Background: an optimization exercise with open tools, aiming at small area, a short achievable clock period and few clock cycles per item. Do not read the settings as production practice.
At most, simulation tests tie the RTL to the original design; equivalence was not proved.
Not every run is shown, and edits may drop behaviour that the tests do not exercise.
For run 16, only the layout was checked, not whether the RTL still works.
Treat power and IR drop as tool artefacts here; the default activity estimate runs too high for this design.

==> design/flow/design.v <==
module tea_interface(
    input [63:0] in,
    input mode,
    input reset,
    input write,
    input clk,
    output [63:0] out,
    output out_ready
);
    localparam [31:0] DELTA   = 32'h9E3779B9;
    localparam [31:0] NDELTA  = 32'h61C88647;  
    localparam [31:0] SUM_DEC = 32'hC6EF3720;  
    function [31:0] bs(input [31:0] x);
        bs = {x[7:0], x[15:8], x[23:16], x[31:24]};
    endfunction
    wire [31:0] in_y = bs(in[63:32]);
    wire [31:0] in_z = bs(in[31:0]);
    reg [63:0] kp, kq;
    reg        qhi;       
    reg        wk;        
    reg [31:0] a, b, s;
    reg        m;         
    reg        ph;        
    reg        pre, post;  
    reg        busy, rdy;
    always @(posedge clk) begin
        kq <= kp;
        kp <= (reset | wk) ? {in_y, in_z} : kq;
        qhi <= wk ? 1'b1 : ~qhi;
    end
    wire        swp = pre | post;
    wire [31:0] f   = ((b << 4) + kq[63:32]) ^ (b + s) ^ ((b >> 5) + kq[31:0]);
    wire [31:0] fe  = f & {32{~swp}};
    wire [31:0] mm  = {32{m}};
    wire [31:0] nb  = mm ^ ((mm ^ a) + fe);
    wire go   = busy & (swp | (qhi == (m ~^ ph)));
    wire fin  = ph & (s == (m ? DELTA : SUM_DEC));
    always @(posedge clk) begin
        if (reset) begin
            wk   <= 1'b1;
            busy <= 1'b0;
            rdy  <= 1'b0;
        end else begin
            wk <= 1'b0;
            if (write) begin
                busy <= 1'b1;
                rdy  <= 1'b0;
            end else if (go & (post | (~m & ~swp & fin))) begin
                busy <= 1'b0;
                rdy  <= 1'b1;
            end
        end
    end
    always @(posedge clk) begin
        if (write) begin
            a    <= in_y;
            b    <= in_z;
            s    <= mode ? SUM_DEC : DELTA;
            m    <= mode;
            ph   <= 1'b0;
            pre  <= mode;
            post <= 1'b0;
        end else if (go) begin
            a <= b;
            b <= nb;
            if (swp) begin
                pre  <= 1'b0;
                post <= 1'b0;
            end else begin
                ph <= ~ph;
                if (ph) s <= s + (m ? NDELTA : DELTA);
                if (m & fin) post <= 1'b1;
            end
        end
    end
    assign out = {bs(a), bs(b)};
    assign out_ready = rdy;
endmodule
==> design/flow/run.sh <==
#!/bin/bash
# synth_recipe.tcl (not shown) runs the flow's synth.tcl, then flattens the netlist and writes it again
# the make line also repeats each setting of config.mk as NAME=value (left out here)
make -C /OpenROAD-flow-scripts/flow DESIGN_CONFIG=/design/flow/config.mk WORK_HOME=/design/flow/orfs CLKGATE_MAP_FILE= SYNTH_SCRIPT=/design/flow/synth_recipe.tcl finish
==> design/flow/config.mk <==
export PLATFORM = sky130hd
export DESIGN_NAME = tea_interface
export DESIGN_NICKNAME = tea_interface
export VERILOG_FILES = /design/flow/design.v
export SDC_FILE = /design/flow/constraint.sdc
export NUM_CORES = 4
export LEC_CHECK = 0
export CAP_MARGIN = 20
export CORE_MARGIN = 2
export CORE_UTILIZATION = 40
export SLEW_MARGIN = 20
==> design/flow/constraint.sdc <==
create_clock -name core_clock -period 12.0 [get_ports {clk}]
set_input_delay 2.4000 -clock core_clock [delete_from_list [all_inputs] [get_ports {clk}]]
set_output_delay 2.4000 -clock core_clock [all_outputs]
set_load 0.01 [all_outputs]
==> run_1/flops_by_reg.png <==
Other sequential cells in the stronger grey, the rest of the logic in the fainter grey.
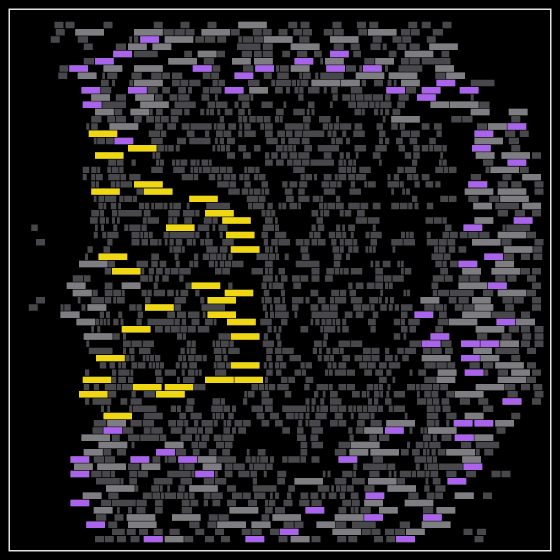
colour	signal	flops
yellow	s	32
purple	kp	64
Util after Layout: 47.8%

==> run_1/layer_met2.png <==
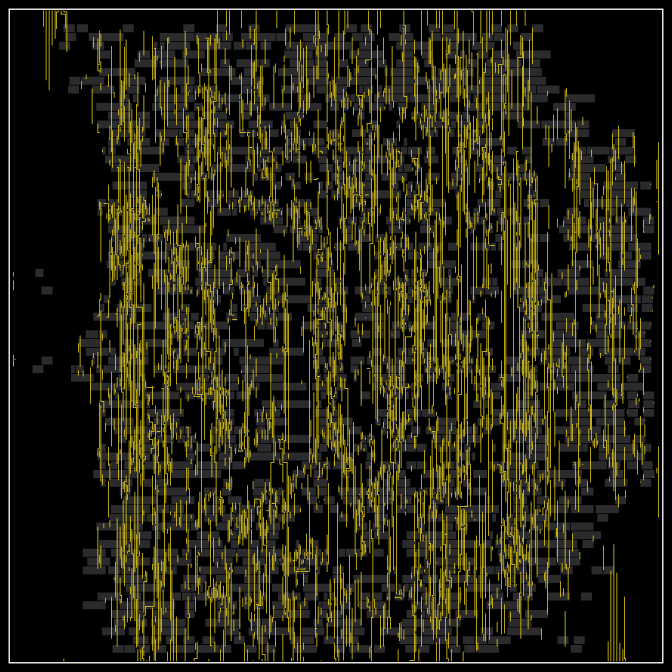
wire length on this layer	20.2 mm
share of all routed wire	44%
Vias: 12,300
fraction of met2 tracks used by global routing: 35.1%
overall routed net length: 45,900 um

==> flow_metrics.env, run 1 <==
export IMPL_result_of_the_run="finished clean"
export IMPL_cts_htree_levels=1
export IMPL_timing_slew_headroom_pct=27.9
export IMPL_post_cts_buffers=0
export IMPL_final_critical_path_setup_slack_ns=5.68
export IMPL_finalHoldViolations=0
export IMPL_fmax_mhz=158
export IMPL_synth_cell_type_count=73
export IMPL_floorplan_rows=72
export IMPL_rsz0062_at_grt="no"
export IMPL_antenna_violations_before_repair=0
export IMPL_fin_setup_tns_ns=0
export IMPL_final_replace_weighted_congestion=0.893
export IMPL_finalInstanceArea_um2=18600
export IMPL_maxCapViolations=0
export IMPL_syn_to_final_growth_pct=17.3
export IMPL_path_common_cell="a21o_1"
export IMPL_cp_startpoint="b[5]$_DFFE_PP_"
export IMPL_postSynthAreaPerCell_um2=10.0
export IMPL_critPathArrivalTime_ns=6.64
export IMPL_global_route_congestion_overflow_total=0
export IMPL_asyncSetResetFlopFracSynth_pct=0
export IMPL_drtIter0Drc=763
export IMPL_clockRootBuffer="clkbuf_16"
export IMPL_layout_drive_gt1_share_pct=11.2
export IMPL_whs_endpoint="kq[6]$_DFF_P_"
export IMPL_cts_clk_slew_worst_paths_ns=0.06
export IMPL_cts_buffers_inserted=27
export IMPL_post_cts_resized=0
export IMPL_main_combinational_cell_family_by_area_after_synthesis="compound AO/OA/AOI/OAI gates"
export IMPL_floorplan_initialDensity_pct=40.7
export IMPL_antenna_diode_count=0
export IMPL_fin_crit_sh_pct=52.7
export IMPL_cell_type_with_the_highest_aggregate_area_in_the_netlist="edfxtp_1"
Testbench counts for the RTL of run 1, summed over its fixed seeds: cycles 68,736, items 1,024.
==> run_1/layer_met3.png <==
The bar under the picture is 50 um long.
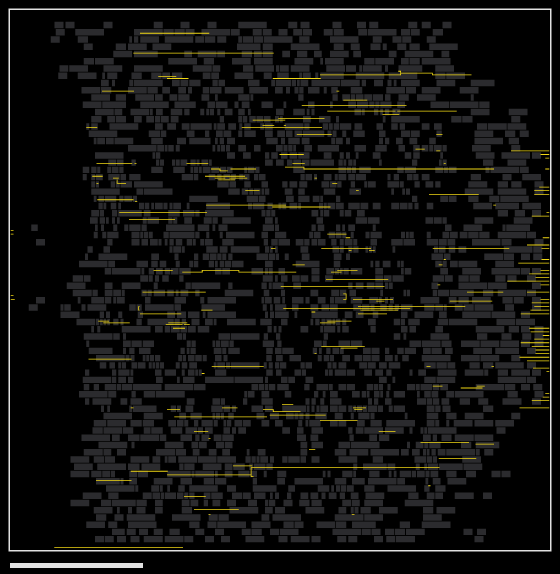
longest straight run	71.3 um
wire length on this layer	1,810 um
nets with wire on the layer	129
share of all routed wire	3.9%
main direction	horizontal
global routing met3 resource utilization: 2.33%

-- run 1: flip-flops by register name, indices dropped and copies added (netlist names), 32 cells and up --
| name | flops |
|---|---|
| s | 32 |
| kp | 64 |
| a | 32 |
| kq | 64 |
| b | 32 |
-- run 1: per-stage QoR --
stage | instances | util [%]
6_report | 2246 | 47.8
5_1_grt | 2246 | 47.8
4_1_cts | 2246 | 47.8
3_5_place_dp | 2196 | 45.6
3_3_place_gp | 2196 | 45.6
2_1_floorplan | 1581 | -
-- run 1: area by class of cell --
cell class / instances / area [um^2]
inverters: 33 / 124
clock inverters: 13 / 120
multi-input cells: 1275 / 9930
clock buffers: 37 / 753
fillers: 3598 / 20300
flip-flops and latches: 232 / 5630
well taps: 518 / 648
repair buffers: 138 / 1360
-- run 1: layer usage --
metal | part of all wire [%] | GRT usage (%)
met4 | 2.1 | 5.94
met5 | 0 | 0
met1 | 50 | 32.1
met3 | 3.9 | 2.33
met2 | 44 | 35.1
==> run 2, diff against run 1 <==
--- a/design/flow/config.mk
+++ b/design/flow/config.mk
@@ -5,6 +5,7 @@
 export SDC_FILE = /design/flow/constraint.sdc
 export NUM_CORES = 4
 export LEC_CHECK = 0
+export ABC_AREA = 1
 export CAP_MARGIN = 20
 export CORE_MARGIN = 2
 export CORE_UTILIZATION = 40
==> run 2 against run 1 <==
Against the previous run:
- utilization decreased by 0.30 points
- sequential share of layout area fell by 2.1 points
- still clean
- cell count up 30%
- clock skew increased by 0.0025 ns
- critical endpoint is now b[29]$_DFFE_PP_
- die area up 7.6%
- largest cell class unchanged
- sequential cell count did not move
==> flow_metrics.env, run 2 <==
export IMPL_asyncSetResetFlopFracSynth_pct=0
export IMPL_drtIter0Drc=1115
export IMPL_cts_htree_levels=1
export IMPL_main_combinational_cell_family_by_area_after_synthesis="simple AND/OR/NAND/NOR gates"
export IMPL_global_route_congestion_overflow_total=0
export IMPL_cell_type_with_the_highest_aggregate_area_in_the_netlist="edfxtp_1"
export IMPL_result_of_the_run="finished clean"
export IMPL_placed_cells_incl_taps=2872
export IMPL_final_cells=2926
export IMPL_synth_cell_type_count=56
export IMPL_finalHoldViolations=0
export IMPL_post_cts_resized=0
export IMPL_fin_setup_tns_ns=0
export IMPL_largestRegisters="kp (64), kq (64)"
export IMPL_cts_buffers_inserted=29
export IMPL_floorplan_initialDensity_pct=40.6
export IMPL_whs_endpoint="kq[10]$_DFF_P_"
export IMPL_timing_slew_headroom_pct=25.3
export IMPL_antenna_violations_before_repair=0
export IMPL_clockRootBuffer="clkbuf_16"
export IMPL_critPathArrivalTime_ns=5.37
export IMPL_postSynthAreaPerCell_um2=7.63
export IMPL_final_critical_path_setup_slack_ns=6.94
export IMPL_layout_drive_gt1_share_pct=6.49
export IMPL_syn_to_final_growth_pct=17.2
export IMPL_finalInstanceArea_um2=20000
export IMPL_fmax_mhz=198
export IMPL_final_replace_weighted_congestion=0.967
export IMPL_antenna_diode_count=0
export IMPL_maxCapViolations=0
export IMPL_post_cts_buffers=0
## run 2: routing by layer
layer / share of wire [%] / GRT usage [%] / wire length (um) / vias up
met5: 0 / 0 / 0 / -
met4: 2.4 / 6.73 / 1430 / 0
met3: 5.7 / 2.83 / 3380 / 77
met2: 45 / 43.8 / 26800 / 426
met1: 47 / 37.5 / 27800 / 7388
li1: - / - / - / 7785
## run 2: worst max-delay path, stage by stage, from the launching register on
cell and delay [ns]:
edfxtp_1 0.56, ha_1 0.31, fa_1 0.41, nand3_1 0.09
nand2_1 0.12, a21oi_2 0.26, o21ai_2 0.16, nand2_1 0.08
nand2_1 0.10, a21oi_1 0.19, xor2_1 0.34, o21ai_1 0.12
a21oi_1 0.14, ha_1 0.30, a21oi_1 0.32, o21ai_0 0.15
a21oi_1 0.15, nand3_1 0.22, nand2_1 0.14, nand2_1 0.09
nand3_1 0.08, nand3_1 0.08, or2_1 0.21, nand3_1 0.06
o21ai_0 0.08
## run 2: cell type report
class                      count  area [um^2]
clock buffer                  39          826
tap                          539          674
inverter                     239          898
sequential                   232         5630
multi-input combinational   1722        10400
clock inverter                15          183
timing repair buffer         140         1390
fill                        4177        22100
==> run_2/flops_by_reg.png <==
Other sequential cells in the stronger grey, the rest of the logic in the fainter grey.
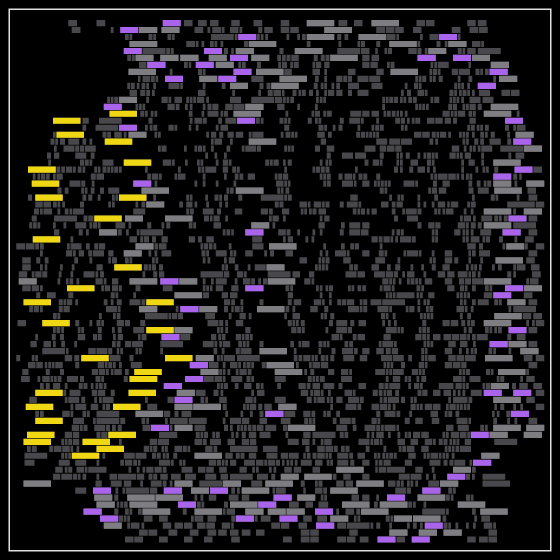
Util after Layout: 47.5%
FF/Latch Area: 5630 um^2
proportion of cell area occupied by registers: 28.2%

==> run_2/ir_drop.png <==
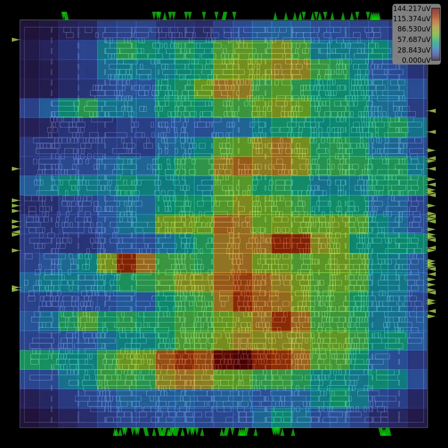

==> run_2/layer_met3.png <==
The bar under the picture is 50 um long.
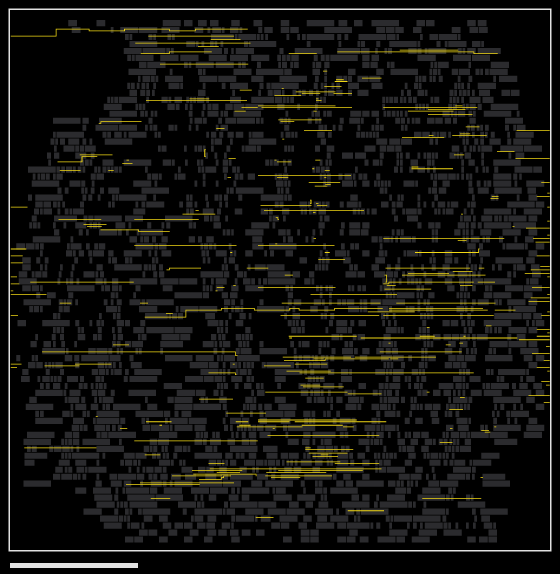
longest straight run	75.2 um
nets with wire on the layer	196
main direction	horizontal
share of all routed wire	5.7%
wire length on this layer	3,380 um
overall routed net length: 59,300 um
Vias: 15,700
global routing met3 resource utilization: 2.83%

==> run 3, diff against run 2 <==
==> design/flow/flow/run.sh (new file) <==
#!/bin/bash
set -euo pipefail
bash standard.sh SETUP_SLACK_MARGIN=7.5 finish > standard_finish.log 2>&1
==> design/flow/standard.sh (new file) <==
#!/bin/bash
# synth_recipe.tcl (not shown) runs the flow's synth.tcl, then flattens the netlist and writes it again
# the make line also repeats each setting of config.mk as NAME=value (left out here)
make -C /OpenROAD-flow-scripts/flow DESIGN_CONFIG=/design/flow/config.mk WORK_HOME=/design/flow/orfs CLKGATE_MAP_FILE= SYNTH_SCRIPT=/design/flow/synth_recipe.tcl "${@:-finish}"
removed: design/flow/run.sh
==> run 3 against run 2 <==
Against the previous run:
- global-route usage up 0.074 points
- maximum frequency up 13%
- worst setup slack improved by 0.59 ns
- still clean on timing, DRC and antenna
- register-to-register slack better by 0.59 ns
==> flow_metrics.env, run 3 <==
export IMPL_result_of_the_run="finished clean"
export IMPL_maxCapViolations=0
export IMPL_syn_to_final_growth_pct=26.1
export IMPL_rsz0062_at_grt="yes"
export IMPL_grt_met1_usage_pct=36.6
export IMPL_timing_slew_headroom_pct=38.8
export IMPL_layout_core_utilization_pct=51.1
export IMPL_detailroute_wirelength_met3_um=3550
export IMPL_antenna_violations_before_repair=1
export IMPL_multi_input_area_um2=11300
export IMPL_post_cts_resized=48
export IMPL_register_area_um2=5630
export IMPL_floorplan_initialDensity_pct=40.6
export IMPL_global_route_congestion_overflow_total=0
export IMPL_final_critical_path_setup_slack_ns=7.53
export IMPL_postSynthAreaPerCell_um2=7.63
export IMPL_route_met2_wl_um=28100
export IMPL_path_common_cell="nand2_1"
export IMPL_slowest_stage="edfxtp_1"
export IMPL_post_cts_buffers=38
export IMPL_cts_htree_levels=1
export IMPL_asyncSetResetFlopFracSynth_pct=0
export IMPL_fin_setup_tns_ns=0
export IMPL_synth_cell_type_count=56
export IMPL_final_cells=3006
export IMPL_layout_drive_gt1_share_pct=16.0
export IMPL_fillCellCount=4173
export IMPL_crit_path_cell_trace="buf_6, ha_4, fa_2, nand2_2, nand2_2, o21ai_4, o21ai_4, a21oi_4, buf_4, o21ai_2, nand2_1, nand2_1, or2_1, nand2_1, nand2_1, a21oi_1, nor2_2, ha_4, nand4_1, nor3_1, nand4_1, nand2_1, xnor2_2, o21ai_0"
export IMPL_fin_crit_sh_pct=37.3
export IMPL_met1_length_um=27900
export IMPL_floorplan_rows=75
export IMPL_critical_path_buf_inv_count=2
export IMPL_finalInstanceArea_um2=21500
export IMPL_critPathArrivalTime_ns=4.77
export IMPL_clockRootBuffer="clkbuf_16"
export IMPL_drtIter0Drc=1069
export IMPL_cell_type_with_the_highest_aggregate_area_in_the_netlist="edfxtp_1"
export IMPL_antenna_diode_count=0
export IMPL_final_replace_weighted_congestion=0.933
export IMPL_global_route_usage_met3_pct=3.56
export IMPL_maxUsedRoutingLayer="met5"
export IMPL_critical_path_max_stage_delay_ns=0.41
run 3: path summary, 6_finish.rpt:
path / cells past startpoint / to / from / slack (ns)
setup / recovery: 24 / b[28]$_DFFE_PP_ / b[0]$_DFFE_PP_ / 7.53
hold / removal: 0 / kq[16]$_DFF_P_ / kp[16]$_DFF_P_ / 0.31
setup reg to reg: 24 / b[28]$_DFFE_PP_ / b[0]$_DFFE_PP_ / 7.53
hold reg to reg: 0 / kq[16]$_DFF_P_ / kp[16]$_DFF_P_ / 0.31
run 3: cell families (layout without fill, tap and decap cells):
logic type / count (synthesis) / count (layout) / synth area share (%)
AND/OR/NAND/NOR: 850 / 850 / 21.0
adder cells (fa/ha/maj): 151 / 151 / 11.3
XOR/XNOR: 195 / 195 / 10.0
multiplexers: 17 / 17 / 1.12
AO/OA/AOI/OAI: 509 / 509 / 17.3
buffers and inverters: 281 / 513 / 6.26
flip-flops: 232 / 232 / 33.0
run 3: cell type report:
| cell class | instances | area share (%) |
|---|---|---|
| multi-input combinational | 1722 | 52.7 |
| sequential | 232 | 26.2 |
| timing repair buffer | 224 | 9.47 |
| inverter | 239 | 4.20 |
| clock buffer | 43 | 3.95 |
| tap | 539 | 3.14 |
| clock inverter | 7 | 0.390 |
==> run_3/layer_met2.png <==
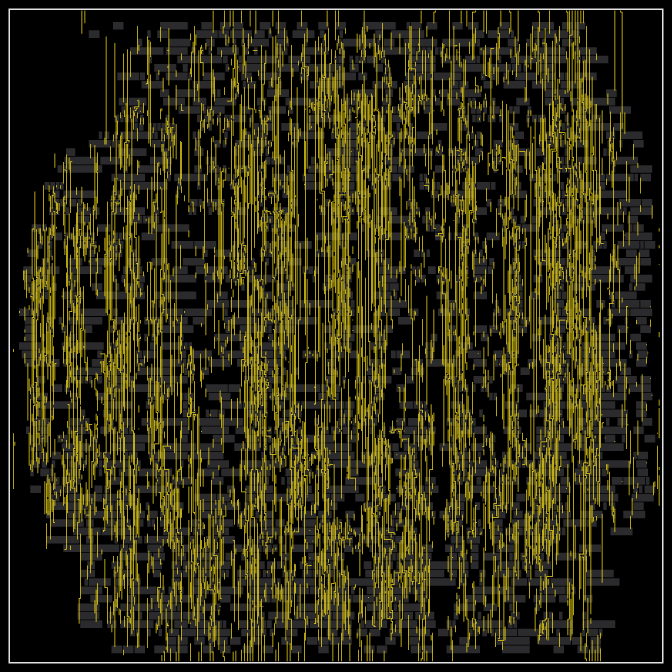
main direction	vertical
share of all routed wire	46%
wire length on this layer	28.1 mm
longest straight run	117 um
Vias: 16,200
overall routed net length: 60,800 um
fraction of met2 tracks used by global routing: 44.9%

==> run_3/ir_drop.png <==
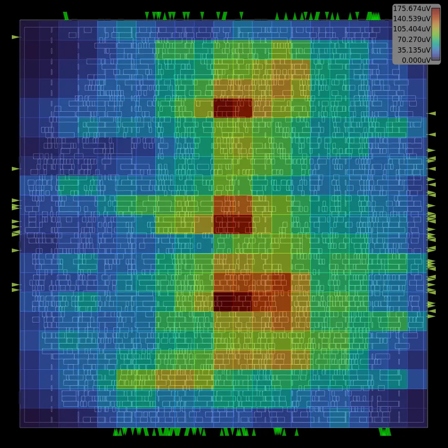

==> run_3/io_fan.png <==
The bar under the picture is 50 um long.
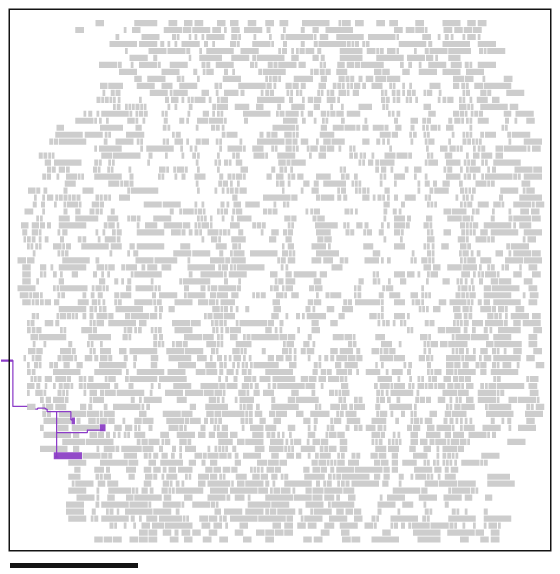
colour	port	bits	direction	end cells	buffers	wire
purple	mode	1	input	3	1	82.0 um
Boundary Pins: 133
Port-buffer cells: 132

==> run 4, diff against run 3 <==
==> design/flow/flow/run.sh (replaced) <==
#!/bin/bash
set -euo pipefail
bash standard.sh SETUP_SLACK_MARGIN=7 ADDER_MAP_FILE= finish > standard_finish.log 2>&1
--- a/design/flow/config.mk
+++ b/design/flow/config.mk
@@ -5,7 +5,6 @@
 export SDC_FILE = /design/flow/constraint.sdc
 export NUM_CORES = 4
 export LEC_CHECK = 0
-export ABC_AREA = 1
 export CAP_MARGIN = 20
 export CORE_MARGIN = 2
 export CORE_UTILIZATION = 40
==> run 4 against run 3 <==
Against the previous run:
- still clean on timing, DRC and antenna
- first-iteration DRC count is 24% higher
- die area is 3.6% higher
- cell count is 6.0% lower
- worst hold slack better by 0.010 ns
- critical endpoint unchanged
==> flow_metrics.env, run 4 <==
export IMPL_num_io_pins=133
export IMPL_placed_cells_incl_taps=2618
export IMPL_timing_slew_headroom_pct=43.7
export IMPL_result_of_the_run="finished clean"
export IMPL_cp_top_family="compound AO/OA/AOI/OAI gates"
export IMPL_top_area_cell_class="multi-input gates"
export IMPL_nonClockBufferCount=301
export IMPL_detailroute_wirelength_met3_um=3510
export IMPL_fillCellCount=4063
export IMPL_cts_clk_slew_worst_paths_ns=0.06
export IMPL_rr_worst_depth=21
export IMPL_crit_path_cell_trace="buf_4, buf_4, xor2_2, o2111a_2, buf_6, o31ai_4, nand2_1, maj3_2, xnor3_2, mux2i_4, buf_6, o21ai_2, a32o_2, o22ai_1, o211ai_1, a31oi_4, a22oi_2, a2111oi_4, nor2_1, xnor2_1, mux2_4"
export IMPL_finalInstanceArea_um2=22800
export IMPL_antenna_violations_before_repair=0
export IMPL_cp_startpoint="b[5]$_DFFE_PP_"
export IMPL_post_cts_resized=171
export IMPL_critical_path_max_stage_delay_ns=0.46
export IMPL_critical_path_buf_inv_count=4
export IMPL_largestRegisters="kp (64), kq (64)"
export IMPL_nFlopsAndLatches=232
export IMPL_fmax_mhz=185
export IMPL_drtIter0Drc=1326
export IMPL_critPathArrivalTime_ns=5.72
export IMPL_share_of_cell_area_taken_by_multi_input_logic_gates_pct=55.3
export IMPL_fin_setup_tns_ns=0
export IMPL_n_tap_cell=592
export IMPL_cts_buffers_inserted=27
export IMPL_endpoint="b[28]$_DFFE_PP_"
export IMPL_met1_length_um=25300
export IMPL_regToRegEndpoint="b[28]$_DFFE_PP_"
export IMPL_floorplan_rows=77
export IMPL_asyncSetResetFlopFracSynth_pct=0
-- run 4: cell count changes after synthesis, sizes merged, moves of 66 or more --
| cell | change |
|---|---|
| nand2 | -339 |
| inv | -200 |
| xnor2 | +194 |
| ha | -146 |
| mux2 | +91 |
| o21ai | -84 |
| a21oi | -76 |
| clkbuf | +66 |
-- run 4: kinds of logic after synthesis --
group	synth area share [%]
AOI/OAI and AO/OA	20.4
xor gates and xnor gates	18.4
adders and majority gates	2.46
buffers and inverters	4.40
DFF	31.8
muxes	7.70
and+or+nand+nor	14.8
-- run 4: per-layer routing --
layer | GRT usage [%] | up-vias
met5 | 0 | -
li1 | - | 7720
met2 | 43.4 | 542
met4 | 6.32 | 0
met1 | 32.2 | 8119
met3 | 2.60 | 71
==> run_4/io_fan.png <==
The bar under the picture is 50 um long.
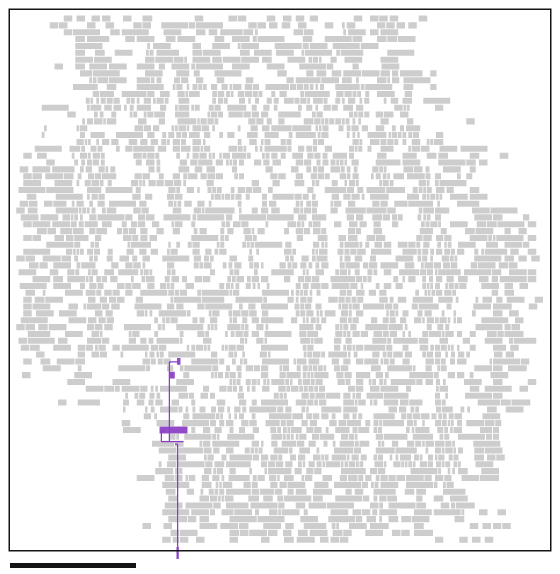

==> run_4/layer_met3.png <==
The bar under the picture is 50 um long.
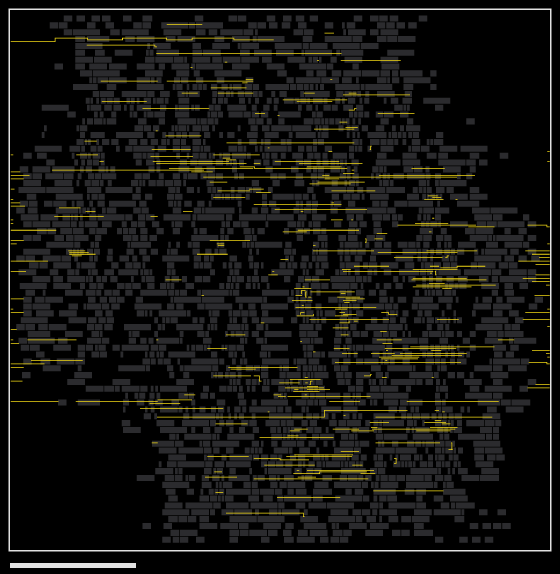
wire length on this layer	3,510 um
nets with wire on the layer	222
global routing met3 resource utilization: 2.60%
overall routed net length: 59,000 um
Vias: 16,500

==> run_4/flops_by_reg.png <==
Other sequential cells in the stronger grey, the rest of the logic in the fainter grey.
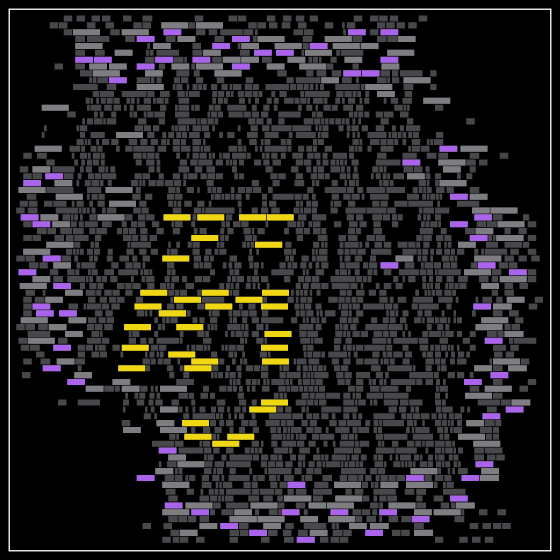
colour	signal	flops
purple	kp	64
yellow	s	32
FF/Latch Area: 5640 um^2
Util after Layout: 51.9%
proportion of cell area occupied by registers: 24.7%

==> run 5, diff against run 4 <==
==> design/flow/flow/run.sh (replaced) <==
#!/bin/bash
set -euo pipefail
bash standard.sh SETUP_SLACK_MARGIN=7 finish > standard_finish.log 2>&1
--- a/design/flow/config.mk
+++ b/design/flow/config.mk
@@ -7,5 +7,6 @@
 export LEC_CHECK = 0
 export CAP_MARGIN = 20
 export CORE_MARGIN = 2
-export CORE_UTILIZATION = 40
+export CORE_UTILIZATION = 65
+export PLACE_DENSITY = 0.8
 export SLEW_MARGIN = 20
==> run 5 against run 4 <==
Against the previous run:
- utilization increased by 29 points
- cell count decreased by 25%
- sequential cell count unchanged
- sequential share of layout area increased by 4.0 points
==> flow_metrics.env, run 5 <==
export IMPL_synth_compound_area_share_pct=17.5
export IMPL_global_route_congestion_overflow_total=0
export IMPL_synth_simple_gate_area_share_pct=9.70
export IMPL_critical_path_max_stage_delay_ns=0.48
export IMPL_critPathArrivalTime_ns=5.89
export IMPL_maxCapViolations=0
export IMPL_cts_htree_levels=1
export IMPL_fin_setup_tns_ns=0
export IMPL_final_replace_weighted_congestion=0.929
export IMPL_io_buffers=132
export IMPL_cp_startpoint="b[5]$_DFFE_PP_"
export IMPL_cell_type_with_the_highest_aggregate_area_in_the_netlist="edfxtp_1"
export IMPL_num_io_pins=133
export IMPL_busiest_layer="met2"
export IMPL_floorplan_rows=57
export IMPL_drtIter0Drc=1368
export IMPL_whs_endpoint="kq[28]$_DFF_P_"
export IMPL_cp_top_family="compound AO/OA/AOI/OAI gates"
export IMPL_result_of_the_run="finished clean"
export IMPL_placed_cells_incl_taps=2002
export IMPL_endpoint="b[31]$_DFFE_PP_"
export IMPL_rr_startpoint="b[5]$_DFFE_PP_"
export IMPL_antenna_violations_before_repair=0
export IMPL_layout_drive_gt1_share_pct=20.5
export IMPL_synth_xor_area_share_pct=14.8
export IMPL_whs_path_depth=0
export IMPL_asyncSetResetFlopFracSynth_pct=0
export IMPL_synth_adder_area_share_pct=12.2
export IMPL_rr_worst_depth=23
export IMPL_grt_met1_usage_pct=50.9
export IMPL_fmax_mhz=178
export IMPL_rrSetupSlack_ns=6.39
export IMPL_floorplan_initialDensity_pct=65.6
export IMPL_cts_buffers_inserted=25
export IMPL_clockRootBuffer="clkbuf_16"
export IMPL_cp_depth=23
export IMPL_path_common_cell="a21o_1"
export IMPL_final_cells=2134
export IMPL_fin_crit_sh_pct=46.7
export IMPL_regToRegEndpoint="b[31]$_DFFE_PP_"
## run 5: cells by family (layout without fill, tap and decap cells)
group / count (synthesis) / count (layout)
fa+ha+maj: 151 / 151
simple gates: 322 / 322
buf+inv: 74 / 303
xor+xnor: 260 / 260
flops: 232 / 232
mux: 120 / 120
compound gates: 422 / 422
## run 5: layout make-up
cell class,count,area (um^2)
Tap cell,324,405
Sequential cell,232,5630
Clock buffer,31,711
Timing Repair inverter,1,5.00
Inverter,33,128
Timing Repair Buffer,224,2050
Clock inverter,14,151
Multi-Input combinational cell,1275,10500
Fill cell,1546,4490
## run 5: metal layers
layer,vias up,part of all wire [%]
met5,-,0
met4,0,3.4
met3,125,8.6
met2,626,46
met1,6457,42
li1,6210,-
## run 5: repair_timing
item                       CTS  global route
pin swaps                   35            60
setup endpoints to repair   15            20
gates resized for setup     47            73
cloned                       1             0
setup buffers               35            51
==> run_5/flops_by_reg.png <==
Other sequential cells in the stronger grey, the rest of the logic in the fainter grey.
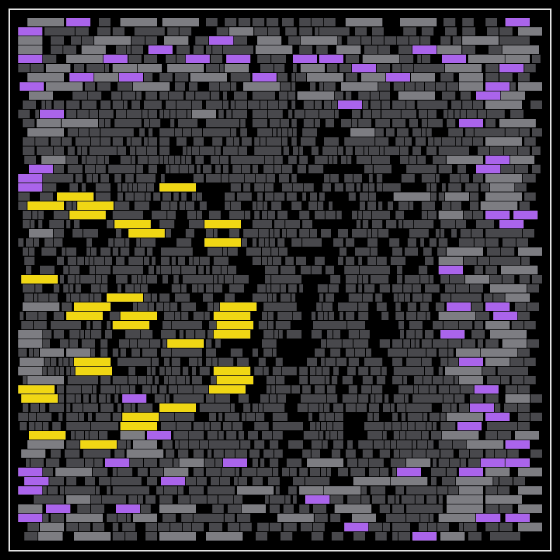
proportion of cell area occupied by registers: 28.7%
Util after Layout: 81.4%

==> run_5/layer_met3.png <==
The bar under the picture is 50 um long.
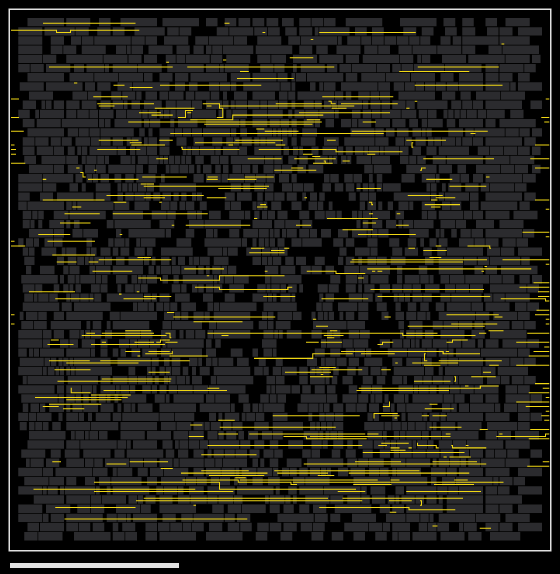
longest straight run	66.7 um
nets with wire on the layer	255
share of all routed wire	8.6%
overall routed net length: 48,800 um
global routing met3 resource utilization: 6.47%
Vias: 13,400

==> run_5/ir_drop.png <==
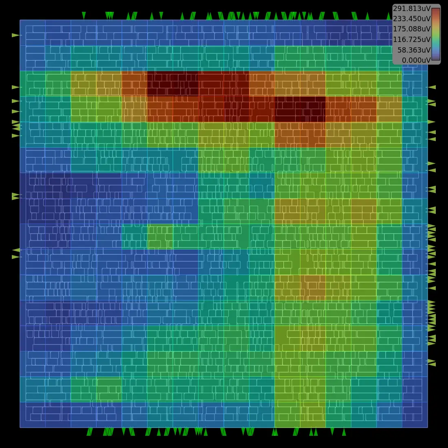

==> run 6, diff against run 5 <==
==> design/flow/flow/run.sh (replaced) <==
#!/bin/bash
# The standard layout, with timing repair aiming below the clock period:
# repair_timing treats paths with less than MARGIN ns of slack as failing.
set -euo pipefail
MARGIN=7
bash standard.sh SETUP_SLACK_MARGIN=$MARGIN finish > standard_finish.log 2>&1
--- a/design/flow/config.mk
+++ b/design/flow/config.mk
@@ -7,6 +7,5 @@
 export LEC_CHECK = 0
 export CAP_MARGIN = 20
 export CORE_MARGIN = 2
-export CORE_UTILIZATION = 65
-export PLACE_DENSITY = 0.8
+export CORE_UTILIZATION = 40
 export SLEW_MARGIN = 20
==> run 6 against run 5 <==
Against the previous run:
- still clean
- first-iteration DRC count shrank 40%
- die area grew 61%
- worst setup slack gained 0.15 ns
- global-route usage shrank 13 points
- synthesized area is the same
- maximum frequency grew 2.7%
- via count shrank 4.6%
- sequential cell count is the same
- cell area grew 2.6%
==> flow_metrics.env, run 6 <==
export IMPL_drtIter0Drc=822
export IMPL_sh_seq_area_pct=28.0
export IMPL_final_cells=2342
export IMPL_share_of_cell_area_taken_by_multi_input_logic_gates_pct=53.2
export IMPL_post_cts_buffers=54
export IMPL_layout_drive_gt1_share_pct=22.3
export IMPL_layout_core_utilization_pct=51.8
export IMPL_fin_setup_tns_ns=0
export IMPL_finalInstanceArea_um2=20100
export IMPL_cts_htree_levels=1
export IMPL_top_area_cell_class="multi-input gates"
export IMPL_register_area_um2=5630
export IMPL_area_share_clock_buf_inv_pct=4.33
export IMPL_path_common_cell="a21o_1"
export IMPL_multi_input_cells=1275
export IMPL_fin_crit_sh_pct=45.5
export IMPL_fillCellCount=3432
export IMPL_detailroute_wirelength_met3_um=1840
export IMPL_finalHoldViolations=0
export IMPL_rsz0062_at_grt="yes"
export IMPL_cts_buffers_inserted=26
export IMPL_fmax_mhz=183
export IMPL_result_of_the_run="finished clean"
export IMPL_layout_non_clock_buf_share_pct=10.7
export IMPL_clock_buffer_count=37
export IMPL_post_cts_resized=60
export IMPL_critPathArrivalTime_ns=5.76
export IMPL_critical_path_buf_inv_count=3
export IMPL_clockRootBuffer="clkbuf_16"
export IMPL_placed_cells_incl_taps=2197
export IMPL_antenna_violations_before_repair=0
export IMPL_route_met2_wl_um=21700
export IMPL_asyncSetResetFlopFracSynth_pct=0
export IMPL_antenna_diode_count=0
export IMPL_timing_slew_headroom_pct=28.8
export IMPL_n_tap_cell=518
export IMPL_floorplan_rows=72
export IMPL_global_route_congestion_overflow_total=0
export IMPL_cp_top_family="compound AO/OA/AOI/OAI gates"
==> run 6: cell counts after synthesis <==
Identical to the previous run, type by type.
==> run 6: logic make-up (layout without fill, tap and decap cells) <==
logic type / Yosys count / after routing / synth area share (%)
adder cells (fa/ha/maj): 151 / 151 / 12.2
buffers and inverters: 74 / 317 / 1.76
flip-flops: 232 / 232 / 35.6
multiplexers: 120 / 120 / 8.52
AND/OR/NAND/NOR: 322 / 322 / 9.70
XOR/XNOR: 260 / 260 / 14.8
AO/OA/AOI/OAI: 422 / 422 / 17.5
==> run 6: final timing paths <==
| check | startpoint | to | slack, ns | depth (start not counted) |
|---|---|---|---|---|
| min | kp[44]$_DFF_P_ | kq[44]$_DFF_P_ | 0.32 | 0 |
| min reg2reg | kp[44]$_DFF_P_ | kq[44]$_DFF_P_ | 0.32 | 0 |
| max | b[5]$_DFFE_PP_ | b[31]$_DFFE_PP_ | 6.54 | 24 |
| max reg2reg | b[5]$_DFFE_PP_ | b[31]$_DFFE_PP_ | 6.54 | 24 |
==> run 6: routing by layer <==
metal,vias to the layer above,global-route usage [%]
li1,6237,-
met2,261,36.9
met4,0,6.07
met1,6234,33.7
met3,71,1.88
met5,-,0
==> run_6/io_fan.png <==
The bar under the picture is 50 um long.
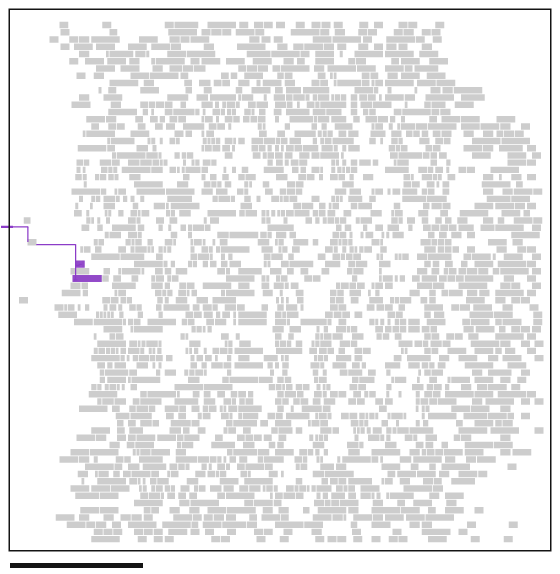
colour	port	bits	direction	end cells	buffers	wire
purple	mode	1	input	3	1	44.4 um

==> run_6/layer_met2.png <==
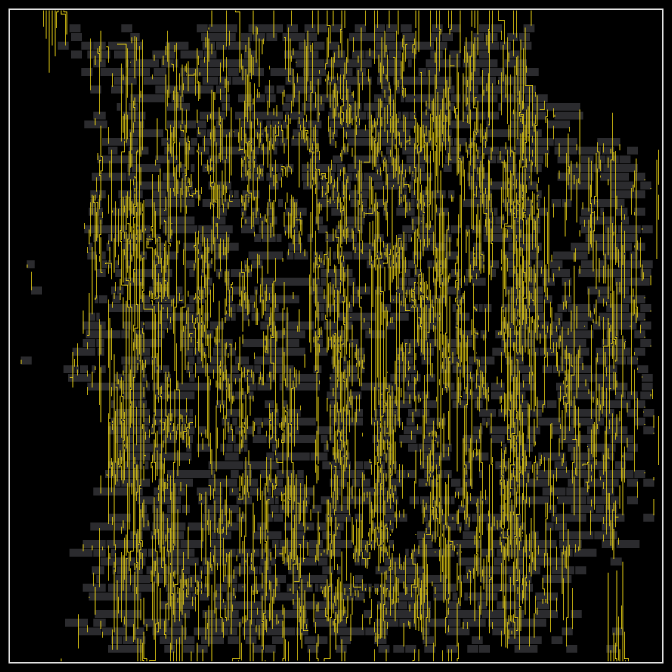
longest straight run	95.9 um
share of all routed wire	45%
wire length on this layer	21.7 mm
fraction of met2 tracks used by global routing: 36.9%
overall routed net length: 48,300 um
Vias: 12,800

==> run_6/layer_met3.png <==
The bar under the picture is 50 um long.
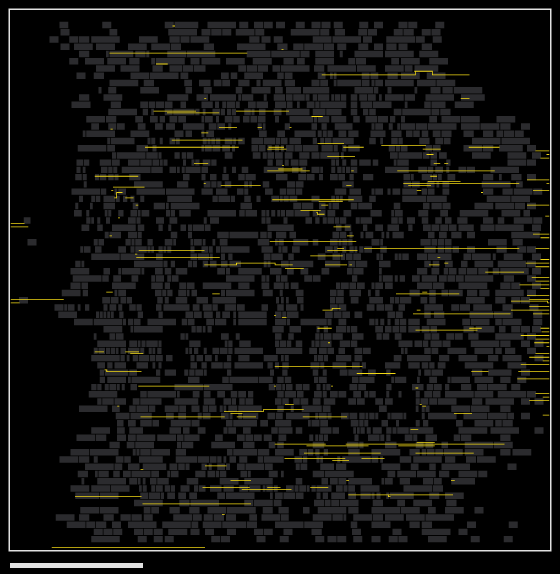
share of all routed wire	3.8%
main direction	horizontal
nets with wire on the layer	132
global routing met3 resource utilization: 1.88%

==> run 7, diff against run 6 <==
==> design/flow/flow/run.sh (replaced) <==
#!/bin/bash
# The standard layout, with timing repair aiming below the clock period:
# repair_timing treats paths with less than MARGIN ns of slack as failing,
# and may resize cells to any footprint.
set -euo pipefail
MARGIN=8
bash standard.sh SETUP_SLACK_MARGIN=$MARGIN MATCH_CELL_FOOTPRINT=0 finish > standard_finish.log 2>&1
==> run 7 against run 6 <==
Against the previous run:
- still clean
- worst hold slack lost 0.0022 ns
- register-to-register slack lost 0.02 ns
- cell area grew 1.6%
- non-clock buffer count grew 23
- critical path depth shrank 1
==> flow_metrics.env, run 7 <==
export IMPL_detailroute_wirelength_met3_um=2340
export IMPL_largestRegisters="kp (64), kq (64)"
export IMPL_final_critical_path_setup_slack_ns=6.52
export IMPL_finalHoldViolations=0
export IMPL_num_io_pins=133
export IMPL_final_cells=2365
export IMPL_maxUsedRoutingLayer="met4"
export IMPL_floorplan_rows=72
export IMPL_crit_path_cell_trace="ha_1, a21o_1, nand4_1, nand3_2, a31o_4, a2111oi_4, buf_4, o41a_1, buf_4, xnor2_1, xnor2_1, nor2_1, ha_1, and3_4, and4_1, a221o_1, nor3_4, o41ai_4, a21o_1, a21oi_2, xnor2_1, xnor2_1, mux2_2"
export IMPL_floorplan_initialDensity_pct=40.7
export IMPL_synth_compound_area_share_pct=17.5
export IMPL_cts_htree_levels=1
export IMPL_cell_type_with_the_highest_aggregate_area_in_the_netlist="edfxtp_1"
export IMPL_antenna_diode_count=0
export IMPL_result_of_the_run="finished clean"
export IMPL_met1_length_um=25000
export IMPL_timing_slew_headroom_pct=26.5
export IMPL_antenna_violations_before_repair=2
export IMPL_critical_path_buf_inv_count=2
export IMPL_postSynthAreaPerCell_um2=10.0
export IMPL_syn_to_final_growth_pct=29.2
export IMPL_synth_xor_area_share_pct=14.8
export IMPL_route_met2_wl_um=23200
export IMPL_clockRootBuffer="clkbuf_16"
export IMPL_cp_top_family="compound AO/OA/AOI/OAI gates"
==> run 7: cell counts after synthesis <==
No cell type changed its count.
==> run 7: path summary, 6_finish.rpt <==
check | start | endpoint | slack (ns) | cells after the start
min | kp[35]$_DFF_P_ | kq[35]$_DFF_P_ | 0.32 | 0
min reg2reg | kp[35]$_DFF_P_ | kq[35]$_DFF_P_ | 0.32 | 0
max reg2reg | b[1]$_DFFE_PP_ | b[31]$_DFFE_PP_ | 6.52 | 23
max | b[1]$_DFFE_PP_ | b[31]$_DFFE_PP_ | 6.52 | 23
==> run 7: final cells by class <==
type | instances | area share (%)
multi-input cells | 1275 | 52.6
repair inverters | 1 | 0.0245
clock inverters | 12 | 0.380
flip-flops and latches | 232 | 27.5
clock buffers | 34 | 3.53
repair buffers | 260 | 12.1
inverters | 33 | 0.637
well taps | 518 | 3.17
==> run 7: what timing repair did <==
item / in CTS / in global routing
gates resized for setup: 100 / 87
cloned: 3 / 1
pin swaps: 27 / 68
setup buffers: 84 / 35
hold endpoints to repair: 0 / 0
setup endpoints to repair: 71 / 32
==> run_7/io_fan.png <==
The bar under the picture is 50 um long.
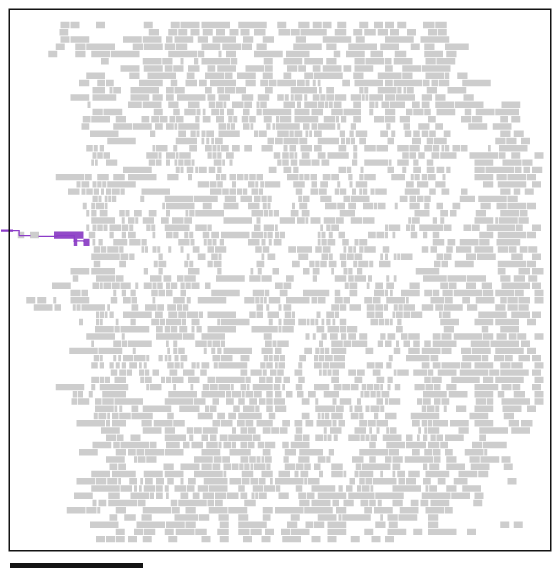
colour	port	bits	direction	end cells	buffers	wire
purple	mode	1	input	3	1	29.4 um

==> run_7/layer_met3.png <==
The bar under the picture is 50 um long.
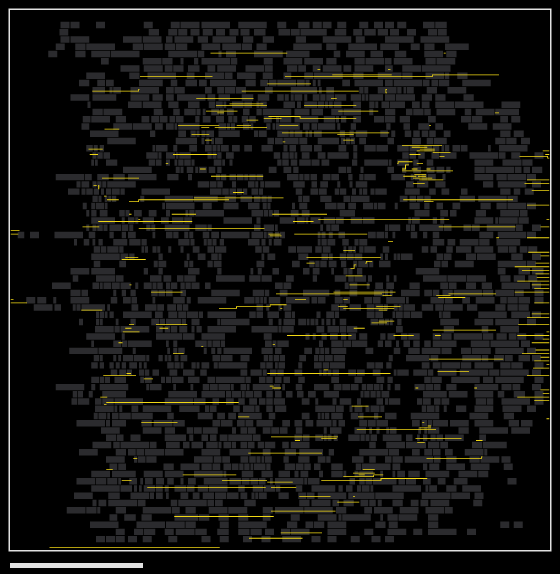
longest straight run	63.7 um
wire length on this layer	2,340 um
global routing met3 resource utilization: 2.13%
overall routed net length: 52,000 um
Vias: 13,200

==> run_7/flops_by_reg.png <==
Other sequential cells in the stronger grey, the rest of the logic in the fainter grey.
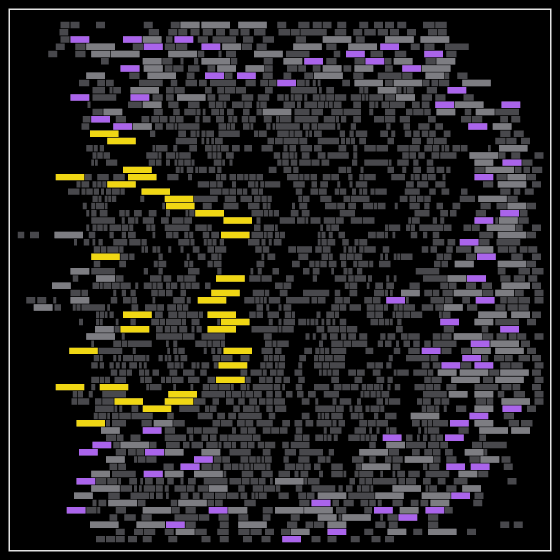
colour	signal	flops
purple	kp	64
yellow	s	32
FF/Latch Area: 5630 um^2
Util after Layout: 52.6%

==> run 8, diff against run 7 <==
==> design/flow/flow/run.sh (replaced) <==
#!/bin/bash
# The standard layout, with two changes:
# - timing repair treats paths with less than MARGIN ns of slack as failing,
#   so it speeds up the design below the clock period;
# - the buffer on each input and output port is the smallest buffer.
set -euo pipefail
MARGIN=8
bash standard.sh SETUP_SLACK_MARGIN=$MARGIN \
  "BUFFER_PORTS_ARGS=-buffer_cell sky130_fd_sc_hd__buf_1" \
  finish > standard_finish.log 2>&1
--- a/design/flow/config.mk
+++ b/design/flow/config.mk
@@ -5,7 +5,9 @@
 export SDC_FILE = /design/flow/constraint.sdc
 export NUM_CORES = 4
 export LEC_CHECK = 0
+export ABC_AREA = 1
 export CAP_MARGIN = 20
 export CORE_MARGIN = 2
 export CORE_UTILIZATION = 40
+export CTS_BUF_LIST = sky130_fd_sc_hd__clkbuf_8
 export SLEW_MARGIN = 20
==> run 8 against run 7 <==
Against the previous run:
- cell area is 4.1% higher
- maximum frequency is 20% higher
- global-route usage is 3.3 points higher
- worst setup slack better by 0.92 ns
- worst hold slack worse by 0.0093 ns
- wire length is 21% higher
- still clean
==> flow_metrics.env, run 8 <==
export IMPL_critPathArrivalTime_ns=4.90
export IMPL_syn_to_final_growth_pct=24.7
export IMPL_rr_startpoint="b[0]$_DFFE_PP_"
export IMPL_post_cts_resized=131
export IMPL_whs_endpoint="kq[13]$_DFF_P_"
export IMPL_layout_drive_gt1_share_pct=19.2
export IMPL_fmax_mhz=219
export IMPL_cell_type_with_the_highest_aggregate_area_in_the_netlist="edfxtp_1"
export IMPL_critical_path_max_stage_delay_ns=0.43
export IMPL_antenna_diode_count=0
export IMPL_timing_slew_headroom_pct=54.5
export IMPL_critical_path_buf_inv_count=5
export IMPL_antenna_violations_before_repair=0
export IMPL_cp_startpoint="b[0]$_DFFE_PP_"
export IMPL_register_area_um2=5630
export IMPL_result_of_the_run="finished clean"
export IMPL_final_signal_inverter_count=239
export IMPL_io_buffers=132
export IMPL_nFlopsAndLatches=232
export IMPL_global_route_congestion_overflow_total=0
export IMPL_slowest_stage="edfxtp_1"
export IMPL_cts_buffers_inserted=43
export IMPL_totalWireLength_um=63000
export IMPL_main_combinational_cell_family_by_area_after_synthesis="simple AND/OR/NAND/NOR gates"
export IMPL_fin_setup_tns_ns=0
export IMPL_hold_path_startpoint="kp[13]$_DFF_P_"
export IMPL_synth_xor_area_share_pct=10.0
export IMPL_largestRegisters="kp (64), kq (64)"
export IMPL_clockRootBuffer="clkbuf_8"
export IMPL_area_share_clock_buf_inv_pct=4.14
export IMPL_nonClockBufferCount=252
export IMPL_clock_buffer_count=51
export IMPL_path_common_cell="a21oi_4"
export IMPL_rr_worst_depth=25
export IMPL_n_tap_cell=539
export IMPL_synth_adder_area_share_pct=11.3
export IMPL_layout_non_clock_buf_share_pct=6.83
export IMPL_rrSetupSlack_ns=7.44
export IMPL_whs_path_depth=0
export IMPL_final_cells=3064
export IMPL_share_of_cell_area_taken_by_multi_input_logic_gates_pct=55.1
export IMPL_num_io_pins=133
export IMPL_fillCellCount=4092
export IMPL_synth_area_mux_share_pct=1.12
export IMPL_cts_htree_levels=2
export IMPL_synth_simple_gate_area_share_pct=21.0
export IMPL_fin_crit_sh_pct=38.0
export IMPL_top_area_cell_class="multi-input gates"
export IMPL_maxCapViolations=0
==> run 8: cell types whose count changed after synthesis, sizes merged, moves of 67 or more <==
cell	before	now
nand2	83	506
o21ai	87	208
a21oi	134	205
mux2	117	17
nor2	99	166
xnor2	164	59
a21o	92	18
inv	33	238
==> run 8: how the worst max path moves through the flow <==
stage / slack (ns) / endpoint / depth (start not counted)
after detailed placement: 6.59 / s[2]$_SDFFCE_PP0P_ / 5
final: 7.44 / b[21]$_DFFE_PP_ / 25
after CTS: 7.61 / b[29]$_DFFE_PP_ / 24
after global placement: 6.66 / s[1]$_SDFFCE_PP0P_ / 5
after floorplan: 8.06 / b[29]$_DFFE_PP_ / 25
after global routing: 7.33 / b[31]$_DFFE_PP_ / 25
==> run 8: routing by layer <==
layer  vias to the layer above  wire [um]
met5                         -          0
met4                         0       1980
met3                       130       4420
met2                       565      28700
met1                      7871      27900
li1                       8029          -
==> run_8/ir_drop.png <==
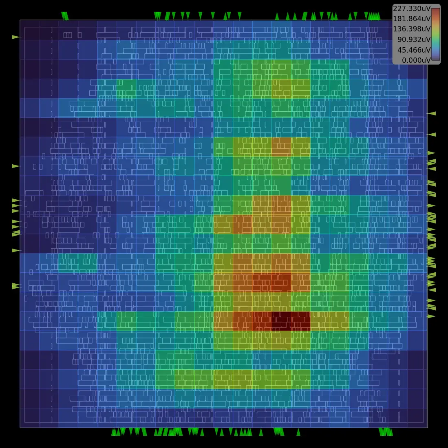

==> run_8/layer_met2.png <==
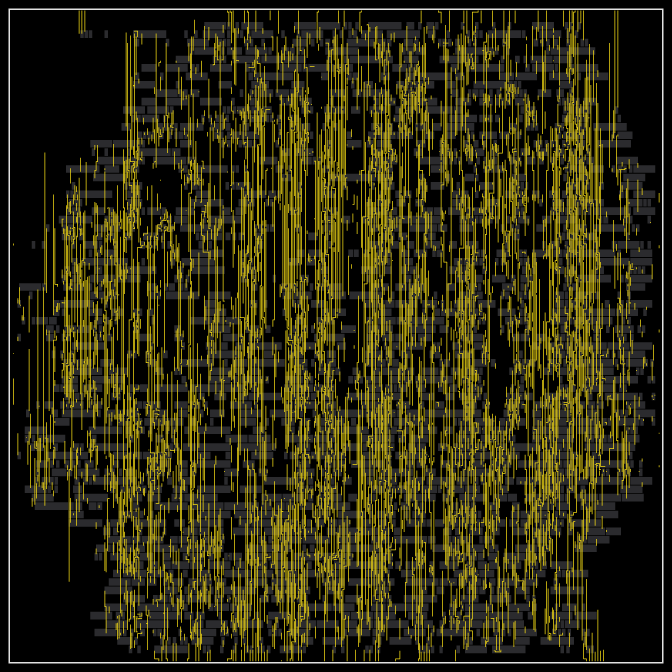
longest straight run	89.1 um
share of all routed wire	46%
main direction	vertical
nets with wire on the layer	2,301
wire length on this layer	28.7 mm
fraction of met2 tracks used by global routing: 45.5%
Vias: 16,600

==> run_8/flops_by_reg.png <==
Other sequential cells in the stronger grey, the rest of the logic in the fainter grey.
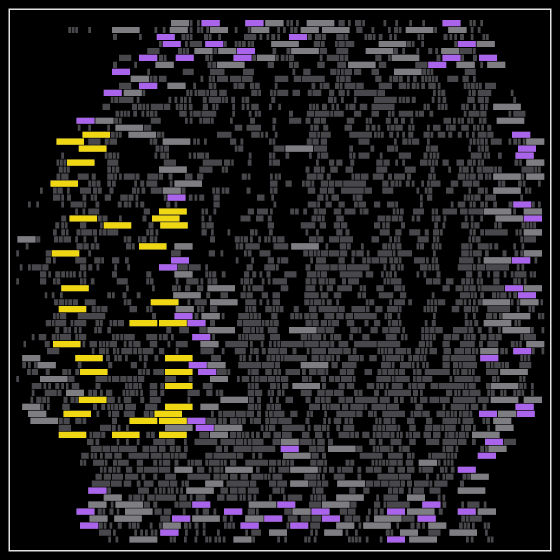
Util after Layout: 50.6%

==> run 9, diff against run 8 <==
--- a/design/flow/flow/run.sh
+++ b/design/flow/flow/run.sh
@@ -4,7 +4,7 @@
 #   so it speeds up the design below the clock period;
 # - the buffer on each input and output port is the smallest buffer.
 set -euo pipefail
-MARGIN=8
+MARGIN=7.5
 bash standard.sh SETUP_SLACK_MARGIN=$MARGIN \
   "BUFFER_PORTS_ARGS=-buffer_cell sky130_fd_sc_hd__buf_1" \
   finish > standard_finish.log 2>&1
--- a/design/flow/config.mk
+++ b/design/flow/config.mk
@@ -9,5 +9,5 @@
 export CAP_MARGIN = 20
 export CORE_MARGIN = 2
 export CORE_UTILIZATION = 40
-export CTS_BUF_LIST = sky130_fd_sc_hd__clkbuf_8
+export CTS_BUF_LIST = sky130_fd_sc_hd__clkbuf_4
 export SLEW_MARGIN = 20
==> run 9 against run 8 <==
Against the previous run:
- wire length is 5.9% lower
- worst hold slack worse by 0.016 ns
- clock-buffer cell count is 49 higher
- still clean
- cell area is 5.4% lower
- non-clock buffer count is 54 lower
- clock skew is 0.053 ns higher
==> flow_metrics.env, run 9 <==
export IMPL_rsz0062_at_grt="yes"
export IMPL_postSynthAreaPerCell_um2=7.63
export IMPL_final_cells=3062
export IMPL_critical_path_max_stage_delay_ns=0.55
export IMPL_critical_path_buf_inv_count=2
export IMPL_fmax_mhz=218
export IMPL_timing_slew_headroom_pct=47.3
export IMPL_floorplan_initialDensity_pct=40.6
export IMPL_io_buffers=132
export IMPL_synth_adder_area_share_pct=11.3
export IMPL_drtIter0Drc=1207
export IMPL_layout_drive_gt1_share_pct=15.0
export IMPL_result_of_the_run="finished clean"
export IMPL_synth_simple_gate_area_share_pct=21.0
export IMPL_rr_worst_depth=22
export IMPL_final_replace_weighted_congestion=1.01
export IMPL_rrSetupSlack_ns=7.41
export IMPL_antenna_violations_before_repair=2
export IMPL_syn_to_final_growth_pct=18.0
export IMPL_endpoint="b[31]$_DFFE_PP_"
export IMPL_finalInstanceArea_um2=20100
export IMPL_num_io_pins=133
export IMPL_floorplan_rows=75
export IMPL_cp_depth=22
export IMPL_maxCapViolations=0
export IMPL_placed_cells_incl_taps=2872
export IMPL_rr_startpoint="b[15]$_DFFE_PP_"
export IMPL_global_route_congestion_overflow_total=0
export IMPL_clockRootBuffer="clkbuf_4"
export IMPL_critPathArrivalTime_ns=5.14
export IMPL_cp_top_family="compound AO/OA/AOI/OAI gates"
export IMPL_layout_core_utilization_pct=47.8
export IMPL_fin_crit_sh_pct=38.2
export IMPL_slowest_stage="edfxtp_1"
[run 9: cell counts after synthesis]
Identical to the previous run, type by type.
[run 9: layer usage]
metal | track usage [%] | part of all wire, % | vias to the layer above | routed length, um
met1 | 35.6 | 46 | 7664 | 27000
li1 | - | - | 8023 | -
met3 | 4.17 | 6.2 | 123 | 3690
met5 | 0 | 0 | - | 0
met4 | 9.71 | 3.1 | 0 | 1830
met2 | 43.2 | 45 | 530 | 26800
[run 9: timing repair]
item / in CTS / in global routing
setup buffers: 27 / 31
setup endpoints to repair: 53 / 40
gates resized for setup: 42 / 85
pin swaps: 15 / 31
[run 9: layout make-up]
type / instances / area (um^2)
fill: 4266 / 21900
multi-input combinational: 1722 / 10900
sequential: 232 / 5630
timing repair buffer: 198 / 1010
inverter: 239 / 903
clock buffer: 100 / 751
tap: 539 / 674
clock inverter: 27 / 231
antenna: 5 / 12.5
==> run_9/io_fan.png <==
The bar under the picture is 50 um long.
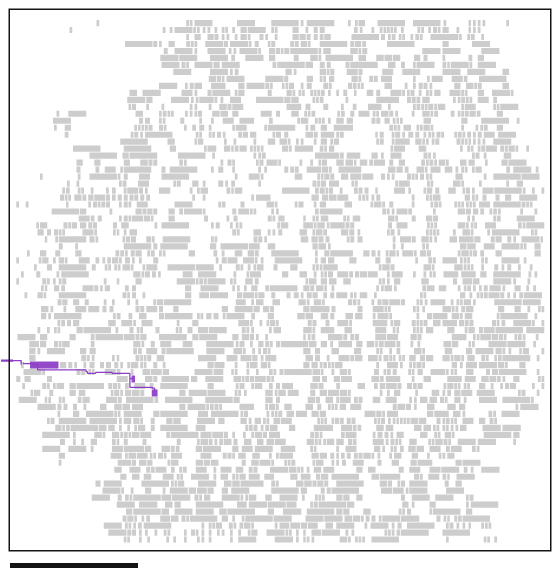
colour	port	bits	direction	end cells	buffers	wire
purple	mode	1	input	3	1	69.3 um

==> run_9/layer_met2.png <==
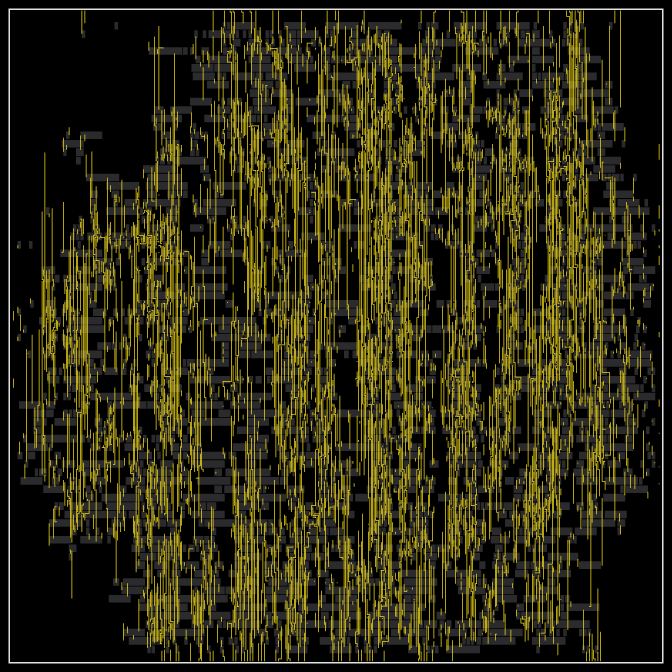
overall routed net length: 59,300 um
Vias: 16,300
fraction of met2 tracks used by global routing: 43.2%

==> run_9/ir_drop.png <==
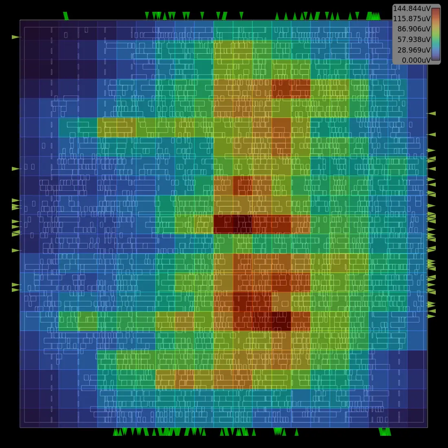

==> run 10, diff against run 9 <==
--- a/design/flow/config.mk
+++ b/design/flow/config.mk
@@ -9,5 +9,6 @@
 export CAP_MARGIN = 20
 export CORE_MARGIN = 2
 export CORE_UTILIZATION = 40
-export CTS_BUF_LIST = sky130_fd_sc_hd__clkbuf_4
+export CTS_CLUSTER_DIAMETER = 100
+export CTS_CLUSTER_SIZE = 30
 export SLEW_MARGIN = 20
==> run 10 against run 9 <==
Against the previous run:
- register-to-register slack improved by 0.09 ns
- non-clock buffer count rose by 13
- synthesized cell count did not move
- still clean
- critical endpoint is now b[29]$_DFFE_PP_
- worst setup slack improved by 0.087 ns
==> flow_metrics.env, run 10 <==
export IMPL_synth_cell_type_count=56
export IMPL_crit_fanout=4
export IMPL_layout_drive_gt1_share_pct=14.6
export IMPL_detailroute_wirelength_met3_um=3300
export IMPL_timing_slew_headroom_pct=47.9
export IMPL_cp_startpoint="b[0]$_DFFE_PP_"
export IMPL_global_route_congestion_overflow_total=0
export IMPL_route_met2_wl_um=27200
export IMPL_antenna_diode_count=0
export IMPL_slowest_stage="edfxtp_1"
export IMPL_coreArea_um2=42000
export IMPL_largestRegisters="kp (64), kq (64)"
export IMPL_clockRootBuffer="clkbuf_16"
export IMPL_cp_top_family="compound AO/OA/AOI/OAI gates"
export IMPL_rsz0062_at_grt="yes"
export IMPL_fin_crit_sh_pct=37.5
export IMPL_finalHoldViolations=0
export IMPL_busiest_layer="met2"
export IMPL_final_replace_weighted_congestion=1.01
export IMPL_result_of_the_run="finished clean"
export IMPL_critPathArrivalTime_ns=4.76
export IMPL_maxUsedRoutingLayer="met4"
export IMPL_gr_usage_met2_pct=43.6
export IMPL_asyncSetResetFlopFracSynth_pct=0
export IMPL_rr_startpoint="b[0]$_DFFE_PP_"
export IMPL_crit_required_ns=12.26
export IMPL_final_cells=2967
export IMPL_setup_viol=0
export IMPL_final_critical_path_setup_slack_ns=7.50
export IMPL_postSynthAreaPerCell_um2=7.63
export IMPL_layout_core_utilization_pct=47.7
export IMPL_cts_htree_levels=1
export IMPL_io_buffers=132
export IMPL_placement_setup_worst_slack_ns=6.60
export IMPL_cts_buffers_inserted=14
export IMPL_num_io_pins=133
export IMPL_antenna_violations_before_repair=0
export IMPL_path_common_cell="nand3_1"
export IMPL_hold_path_startpoint="kp[35]$_DFF_P_"
export IMPL_critical_path_max_stage_delay_ns=0.51
export IMPL_fin_setup_tns_ns=0
export IMPL_floorplan_rows=75
export IMPL_cell_type_with_the_highest_aggregate_area_in_the_netlist="edfxtp_1"
export IMPL_drtIter0Drc=1148
export IMPL_finalInstanceArea_um2=20100
export IMPL_syn_to_final_growth_pct=17.7
export IMPL_cts_clk_slew_worst_paths_ns=0.11
export IMPL_fmax_mhz=222
export IMPL_met1_length_um=27300
export IMPL_synth_main_ff_cell="dfxtp_1"
export IMPL_layout_skew_ns=0.0316
export IMPL_critical_path_buf_inv_count=1
export IMPL_placed_cells_incl_taps=2872
==> run 10: final timing paths <==
kind / end / slack, ns / cells past startpoint
worst max-delay path: b[29]$_DFFE_PP_ / 7.50 / 25
worst min-delay path: kq[35]$_DFF_P_ / 0.33 / 0
worst max register to register: b[29]$_DFFE_PP_ / 7.50 / 25
worst min register to register: kq[35]$_DFF_P_ / 0.33 / 0
==> run 10: what timing repair did <==
action,in CTS,in global routing
setup buffers,30,41
gates resized for setup,24,173
endpoints found under the setup margin,103,18
pin swaps,12,47
==> run 10: cell families after synthesis <==
kind of cell    Yosys count  share of synthesized area (%)
simple gates            850                           21.0
xor+xnor                195                           10.0
mux                      17                           1.12
compound gates          509                           17.3
flops                   232                           33.0
fa+ha+maj               151                           11.3
buf+inv                 281                           6.26
==> run 10: cell type report <==
cell class	count	area, um^2
fill	4201	22000
multi-input combinational	1722	11300
sequential	232	5630
timing repair buffer	211	1110
inverter	239	906
tap	539	674
clock buffer	16	389
clock inverter	8	103
==> run_10/layer_met3.png <==
The bar under the picture is 50 um long.
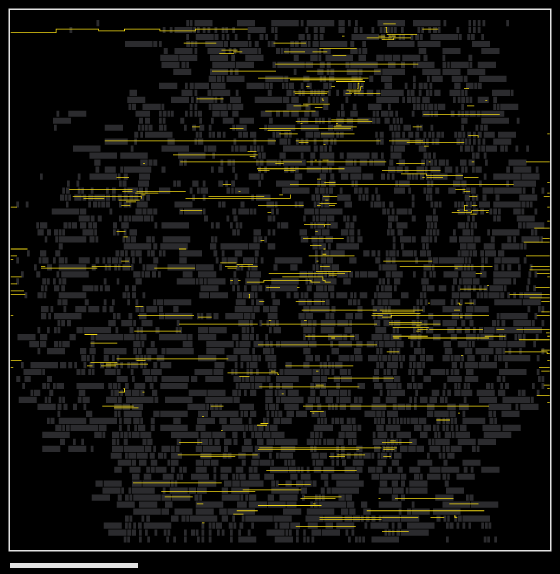
main direction	horizontal
wire length on this layer	3,300 um
share of all routed wire	5.6%
nets with wire on the layer	244
longest straight run	86.9 um
Vias: 16,100
global routing met3 resource utilization: 2.62%
overall routed net length: 59,200 um

==> run_10/ir_drop.png <==
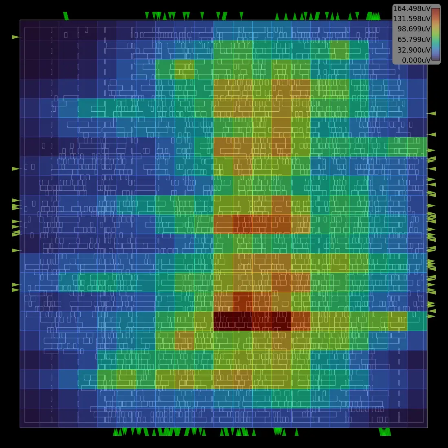

==> run_10/io_fan.png <==
The bar under the picture is 50 um long.
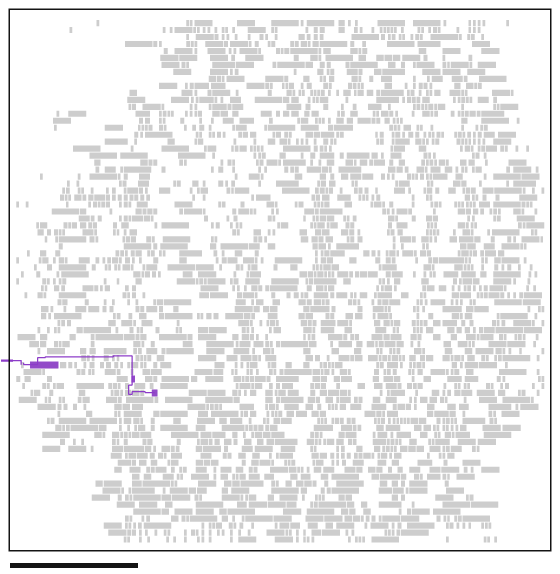
colour	port	bits	direction	end cells	buffers	wire
purple	mode	1	input	3	1	79.7 um

==> run 11, diff against run 10 <==
--- a/design/flow/design.v
+++ b/design/flow/design.v
@@ -29,10 +29,16 @@
         qhi <= wk ? 1'b1 : ~qhi;
     end
     wire        swp = pre | post;
-    wire [31:0] f   = ((b << 4) + kq[63:32]) ^ (b + s) ^ ((b >> 5) + kq[31:0]);
+    wire [31:0] t1, t2, t3;
+    padd #(32) u1 (b << 4, kq[63:32], 1'b0, t1, );
+    padd #(32) u2 (b, s, 1'b0, t2, );
+    padd #(32) u3 (b >> 5, kq[31:0], 1'b0, t3, );
+    wire [31:0] f   = t1 ^ t2 ^ t3;
     wire [31:0] fe  = f & {32{~swp}};
     wire [31:0] mm  = {32{m}};
-    wire [31:0] nb  = mm ^ ((mm ^ a) + fe);
+    wire [31:0] nbr;
+    padd #(32) u4 (mm ^ a, fe, 1'b0, nbr, );
+    wire [31:0] nb  = mm ^ nbr;
     wire go   = busy & (swp | (qhi == (m ~^ ph)));
     wire fin  = ph & (s == (m ? DELTA : SUM_DEC));
     always @(posedge clk) begin
@@ -76,3 +82,31 @@
     assign out = {bs(a), bs(b)};
     assign out_ready = rdy;
 endmodule
+module padd #(parameter W = 32) (
+    input  [W-1:0] a,
+    input  [W-1:0] b,
+    input          ci,
+    output [W-1:0] s,
+    output         co
+);
+    reg [W-1:0] p, g, gp, pp;
+    integer l, i, j;
+    always @* begin
+        p = a ^ b;
+        g = a & b;
+        g[0] = g[0] | (p[0] & ci);
+        gp = g;
+        pp = p;
+        for (l = 0; (1 << l) < W; l = l + 1) begin
+            for (i = W - 1; i >= 0; i = i - 1) begin
+                j = ((i >> l) & 1) ? ((i >> l) << l) - 1 : -1;
+                if (j >= 0) begin
+                    gp[i] = gp[i] | (pp[i] & gp[j]);
+                    pp[i] = pp[i] & pp[j];
+                end
+            end
+        end
+    end
+    assign s  = p ^ {gp[W-2:0], ci};
+    assign co = gp[W-1];
+endmodule
--- a/design/flow/config.mk
+++ b/design/flow/config.mk
@@ -9,6 +9,6 @@
 export CAP_MARGIN = 20
 export CORE_MARGIN = 2
 export CORE_UTILIZATION = 40
-export CTS_CLUSTER_DIAMETER = 100
+export CTS_CLUSTER_DIAMETER = 80
 export CTS_CLUSTER_SIZE = 30
 export SLEW_MARGIN = 20
==> run 11 against run 10 <==
Against the previous run:
- still clean on timing, DRC and antenna
- cell area is 8.7% lower
- critical path depth decreased by 19
- cell count decreased by 10%
- wire length shrank 23%
- worst hold slack worse by 0.0052 ns
- highest routed layer unchanged
==> flow_metrics.env, run 11 <==
export IMPL_result_of_the_run="finished clean"
export IMPL_timing_slew_headroom_pct=43.6
export IMPL_whs_path_depth=0
export IMPL_final_critical_path_setup_slack_ns=7.48
export IMPL_drtIter0Drc=994
export IMPL_detailroute_wirelength_met3_um=2340
export IMPL_finalHoldViolations=0
export IMPL_maxUsedRoutingLayer="met4"
export IMPL_fin_setup_tns_ns=0
export IMPL_synth_main_ff_cell="dfxtp_1"
export IMPL_route_met2_wl_um=21100
export IMPL_finalInstanceArea_um2=18300
export IMPL_cts_htree_levels=1
export IMPL_crit_path_cell_trace="clkbuf_2, buf_4, buf_4, nor2_1, clkinvlp_4, buf_4"
export IMPL_multi_input_cells=1440
export IMPL_path_common_cell="buf_4"
export IMPL_busiest_layer="met2"
export IMPL_syn_to_final_growth_pct=15.9
export IMPL_antenna_diode_count=0
export IMPL_largestRegisters="kp (64), kq (64)"
export IMPL_postSynthAreaPerCell_um2=8.06
export IMPL_multi_input_area_um2=9500
export IMPL_post_cts_resized=17
export IMPL_placed_cells_incl_taps=2583
export IMPL_io_buffers=132
export IMPL_register_area_um2=5630
export IMPL_cts_clk_slew_worst_paths_ns=0.08
export IMPL_num_io_pins=133
export IMPL_rr_startpoint="b[5]$_DFFE_PP_"
export IMPL_met1_length_um=20900
Testbench counts for the RTL of run 11, summed over its fixed seeds: cycles 68,736, items 1,024.
-- run 11: cell count changes after synthesis, sizes merged, moves of 10 or more --
cell and change:
nand3 +13, fa +15, o21ai -58, a21oi -60
nand2 -62, nor2 -48, xor2 -38, or2 -10
-- run 11: kinds of logic (layout without fill, tap and decap cells) --
kind of cell,count (synthesis),count (layout),synth area share (%)
and+or+nand+nor,734,734,19.9
AOI/OAI and AO/OA,377,377,14.2
buffers and inverters,289,467,6.94
DFF,232,232,35.6
adders and majority gates,162,162,13.8
xor gates and xnor gates,148,148,8.25
muxes,19,19,1.35
-- run 11: worst reg2reg max path: stages (launching register included) --
cell and delay, ns:
edfxtp_1 0.41, buf_4 0.15, buf_4 0.18, ha_4 0.26, nand2_1 0.05, nand2_1 0.07, a21oi_2 0.18, nand2_4 0.10
nand2_4 0.08, nand2_4 0.06, fa_1 0.38, xnor2_1 0.15, xnor2_1 0.23, o21ai_1 0.09, a21oi_1 0.18, ha_1 0.30
a21o_1 0.22, a21oi_2 0.14, o21bai_2 0.11, a21oi_2 0.19, o21ai_4 0.11, nand3_1 0.08, nand2_1 0.06, a21oi_2 0.19
nand3_1 0.10, nand3_1 0.08, nand2_1 0.07
==> run_11/flops_by_reg.png <==
Other sequential cells in the stronger grey, the rest of the logic in the fainter grey.
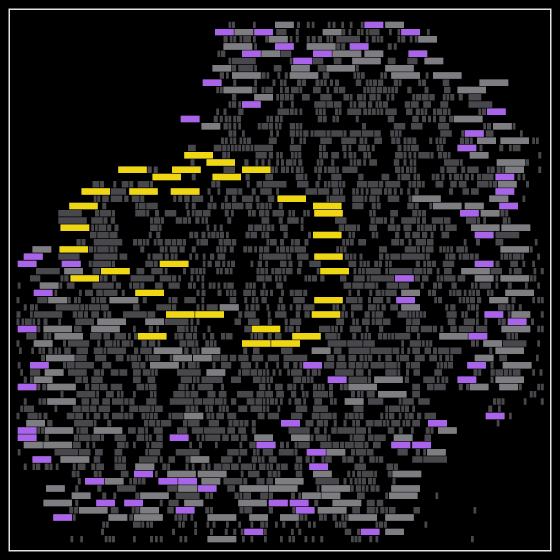
Util after Layout: 47.2%
proportion of cell area occupied by registers: 30.7%

==> run_11/layer_met3.png <==
The bar under the picture is 50 um long.
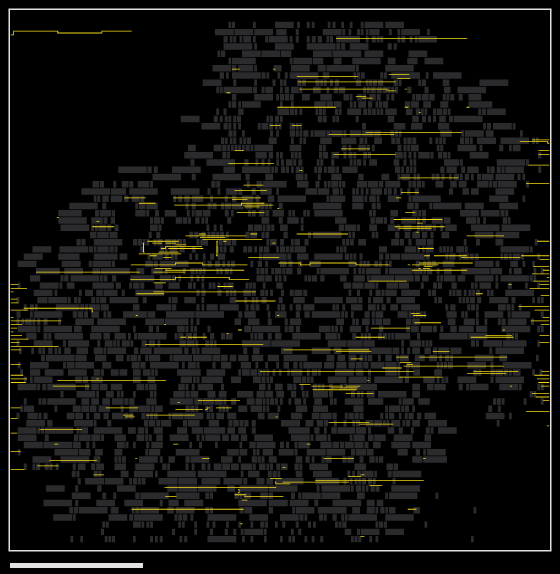
nets with wire on the layer	184
wire length on this layer	2,340 um
longest straight run	57.5 um
share of all routed wire	5.1%
main direction	horizontal
Vias: 13,700
global routing met3 resource utilization: 2.71%
overall routed net length: 45,700 um

==> run_11/ir_drop.png <==
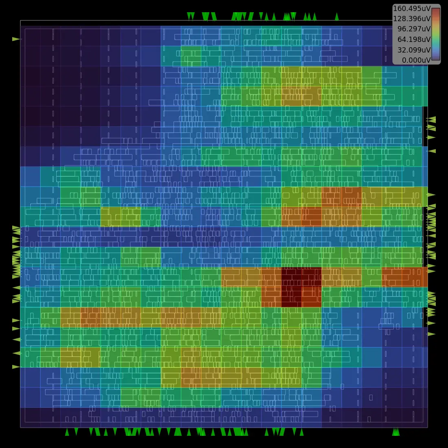

==> run 12, diff against run 11 <==
--- a/design/flow/config.mk
+++ b/design/flow/config.mk
@@ -11,4 +11,5 @@
 export CORE_UTILIZATION = 40
 export CTS_CLUSTER_DIAMETER = 80
 export CTS_CLUSTER_SIZE = 30
+export PLACE_DENSITY = 0.75
 export SLEW_MARGIN = 20
==> run 12 against run 11 <==
Against the previous run:
- still clean on timing, DRC and antenna
- global-route usage fell by 0.25 points
- non-clock buffer count rose by 23
- synthesized cell count did not move
- worst setup slack improved by 0.021 ns
- sequential share of layout area fell by 0.35 points
- utilization rose by 0.54 points
- die area did not move
- cell count rose by 0.75%
- sequential cell count did not move
- critical path type is now reg2reg
==> flow_metrics.env, run 12 <==
export IMPL_post_cts_resized=47
export IMPL_syn_to_final_growth_pct=17.2
export IMPL_critical_path_max_stage_delay_ns=0.46
export IMPL_layout_non_clock_buf_share_pct=5.94
export IMPL_clockRootBuffer="clkbuf_16"
export IMPL_grt_met1_usage_pct=28.5
export IMPL_nonClockBufferCount=208
export IMPL_critPathArrivalTime_ns=4.78
export IMPL_result_of_the_run="finished clean"
export IMPL_gr_usage_met2_pct=36.0
export IMPL_multi_input_cells=1440
export IMPL_clock_buffer_count=17
export IMPL_rr_startpoint="b[0]$_DFFE_PP_"
export IMPL_antenna_diode_count=0
export IMPL_post_cts_buffers=25
export IMPL_finalInstanceArea_um2=18500
export IMPL_finalHoldViolations=0
export IMPL_hold_path_startpoint="kp[35]$_DFF_P_"
export IMPL_drtIter0Drc=1005
export IMPL_fmax_mhz=222
export IMPL_placed_cells_incl_taps=2581
export IMPL_floorplan_rows=72
export IMPL_fin_setup_tns_ns=0
export IMPL_cts_clk_slew_worst_paths_ns=0.11
export IMPL_register_area_um2=5630
export IMPL_setup_viol=0
export IMPL_nFlopsAndLatches=232
export IMPL_io_buffers=132
export IMPL_rsz0062_at_grt="yes"
export IMPL_path_common_cell="nand2_1"
## run 12: worst max-delay path: cells and delay by family (launching register included)
kind,cells,cell delay (ns)
and+or+nand+nor,17,1.34
AOI/OAI and AO/OA,5,1.00
adders and majority gates,3,0.90
DFF,1,0.46
xor gates and xnor gates,2,0.42
buffers and inverters,1,0.06
## run 12: metal layers
layer | vias to the layer above | share of wire (%) | wire (um)
met5 | - | 0 | 0
met4 | 0 | 3.0 | 1370
met3 | 82 | 5.9 | 2680
met2 | 407 | 47 | 21100
met1 | 6564 | 44 | 19900
li1 | 6888 | - | -
## run 12: worst paths after layout
check,endpoint,slack [ns],depth (start not counted)
max reg2reg,b[31]$_DFFE_PP_,7.50,28
max,b[31]$_DFFE_PP_,7.50,28
min,kq[35]$_DFF_P_,0.31,0
min reg2reg,kq[35]$_DFF_P_,0.31,0
## run 12: cell families after synthesis
kind of cell / Yosys count / share of synthesized area [%]
buf+inv: 289 / 6.94
simple gates: 734 / 19.9
mux: 19 / 1.35
xor+xnor: 148 / 8.25
compound gates: 377 / 14.2
flops: 232 / 35.6
fa+ha+maj: 162 / 13.8
==> run_12/flops_by_reg.png <==
Other sequential cells in the stronger grey, the rest of the logic in the fainter grey.
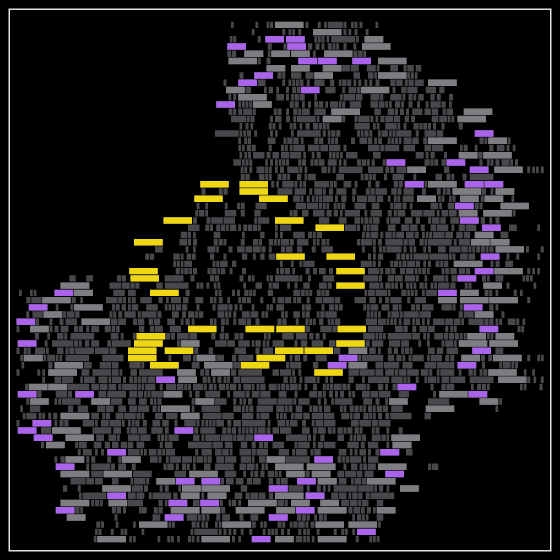
colour	signal	flops	where
yellow	s	32	middle
purple	kp	64	widely spread
not coloured	136
Util after Layout: 47.7%
proportion of cell area occupied by registers: 30.4%

==> run_12/ir_drop.png <==
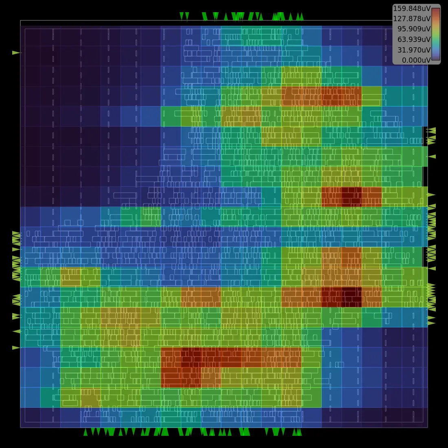

==> run_12/layer_met2.png <==
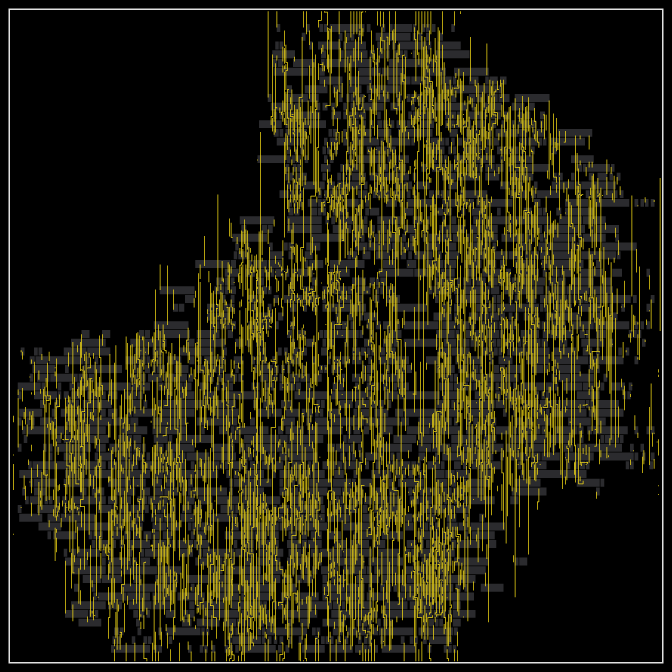
main direction	vertical
share of all routed wire	47%
Vias: 13,900
overall routed net length: 45,100 um

==> run 13, diff against run 12 <==
--- a/design/flow/config.mk
+++ b/design/flow/config.mk
@@ -9,7 +9,6 @@
 export CAP_MARGIN = 20
 export CORE_MARGIN = 2
 export CORE_UTILIZATION = 40
-export CTS_CLUSTER_DIAMETER = 80
-export CTS_CLUSTER_SIZE = 30
-export PLACE_DENSITY = 0.75
+export CTS_CLUSTER_DIAMETER = 60
+export CTS_CLUSTER_SIZE = 20
 export SLEW_MARGIN = 20
==> run 13 against run 12 <==
Against the previous run:
- wire length grew 1.1%
- non-clock buffer count decreased by 12
- maximum frequency rose by 0.18%
- critical endpoint is now b[1]$_DFFE_PP_
- worst hold slack improved by 0.016 ns
- critical path depth decreased by 22
- die area unchanged
- register-to-register slack better by 0.03 ns
- global-route usage rose by 0.22 points
- sequential share of layout area fell by 0.23 points
- utilization rose by 0.37 points
==> flow_metrics.env, run 13 <==
export IMPL_result_of_the_run="finished clean"
export IMPL_post_cts_resized=16
export IMPL_met1_length_um=21000
export IMPL_antenna_violations_before_repair=0
export IMPL_final_critical_path_setup_slack_ns=7.51
export IMPL_drtIter0Drc=1014
export IMPL_hold_path_startpoint="kp[20]$_DFF_P_"
export IMPL_multi_input_area_um2=9480
export IMPL_synth_cell_type_count=54
export IMPL_critPathArrivalTime_ns=4.69
export IMPL_synth_main_ff_cell="dfxtp_1"
export IMPL_postSynthAreaPerCell_um2=8.06
export IMPL_cts_clk_slew_worst_paths_ns=0.07
export IMPL_post_cts_buffers=19
export IMPL_global_route_congestion_overflow_total=0
export IMPL_crit_required_ns=12.20
export IMPL_floorplan_rows=72
export IMPL_maxCapViolations=0
export IMPL_antenna_diode_count=0
export IMPL_rsz0062_at_grt="yes"
export IMPL_num_io_pins=133
export IMPL_global_route_usage_met3_pct=2.70
export IMPL_route_met2_wl_um=21100
export IMPL_coreArea_um2=38800
export IMPL_syn_to_final_growth_pct=18.1
export IMPL_timing_slew_headroom_pct=43.7
export IMPL_critical_path_max_stage_delay_ns=0.60
export IMPL_layout_drive_gt1_share_pct=12.9
export IMPL_detailroute_wirelength_met3_um=2440
export IMPL_grt_met1_usage_pct=29.4
export IMPL_maxUsedRoutingLayer="met4"
export IMPL_cts_buffers_inserted=26
export IMPL_fmax_mhz=223
export IMPL_setup_viol=0
export IMPL_placed_cells_incl_taps=2583
export IMPL_clockRootBuffer="clkbuf_16"
export IMPL_cts_htree_levels=1
export IMPL_asyncSetResetFlopFracSynth_pct=0
export IMPL_busiest_layer="met2"
export IMPL_layout_skew_ns=0.0144
export IMPL_cell_type_with_the_highest_aggregate_area_in_the_netlist="edfxtp_1"
export IMPL_rr_startpoint="b[5]$_DFFE_PP_"
export IMPL_crit_path_cell_trace="clkbuf_2, buf_4, buf_4, nor2_1, clkinvlp_4, buf_4"
export IMPL_placement_setup_worst_slack_ns=6.89
export IMPL_floorplan_initialDensity_pct=40.7
export IMPL_fin_setup_tns_ns=0
-- run 13: cell families after synthesis --
group / count (synthesis) / share of synthesized area [%]
AO/OA/AOI/OAI: 377 / 14.2
multiplexers: 19 / 1.35
buffers and inverters: 289 / 6.94
adder cells (fa/ha/maj): 162 / 13.8
XOR/XNOR: 148 / 8.25
flip-flops: 232 / 35.6
AND/OR/NAND/NOR: 734 / 19.9
-- run 13: worst max path at each step --
stage / start / to / slack, ns / cells after the start
floorplan: write / a[0]$_DFFE_PP_ / 7.64 / 4
finish: write / b[1]$_DFFE_PP_ / 7.51 / 6
detailed placement: write / a[13]$_DFFE_PP_ / 6.89 / 6
CTS: write / a[13]$_DFFE_PP_ / 7.49 / 6
global placement: write / a[4]$_DFFE_PP_ / 6.91 / 6
global route: b[5]$_DFFE_PP_ / b[16]$_DFFE_PP_ / 7.31 / 29
-- run 13: layout make-up --
class,count,area share (%)
multi-input combinational,1440,50.8
tap,518,3.47
clock inverter,19,1.33
clock buffer,29,3.77
timing repair buffer,196,5.46
sequential,232,30.1
inverter,249,5.05
-- run 13: worst max-delay path: cells and delay by family --
family,cells,cell delay [ns]
buffers and inverters,5,2.05
and+or+nand+nor,1,0.17
==> run_13/layer_met2.png <==
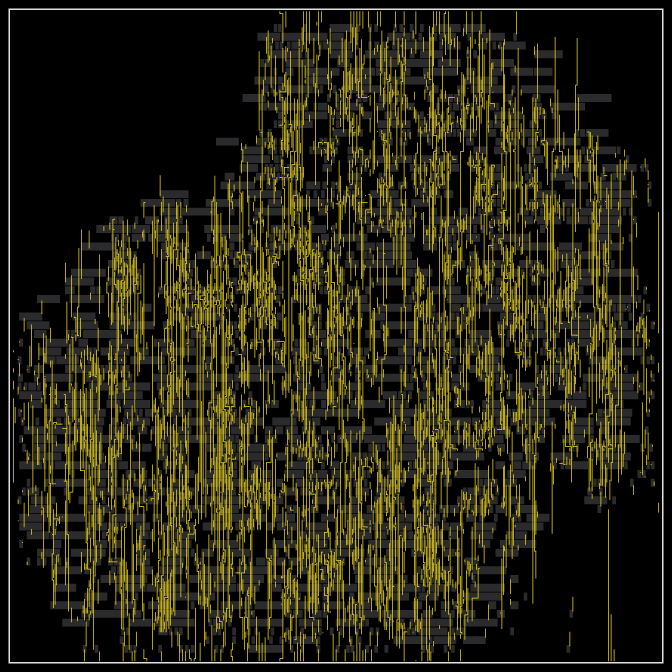
nets with wire on the layer	1,970
share of all routed wire	46%
longest straight run	66.8 um
fraction of met2 tracks used by global routing: 36.5%
Vias: 13,700
overall routed net length: 45,600 um

==> run_13/flops_by_reg.png <==
Other sequential cells in the stronger grey, the rest of the logic in the fainter grey.
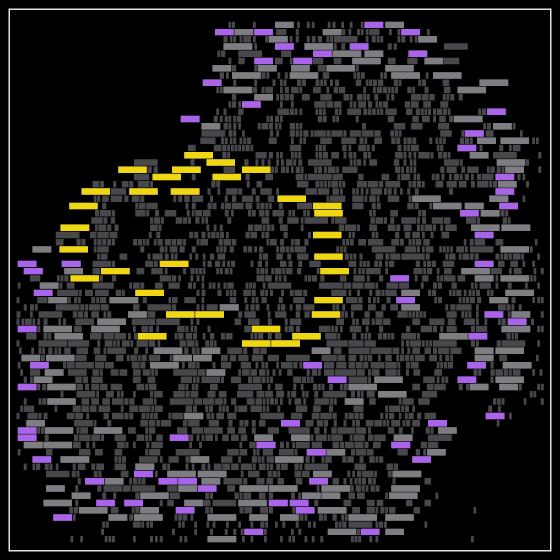
colour	signal	flops
yellow	s	32
purple	kp	64
not coloured	136
Util after Layout: 48.1%
proportion of cell area occupied by registers: 30.1%

==> run_13/ir_drop.png <==
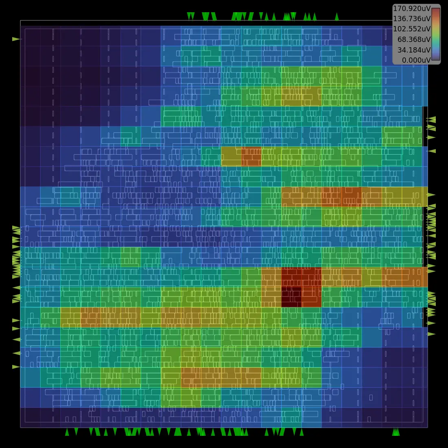

==> run 14, diff against run 13 <==
--- a/design/flow/flow/run.sh
+++ b/design/flow/flow/run.sh
@@ -4,7 +4,7 @@
 #   so it speeds up the design below the clock period;
 # - the buffer on each input and output port is the smallest buffer.
 set -euo pipefail
-MARGIN=7.5
+MARGIN=8
 bash standard.sh SETUP_SLACK_MARGIN=$MARGIN \
   "BUFFER_PORTS_ARGS=-buffer_cell sky130_fd_sc_hd__buf_1" \
   finish > standard_finish.log 2>&1
==> run 14 against run 13 <==
Against the previous run:
- die area stayed put
- sequential cell count unchanged
- sequential share of layout area down 0.27 points
- synthesized area did not move
- clock skew is 0.013 ns higher
- global-route usage grew 0.69 points
- cell count grew 0.37%
- first-iteration DRC count is 1.9% lower
- maximum frequency rose by 0.48%
- via count increased by 1.3%
- critical path type is now reg2reg
- critical endpoint is now b[16]$_DFFE_PP_
- largest cell class unchanged
- highest routed layer unchanged
==> flow_metrics.env, run 14 <==
export IMPL_result_of_the_run="finished clean"
export IMPL_hold_path_startpoint="kp[50]$_DFF_P_"
export IMPL_final_replace_weighted_congestion=0.901
export IMPL_whs_path_depth=0
export IMPL_critPathArrivalTime_ns=4.76
export IMPL_final_cells=2693
export IMPL_fin_setup_tns_ns=0
export IMPL_finalInstanceArea_um2=18800
export IMPL_cell_type_with_the_highest_aggregate_area_in_the_netlist="edfxtp_1"
export IMPL_placement_setup_worst_slack_ns=6.94
export IMPL_rsz0062_at_grt="yes"
export IMPL_maxCapViolations=0
export IMPL_floorplan_initialDensity_pct=40.7
export IMPL_crit_fanout=3
export IMPL_antenna_violations_before_repair=0
export IMPL_rrSetupSlack_ns=7.53
export IMPL_drtIter0Drc=995
export IMPL_io_buffers=132
export IMPL_postSynthAreaPerCell_um2=8.06
export IMPL_path_common_cell="fa_2"
export IMPL_crit_required_ns=12.29
export IMPL_post_cts_buffers=39
export IMPL_largestRegisters="kp (64), kq (64)"
export IMPL_detailroute_wirelength_met3_um=2460
export IMPL_cp_depth=21
export IMPL_synth_main_ff_cell="dfxtp_1"
export IMPL_critical_path_max_stage_delay_ns=0.52
export IMPL_fin_crit_sh_pct=37.2
export IMPL_setup_viol=0
export IMPL_endpoint="b[16]$_DFFE_PP_"
export IMPL_floorplan_rows=72
export IMPL_post_cts_resized=80
export IMPL_placed_cells_incl_taps=2583
export IMPL_cts_clk_slew_worst_paths_ns=0.08
export IMPL_layout_core_utilization_pct=48.5
export IMPL_whs_endpoint="kq[50]$_DFF_P_"
export IMPL_cts_htree_levels=1
export IMPL_synth_cell_type_count=54
export IMPL_met1_length_um=21300
export IMPL_clockRootBuffer="clkbuf_16"
export IMPL_cp_startpoint="b[5]$_DFFE_PP_"
export IMPL_fmax_mhz=224
## run 14: cell types whose count changed in the layout (fill, tap and decap cells not counted), moves of 4 or more
cell | before | now
o21ai_1 | 12 | 19
nor2_1 | 110 | 106
o21bai_2 | 9 | 5
o21ai_0 | 131 | 121
buf_4 | 56 | 65
## run 14: cell families (layout without fill, tap and decap cells)
family                     Yosys count  after routing  synth area share (%)
muxes                               19             19                  1.35
adders and majority gates          162            162                  13.8
and+or+nand+nor                    734            734                  19.9
AOI/OAI and AO/OA                  377            377                  14.2
xor gates and xnor gates           148            148                  8.25
DFF                                232            232                  35.6
buffers and inverters              289            503                  6.94
## run 14: layout make-up
| cell class | count | area, um^2 |
|---|---|---|
| clock buffers | 32 | 736 |
| clock inverters | 16 | 200 |
| fillers | 3752 | 20000 |
| inverters | 249 | 947 |
| multi-input cells | 1440 | 9590 |
| flip-flops and latches | 232 | 5630 |
| well taps | 518 | 648 |
| repair buffers | 205 | 1080 |
| repair inverters | 1 | 5.00 |
## run 14: routing by layer
metal | track usage [%] | up-vias
li1 | - | 6921
met1 | 29.9 | 6515
met2 | 37.8 | 360
met3 | 3.11 | 73
met4 | 6.20 | 0
met5 | 0 | -
==> run_14/layer_met2.png <==
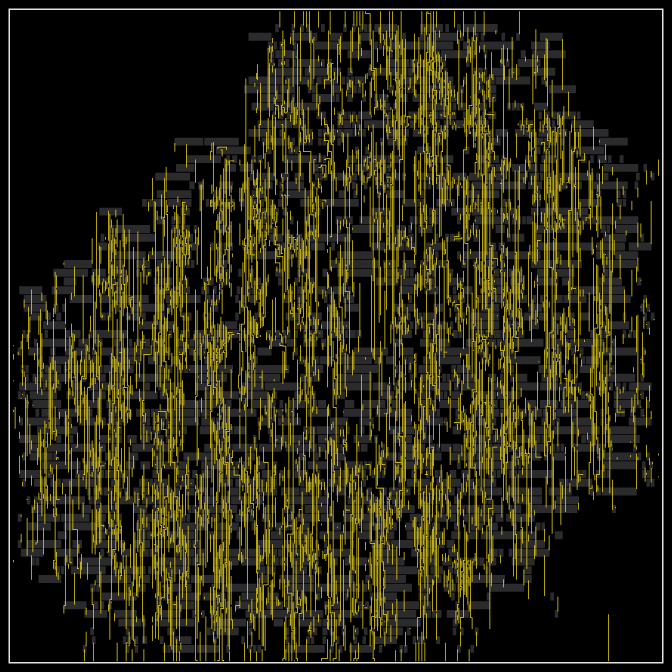
share of all routed wire	47%
main direction	vertical
Vias: 13,900
overall routed net length: 46,900 um
fraction of met2 tracks used by global routing: 37.8%

==> run_14/io_fan.png <==
The bar under the picture is 50 um long.
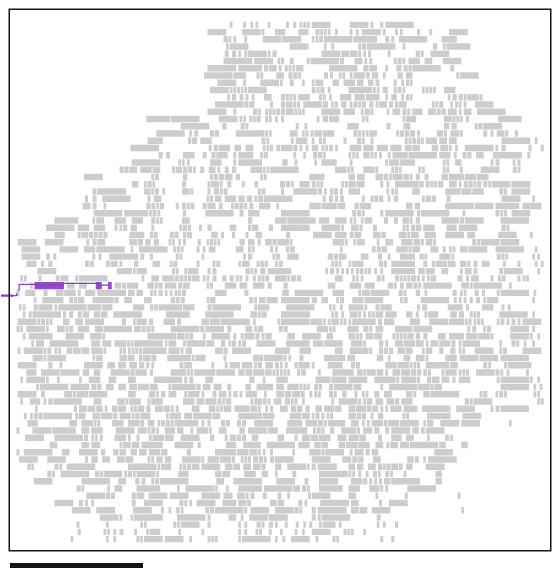

==> run_14/flops_by_reg.png <==
Other sequential cells in the stronger grey, the rest of the logic in the fainter grey.
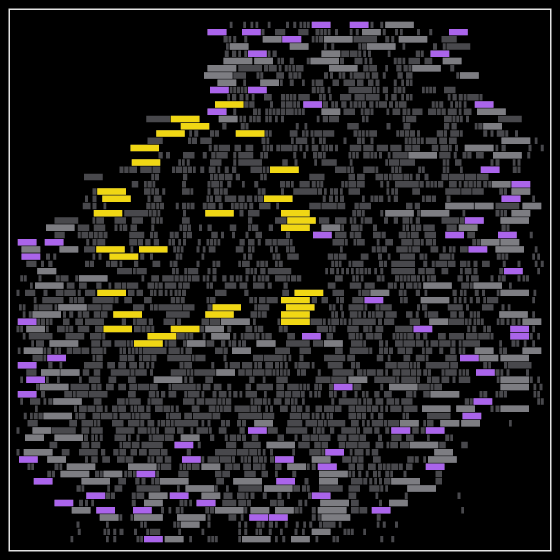
proportion of cell area occupied by registers: 29.9%

==> run 15, diff against run 14 <==
--- a/design/flow/flow/run.sh
+++ b/design/flow/flow/run.sh
@@ -4,7 +4,7 @@
 #   so it speeds up the design below the clock period;
 # - the buffer on each input and output port is the smallest buffer.
 set -euo pipefail
-MARGIN=8
+MARGIN=7
 bash standard.sh SETUP_SLACK_MARGIN=$MARGIN \
   "BUFFER_PORTS_ARGS=-buffer_cell sky130_fd_sc_hd__buf_1" \
   finish > standard_finish.log 2>&1
==> run 15 against run 14 <==
Against the previous run:
- utilization down 2.2 points
- register-to-register slack got worse by 0.21 ns
- critical endpoint is now s[25]$_SDFFCE_PP1P_
- clock skew fell by 0.0081 ns
- still clean
- global-route usage shrank 0.81 points
==> flow_metrics.env, run 15 <==
export IMPL_placement_setup_worst_slack_ns=6.71
export IMPL_floorplan_rows=72
export IMPL_cts_htree_levels=1
export IMPL_asyncSetResetFlopFracSynth_pct=0
export IMPL_fmax_mhz=212
export IMPL_final_cells=2638
export IMPL_postSynthAreaPerCell_um2=8.06
export IMPL_cts_clk_slew_worst_paths_ns=0.08
export IMPL_finalInstanceArea_um2=18000
export IMPL_final_replace_weighted_congestion=0.891
export IMPL_clockRootBuffer="clkbuf_16"
export IMPL_fin_setup_tns_ns=0
export IMPL_synth_main_ff_cell="dfxtp_1"
export IMPL_rsz0062_at_grt="no"
export IMPL_layout_drive_gt1_share_pct=7.78
export IMPL_placed_cells_incl_taps=2583
export IMPL_result_of_the_run="finished clean"
export IMPL_io_buffers=132
export IMPL_busiest_layer="met2"
export IMPL_critPathArrivalTime_ns=4.93
export IMPL_crit_fanout=57
export IMPL_synth_cell_type_count=54
export IMPL_drtIter0Drc=812
export IMPL_global_route_congestion_overflow_total=0
export IMPL_grt_met1_usage_pct=29.2
run 15: cell counts after synthesis:
No cell type changed its count.
run 15: repair_timing:
action	4_1_cts	5_1_grt
resized for setup	1	10
buffers inserted	0	6
endpoints found under the setup margin	2	16
hold endpoints to repair	0	0
pin swaps	0	2
run 15: cell type report:
cell class	count	area [um^2]
Sequential cell	232	5630
Multi-Input combinational cell	1440	9130
Clock buffer	29	693
Fill cell	3825	20900
Inverter	249	937
Tap cell	518	648
Timing Repair Buffer	150	644
Clock inverter	20	294
run 15: worst paths after layout:
kind                                     start                   to  slack [ns]  cells past startpoint
worst min register to register  kp[27]$_DFF_P_       kq[27]$_DFF_P_        0.32                      0
worst max register to register  b[5]$_DFFE_PP_      b[16]$_DFFE_PP_        7.32                     22
worst max-delay path                     write  s[25]$_SDFFCE_PP1P_        7.29                      6
worst min-delay path            kp[27]$_DFF_P_       kq[27]$_DFF_P_        0.32                      0
run 15: cell families after synthesis:
kind of cell | share of synthesized area (%)
adders and majority gates | 13.8
DFF | 35.6
AOI/OAI and AO/OA | 14.2
muxes | 1.35
xor gates and xnor gates | 8.25
and+or+nand+nor | 19.9
buffers and inverters | 6.94
==> run_15/ir_drop.png <==
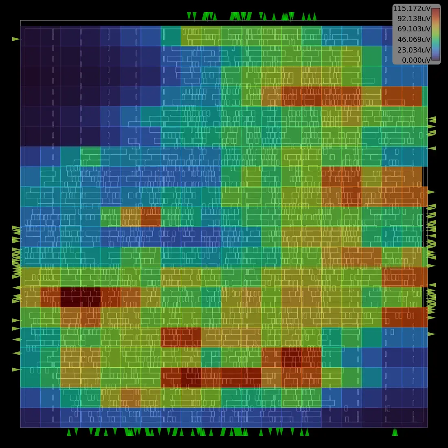

==> run_15/layer_met2.png <==
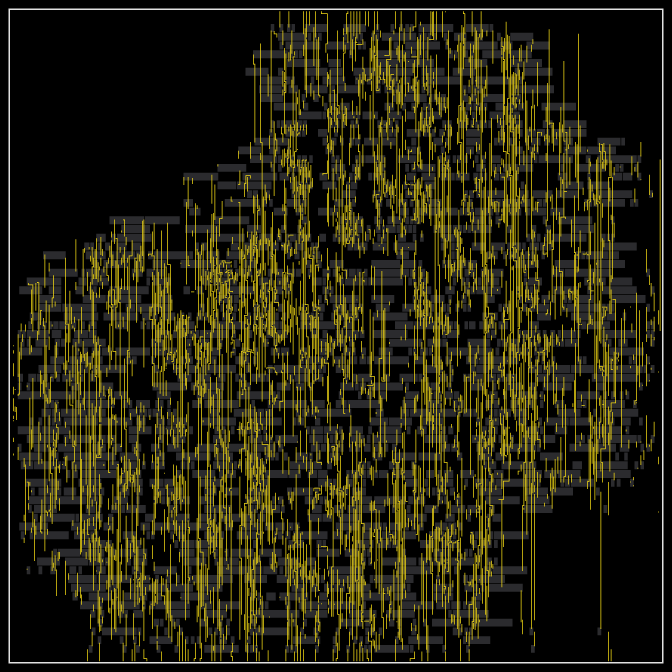
Vias: 13,500
fraction of met2 tracks used by global routing: 35.4%

==> run_15/layer_met3.png <==
The bar under the picture is 50 um long.
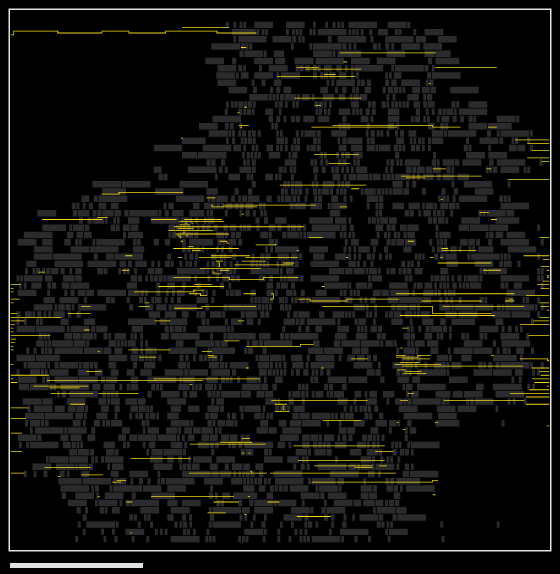
share of all routed wire	5.6%
nets with wire on the layer	169
global routing met3 resource utilization: 3.05%
overall routed net length: 44,800 um

==> run 16, diff against run 15 <==
--- a/design/flow/design.v
+++ b/design/flow/design.v
@@ -99,7 +99,7 @@
         pp = p;
         for (l = 0; (1 << l) < W; l = l + 1) begin
             for (i = W - 1; i >= 0; i = i - 1) begin
-                j = ((i >> l) & 1) ? ((i >> l) << l) - 1 : -1;
+                j = i - (1 << l);
                 if (j >= 0) begin
                     gp[i] = gp[i] | (pp[i] & gp[j]);
                     pp[i] = pp[i] & pp[j];
--- a/design/flow/flow/run.sh
+++ b/design/flow/flow/run.sh
@@ -4,7 +4,7 @@
 #   so it speeds up the design below the clock period;
 # - the buffer on each input and output port is the smallest buffer.
 set -euo pipefail
-MARGIN=7
+MARGIN=7.5
 bash standard.sh SETUP_SLACK_MARGIN=$MARGIN \
   "BUFFER_PORTS_ARGS=-buffer_cell sky130_fd_sc_hd__buf_1" \
   finish > standard_finish.log 2>&1
==> run 16 against run 15 <==
Against the previous run:
- still clean on timing, DRC and antenna
- sequential cell count did not move
- worst hold slack worse by 0.0053 ns
- synthesized area is 9.2% higher
- global-route usage up 5.4 points
- cell count rose by 17%
- maximum frequency rose by 6.8%
- die area rose by 9.1%
- largest cell class unchanged
==> flow_metrics.env, run 16 <==
export IMPL_n_tap_cell=585
export IMPL_area_share_clock_buf_inv_pct=4.43
export IMPL_coreArea_um2=42900
export IMPL_final_critical_path_setup_slack_ns=7.59
export IMPL_rrSetupSlack_ns=7.59
export IMPL_nFlopsAndLatches=232
export IMPL_critical_path_buf_inv_count=1
export IMPL_post_cts_buffers=12
export IMPL_fmax_mhz=227
export IMPL_register_area_um2=5630
export IMPL_drtIter0Drc=1269
export IMPL_fillCellCount=4332
export IMPL_num_io_pins=133
export IMPL_result_of_the_run="finished clean"
export IMPL_cp_top_family="simple AND/OR/NAND/NOR gates"
export IMPL_layout_skew_ns=0.0272
export IMPL_regToRegEndpoint="b[28]$_DFFE_PP_"
export IMPL_slowest_stage="edfxtp_1"
export IMPL_global_route_congestion_overflow_total=0
export IMPL_multi_input_cells=1804
export IMPL_placed_cells_incl_taps=2999
export IMPL_timing_slew_headroom_pct=44.6
export IMPL_finalInstanceArea_um2=20500
export IMPL_synth_cell_type_count=55
export IMPL_layout_non_clock_buf_share_pct=4.66
export IMPL_asyncSetResetFlopFracSynth_pct=0
export IMPL_endpoint="b[28]$_DFFE_PP_"
export IMPL_finalHoldViolations=0
export IMPL_fin_setup_tns_ns=0
export IMPL_multi_input_area_um2=11400
export IMPL_synth_compound_area_share_pct=16.7
export IMPL_clockRootBuffer="clkbuf_16"
export IMPL_largestRegisters="kp (64), kq (64)"
export IMPL_antenna_diode_count=2
export IMPL_layout_drive_gt1_share_pct=13.4
export IMPL_clock_buffer_count=27
export IMPL_cp_startpoint="b[20]$_DFFE_PP_"
==> run 16: cell types whose count changed in the layout (fill, tap and decap cells not counted), moves of 14 or more <==
cell / before / now
a21oi_2: 13 / 28
ha_2: 0 / 25
a21oi_1: 129 / 174
nor2_1: 113 / 164
o21ai_1: 5 / 27
nand2_1: 430 / 509
ha_1: 142 / 106
xor2_1: 98 / 116
buf_4: 17 / 58
inv_1: 242 / 225
fa_1: 19 / 5
o21ai_0: 139 / 171
ha_4: 0 / 15
nand2_2: 9 / 29
==> run 16: worst min path at each step <==
stage                     endpoint           start  slack (ns)  cells past startpoint
floorplan            kq[0]$_DFF_P_   kp[0]$_DFF_P_        0.31                      0
global placement    kq[16]$_DFF_P_  kp[16]$_DFF_P_        0.31                      0
detailed placement  kq[32]$_DFF_P_  kp[32]$_DFF_P_        0.31                      0
CTS                 kq[11]$_DFF_P_  kp[11]$_DFF_P_        0.32                      0
global route        kq[41]$_DFF_P_  kp[41]$_DFF_P_        0.32                      0
finish              kq[11]$_DFF_P_  kp[11]$_DFF_P_        0.31                      0
==> run 16: layer usage <==
metal  track usage (%)  share of wire [%]
met5                 0              0.045
met4              8.11                3.3
met3              4.85                6.3
met2              43.5                 45
met1              36.7                 46
==> run_16/flops_by_reg.png <==
Other sequential cells in the stronger grey, the rest of the logic in the fainter grey.
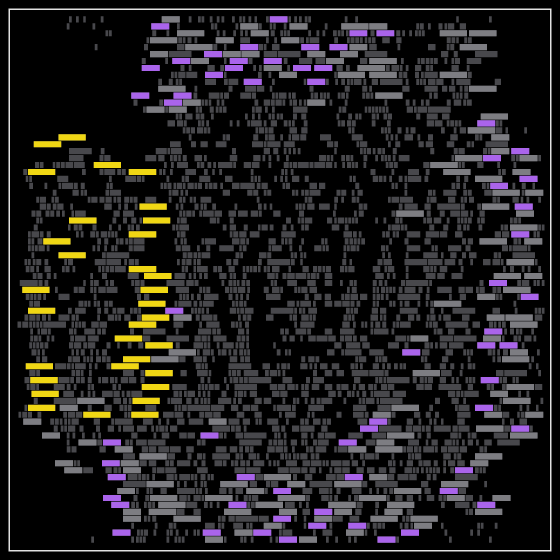
colour	signal	flops
purple	kp	64
yellow	s	32
Util after Layout: 47.8%
proportion of cell area occupied by registers: 27.5%

==> run_16/io_fan.png <==
The bar under the picture is 50 um long.
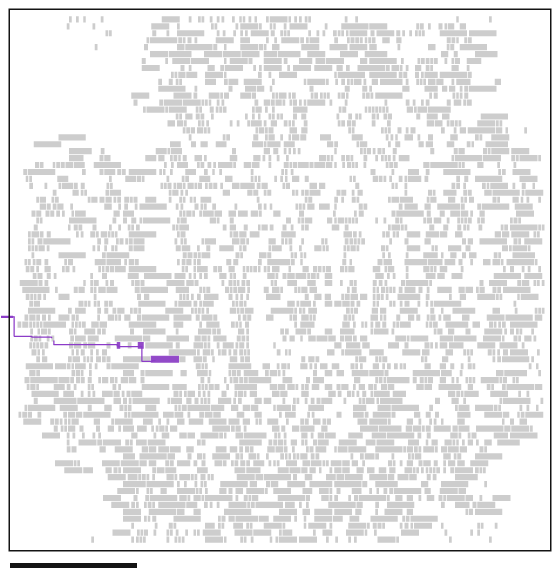

==> run_16/layer_met2.png <==
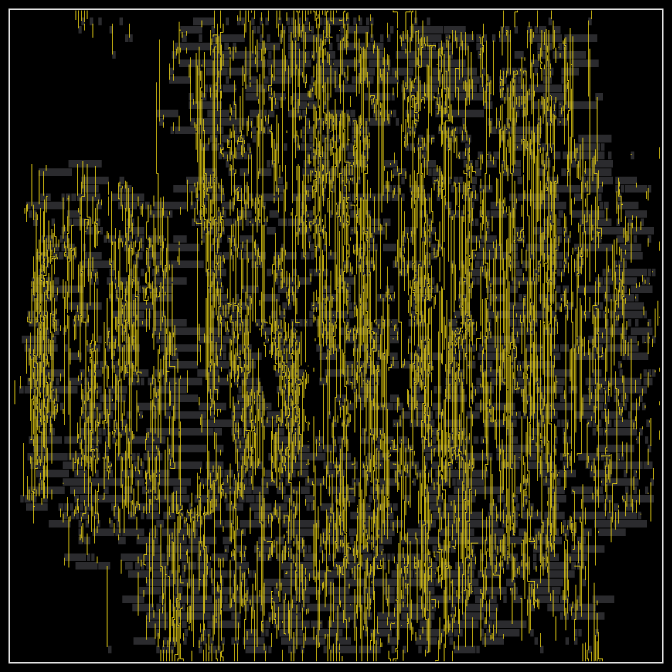
longest straight run	78.2 um
main direction	vertical
nets with wire on the layer	2,244
share of all routed wire	45%
fraction of met2 tracks used by global routing: 43.5%
overall routed net length: 61,600 um
Vias: 16,500


==> gallery <==
IR drop map.
(a)
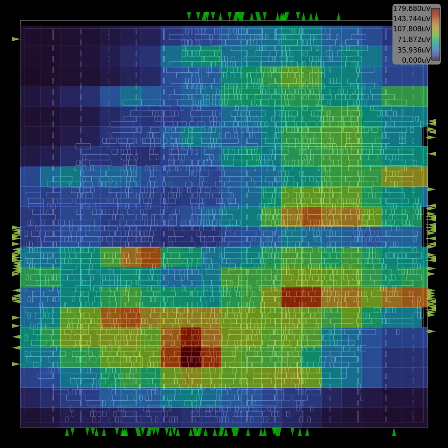
(b)
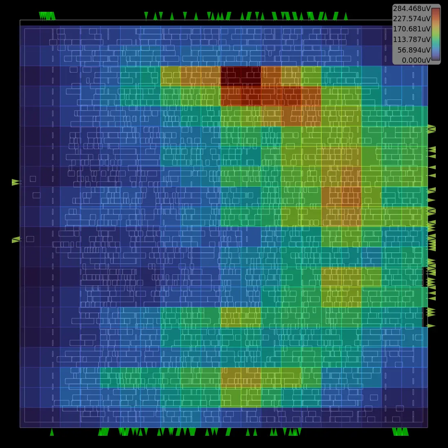
(c)
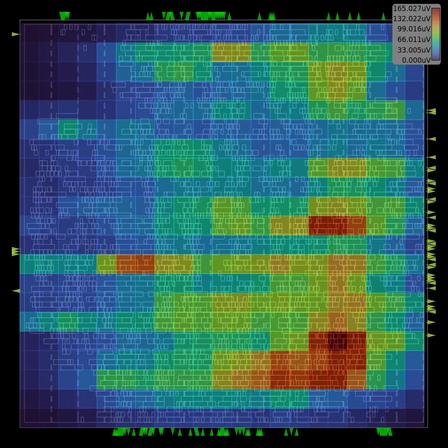
(d)
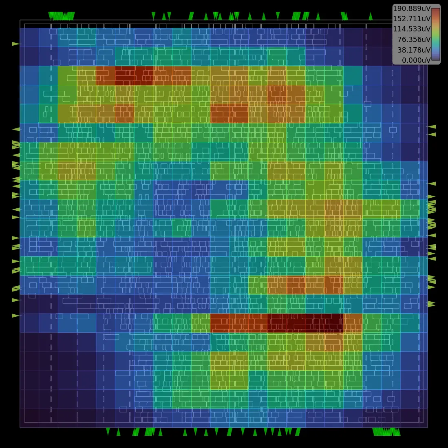
For run 14, see (a).
For run 6, see (b).
For run 4, see (d).
For run 16, see (c).


==> notes/layouts.md <==
Pictures saved along the way, in no particular order.

Where the registers sit.
Other sequential cells in the stronger grey, the rest of the logic in the fainter grey.
Plate I
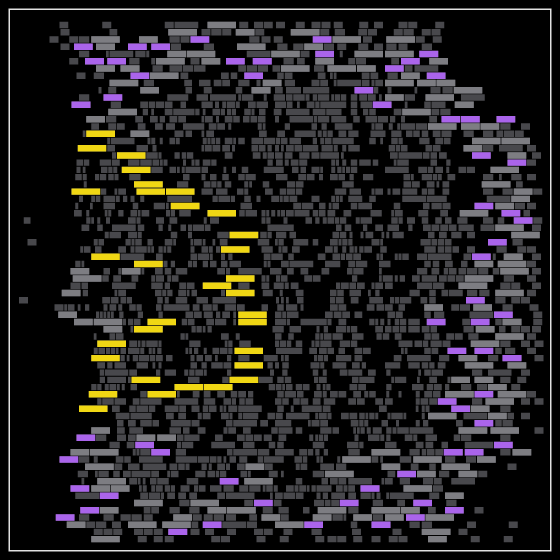
Plate II
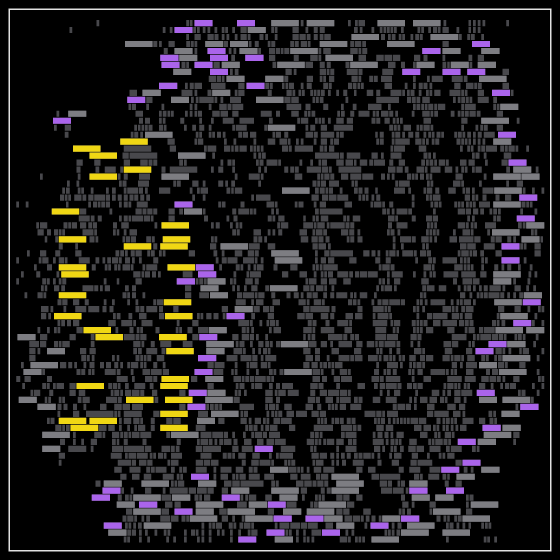
Plate III
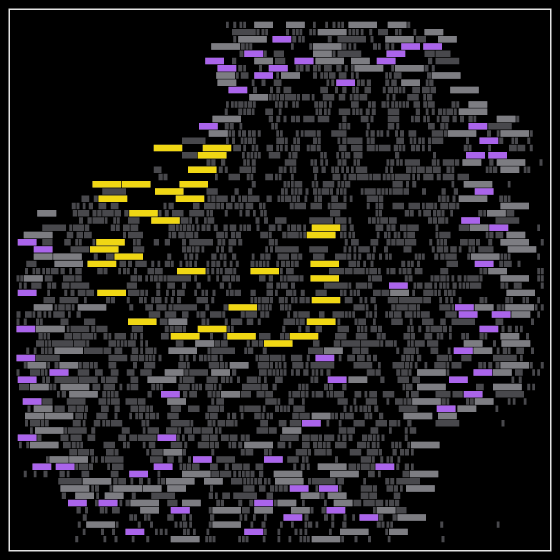
Plate IV
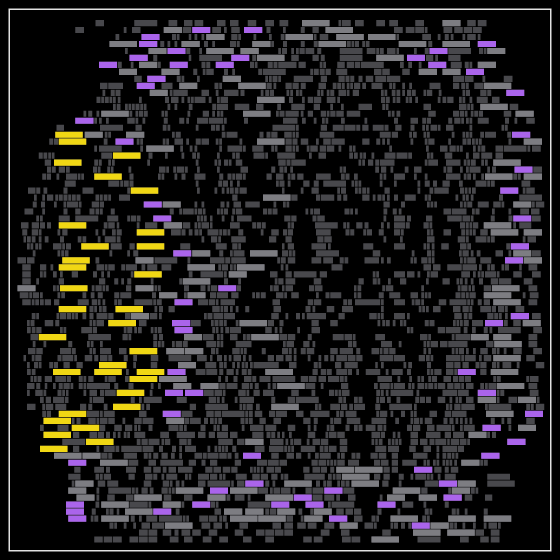
| from | picture |
|---|---|
| run 9 | Plate II |
| run 6 | Plate I |
| run 3 | Plate IV |
| run 15 | Plate III |

Key to Plate IV:
colour	signal	flops
yellow	s	32
purple	kp	64
not coloured	136

port drivers added, routing unchanged:
The flow's constraints put no driver on any port. The routed layouts listed below were extracted and timed again, unchanged, in two steps.
Step 1, drivers: a clkbuf_16 drives clk and a buf_2 each remaining input, both assumed.
Step 2 also shifts input and output timing later by t, the mid clock arrival at the registers, as if the neighbouring blocks saw the same clock.
a / b / c = ideal / step 1 / step 2; a / b = the first two.
run	t (ns)	slack for setup (ns)	hold slack, ns	clock arrival spread, ns	cell pins on the clock port's net
run 1	0.615	5.675 / 5.675 / 5.675	0.319 / 0.319 / 0.319	0.011 / 0.011	1
run 2	0.637	6.943 / 6.943 / 6.528	0.318 / 0.318 / 0.318	0.013 / 0.013	1
run 3	0.633	7.529 / 7.529 / 6.987	0.312 / 0.312 / 0.312	0.019 / 0.020	1
run 4	0.612	6.594 / 6.594 / 6.594	0.323 / 0.323 / 0.323	0.016 / 0.016	1
run 5	0.585	6.394 / 6.394 / 6.394	0.320 / 0.320 / 0.320	0.011 / 0.012	1
run 6	0.603	6.540 / 6.540 / 6.540	0.319 / 0.319 / 0.319	0.010 / 0.009	1
run 7	0.611	6.519 / 6.519 / 6.519	0.317 / 0.317 / 0.317	0.014 / 0.015	1
run 8	0.679	7.436 / 7.436 / 7.436	0.308 / 0.308 / 0.308	0.037 / 0.037	1
run 9	0.840	7.414 / 7.414 / 7.277	0.292 / 0.292 / 0.292	0.088 / 0.088	1
run 10	0.578	7.501 / 7.501 / 7.139	0.328 / 0.328 / 0.328	0.033 / 0.033	1
run 11	0.583	7.480 / 7.508 / 6.925	0.323 / 0.323 / 0.323	0.021 / 0.022	1
run 12	0.584	7.501 / 7.501 / 7.341	0.310 / 0.310 / 0.310	0.038 / 0.038	1
run 13	0.617	7.509 / 7.533 / 6.925	0.327 / 0.327 / 0.327	0.015 / 0.014	1
run 14	0.609	7.531 / 7.531 / 7.531	0.316 / 0.316 / 0.316	0.029 / 0.030	1
run 15	0.601	7.290 / 7.317 / 6.716	0.320 / 0.320 / 0.320	0.020 / 0.021	1
run 16	0.639	7.589 / 7.589 / 7.230	0.315 / 0.315 / 0.315	0.028 / 0.029	1
After both steps every run listed still meets setup and hold. The setup slack of run 13, which loses most, moves by +0.024 ns with the drivers and by -0.584 ns with both steps.
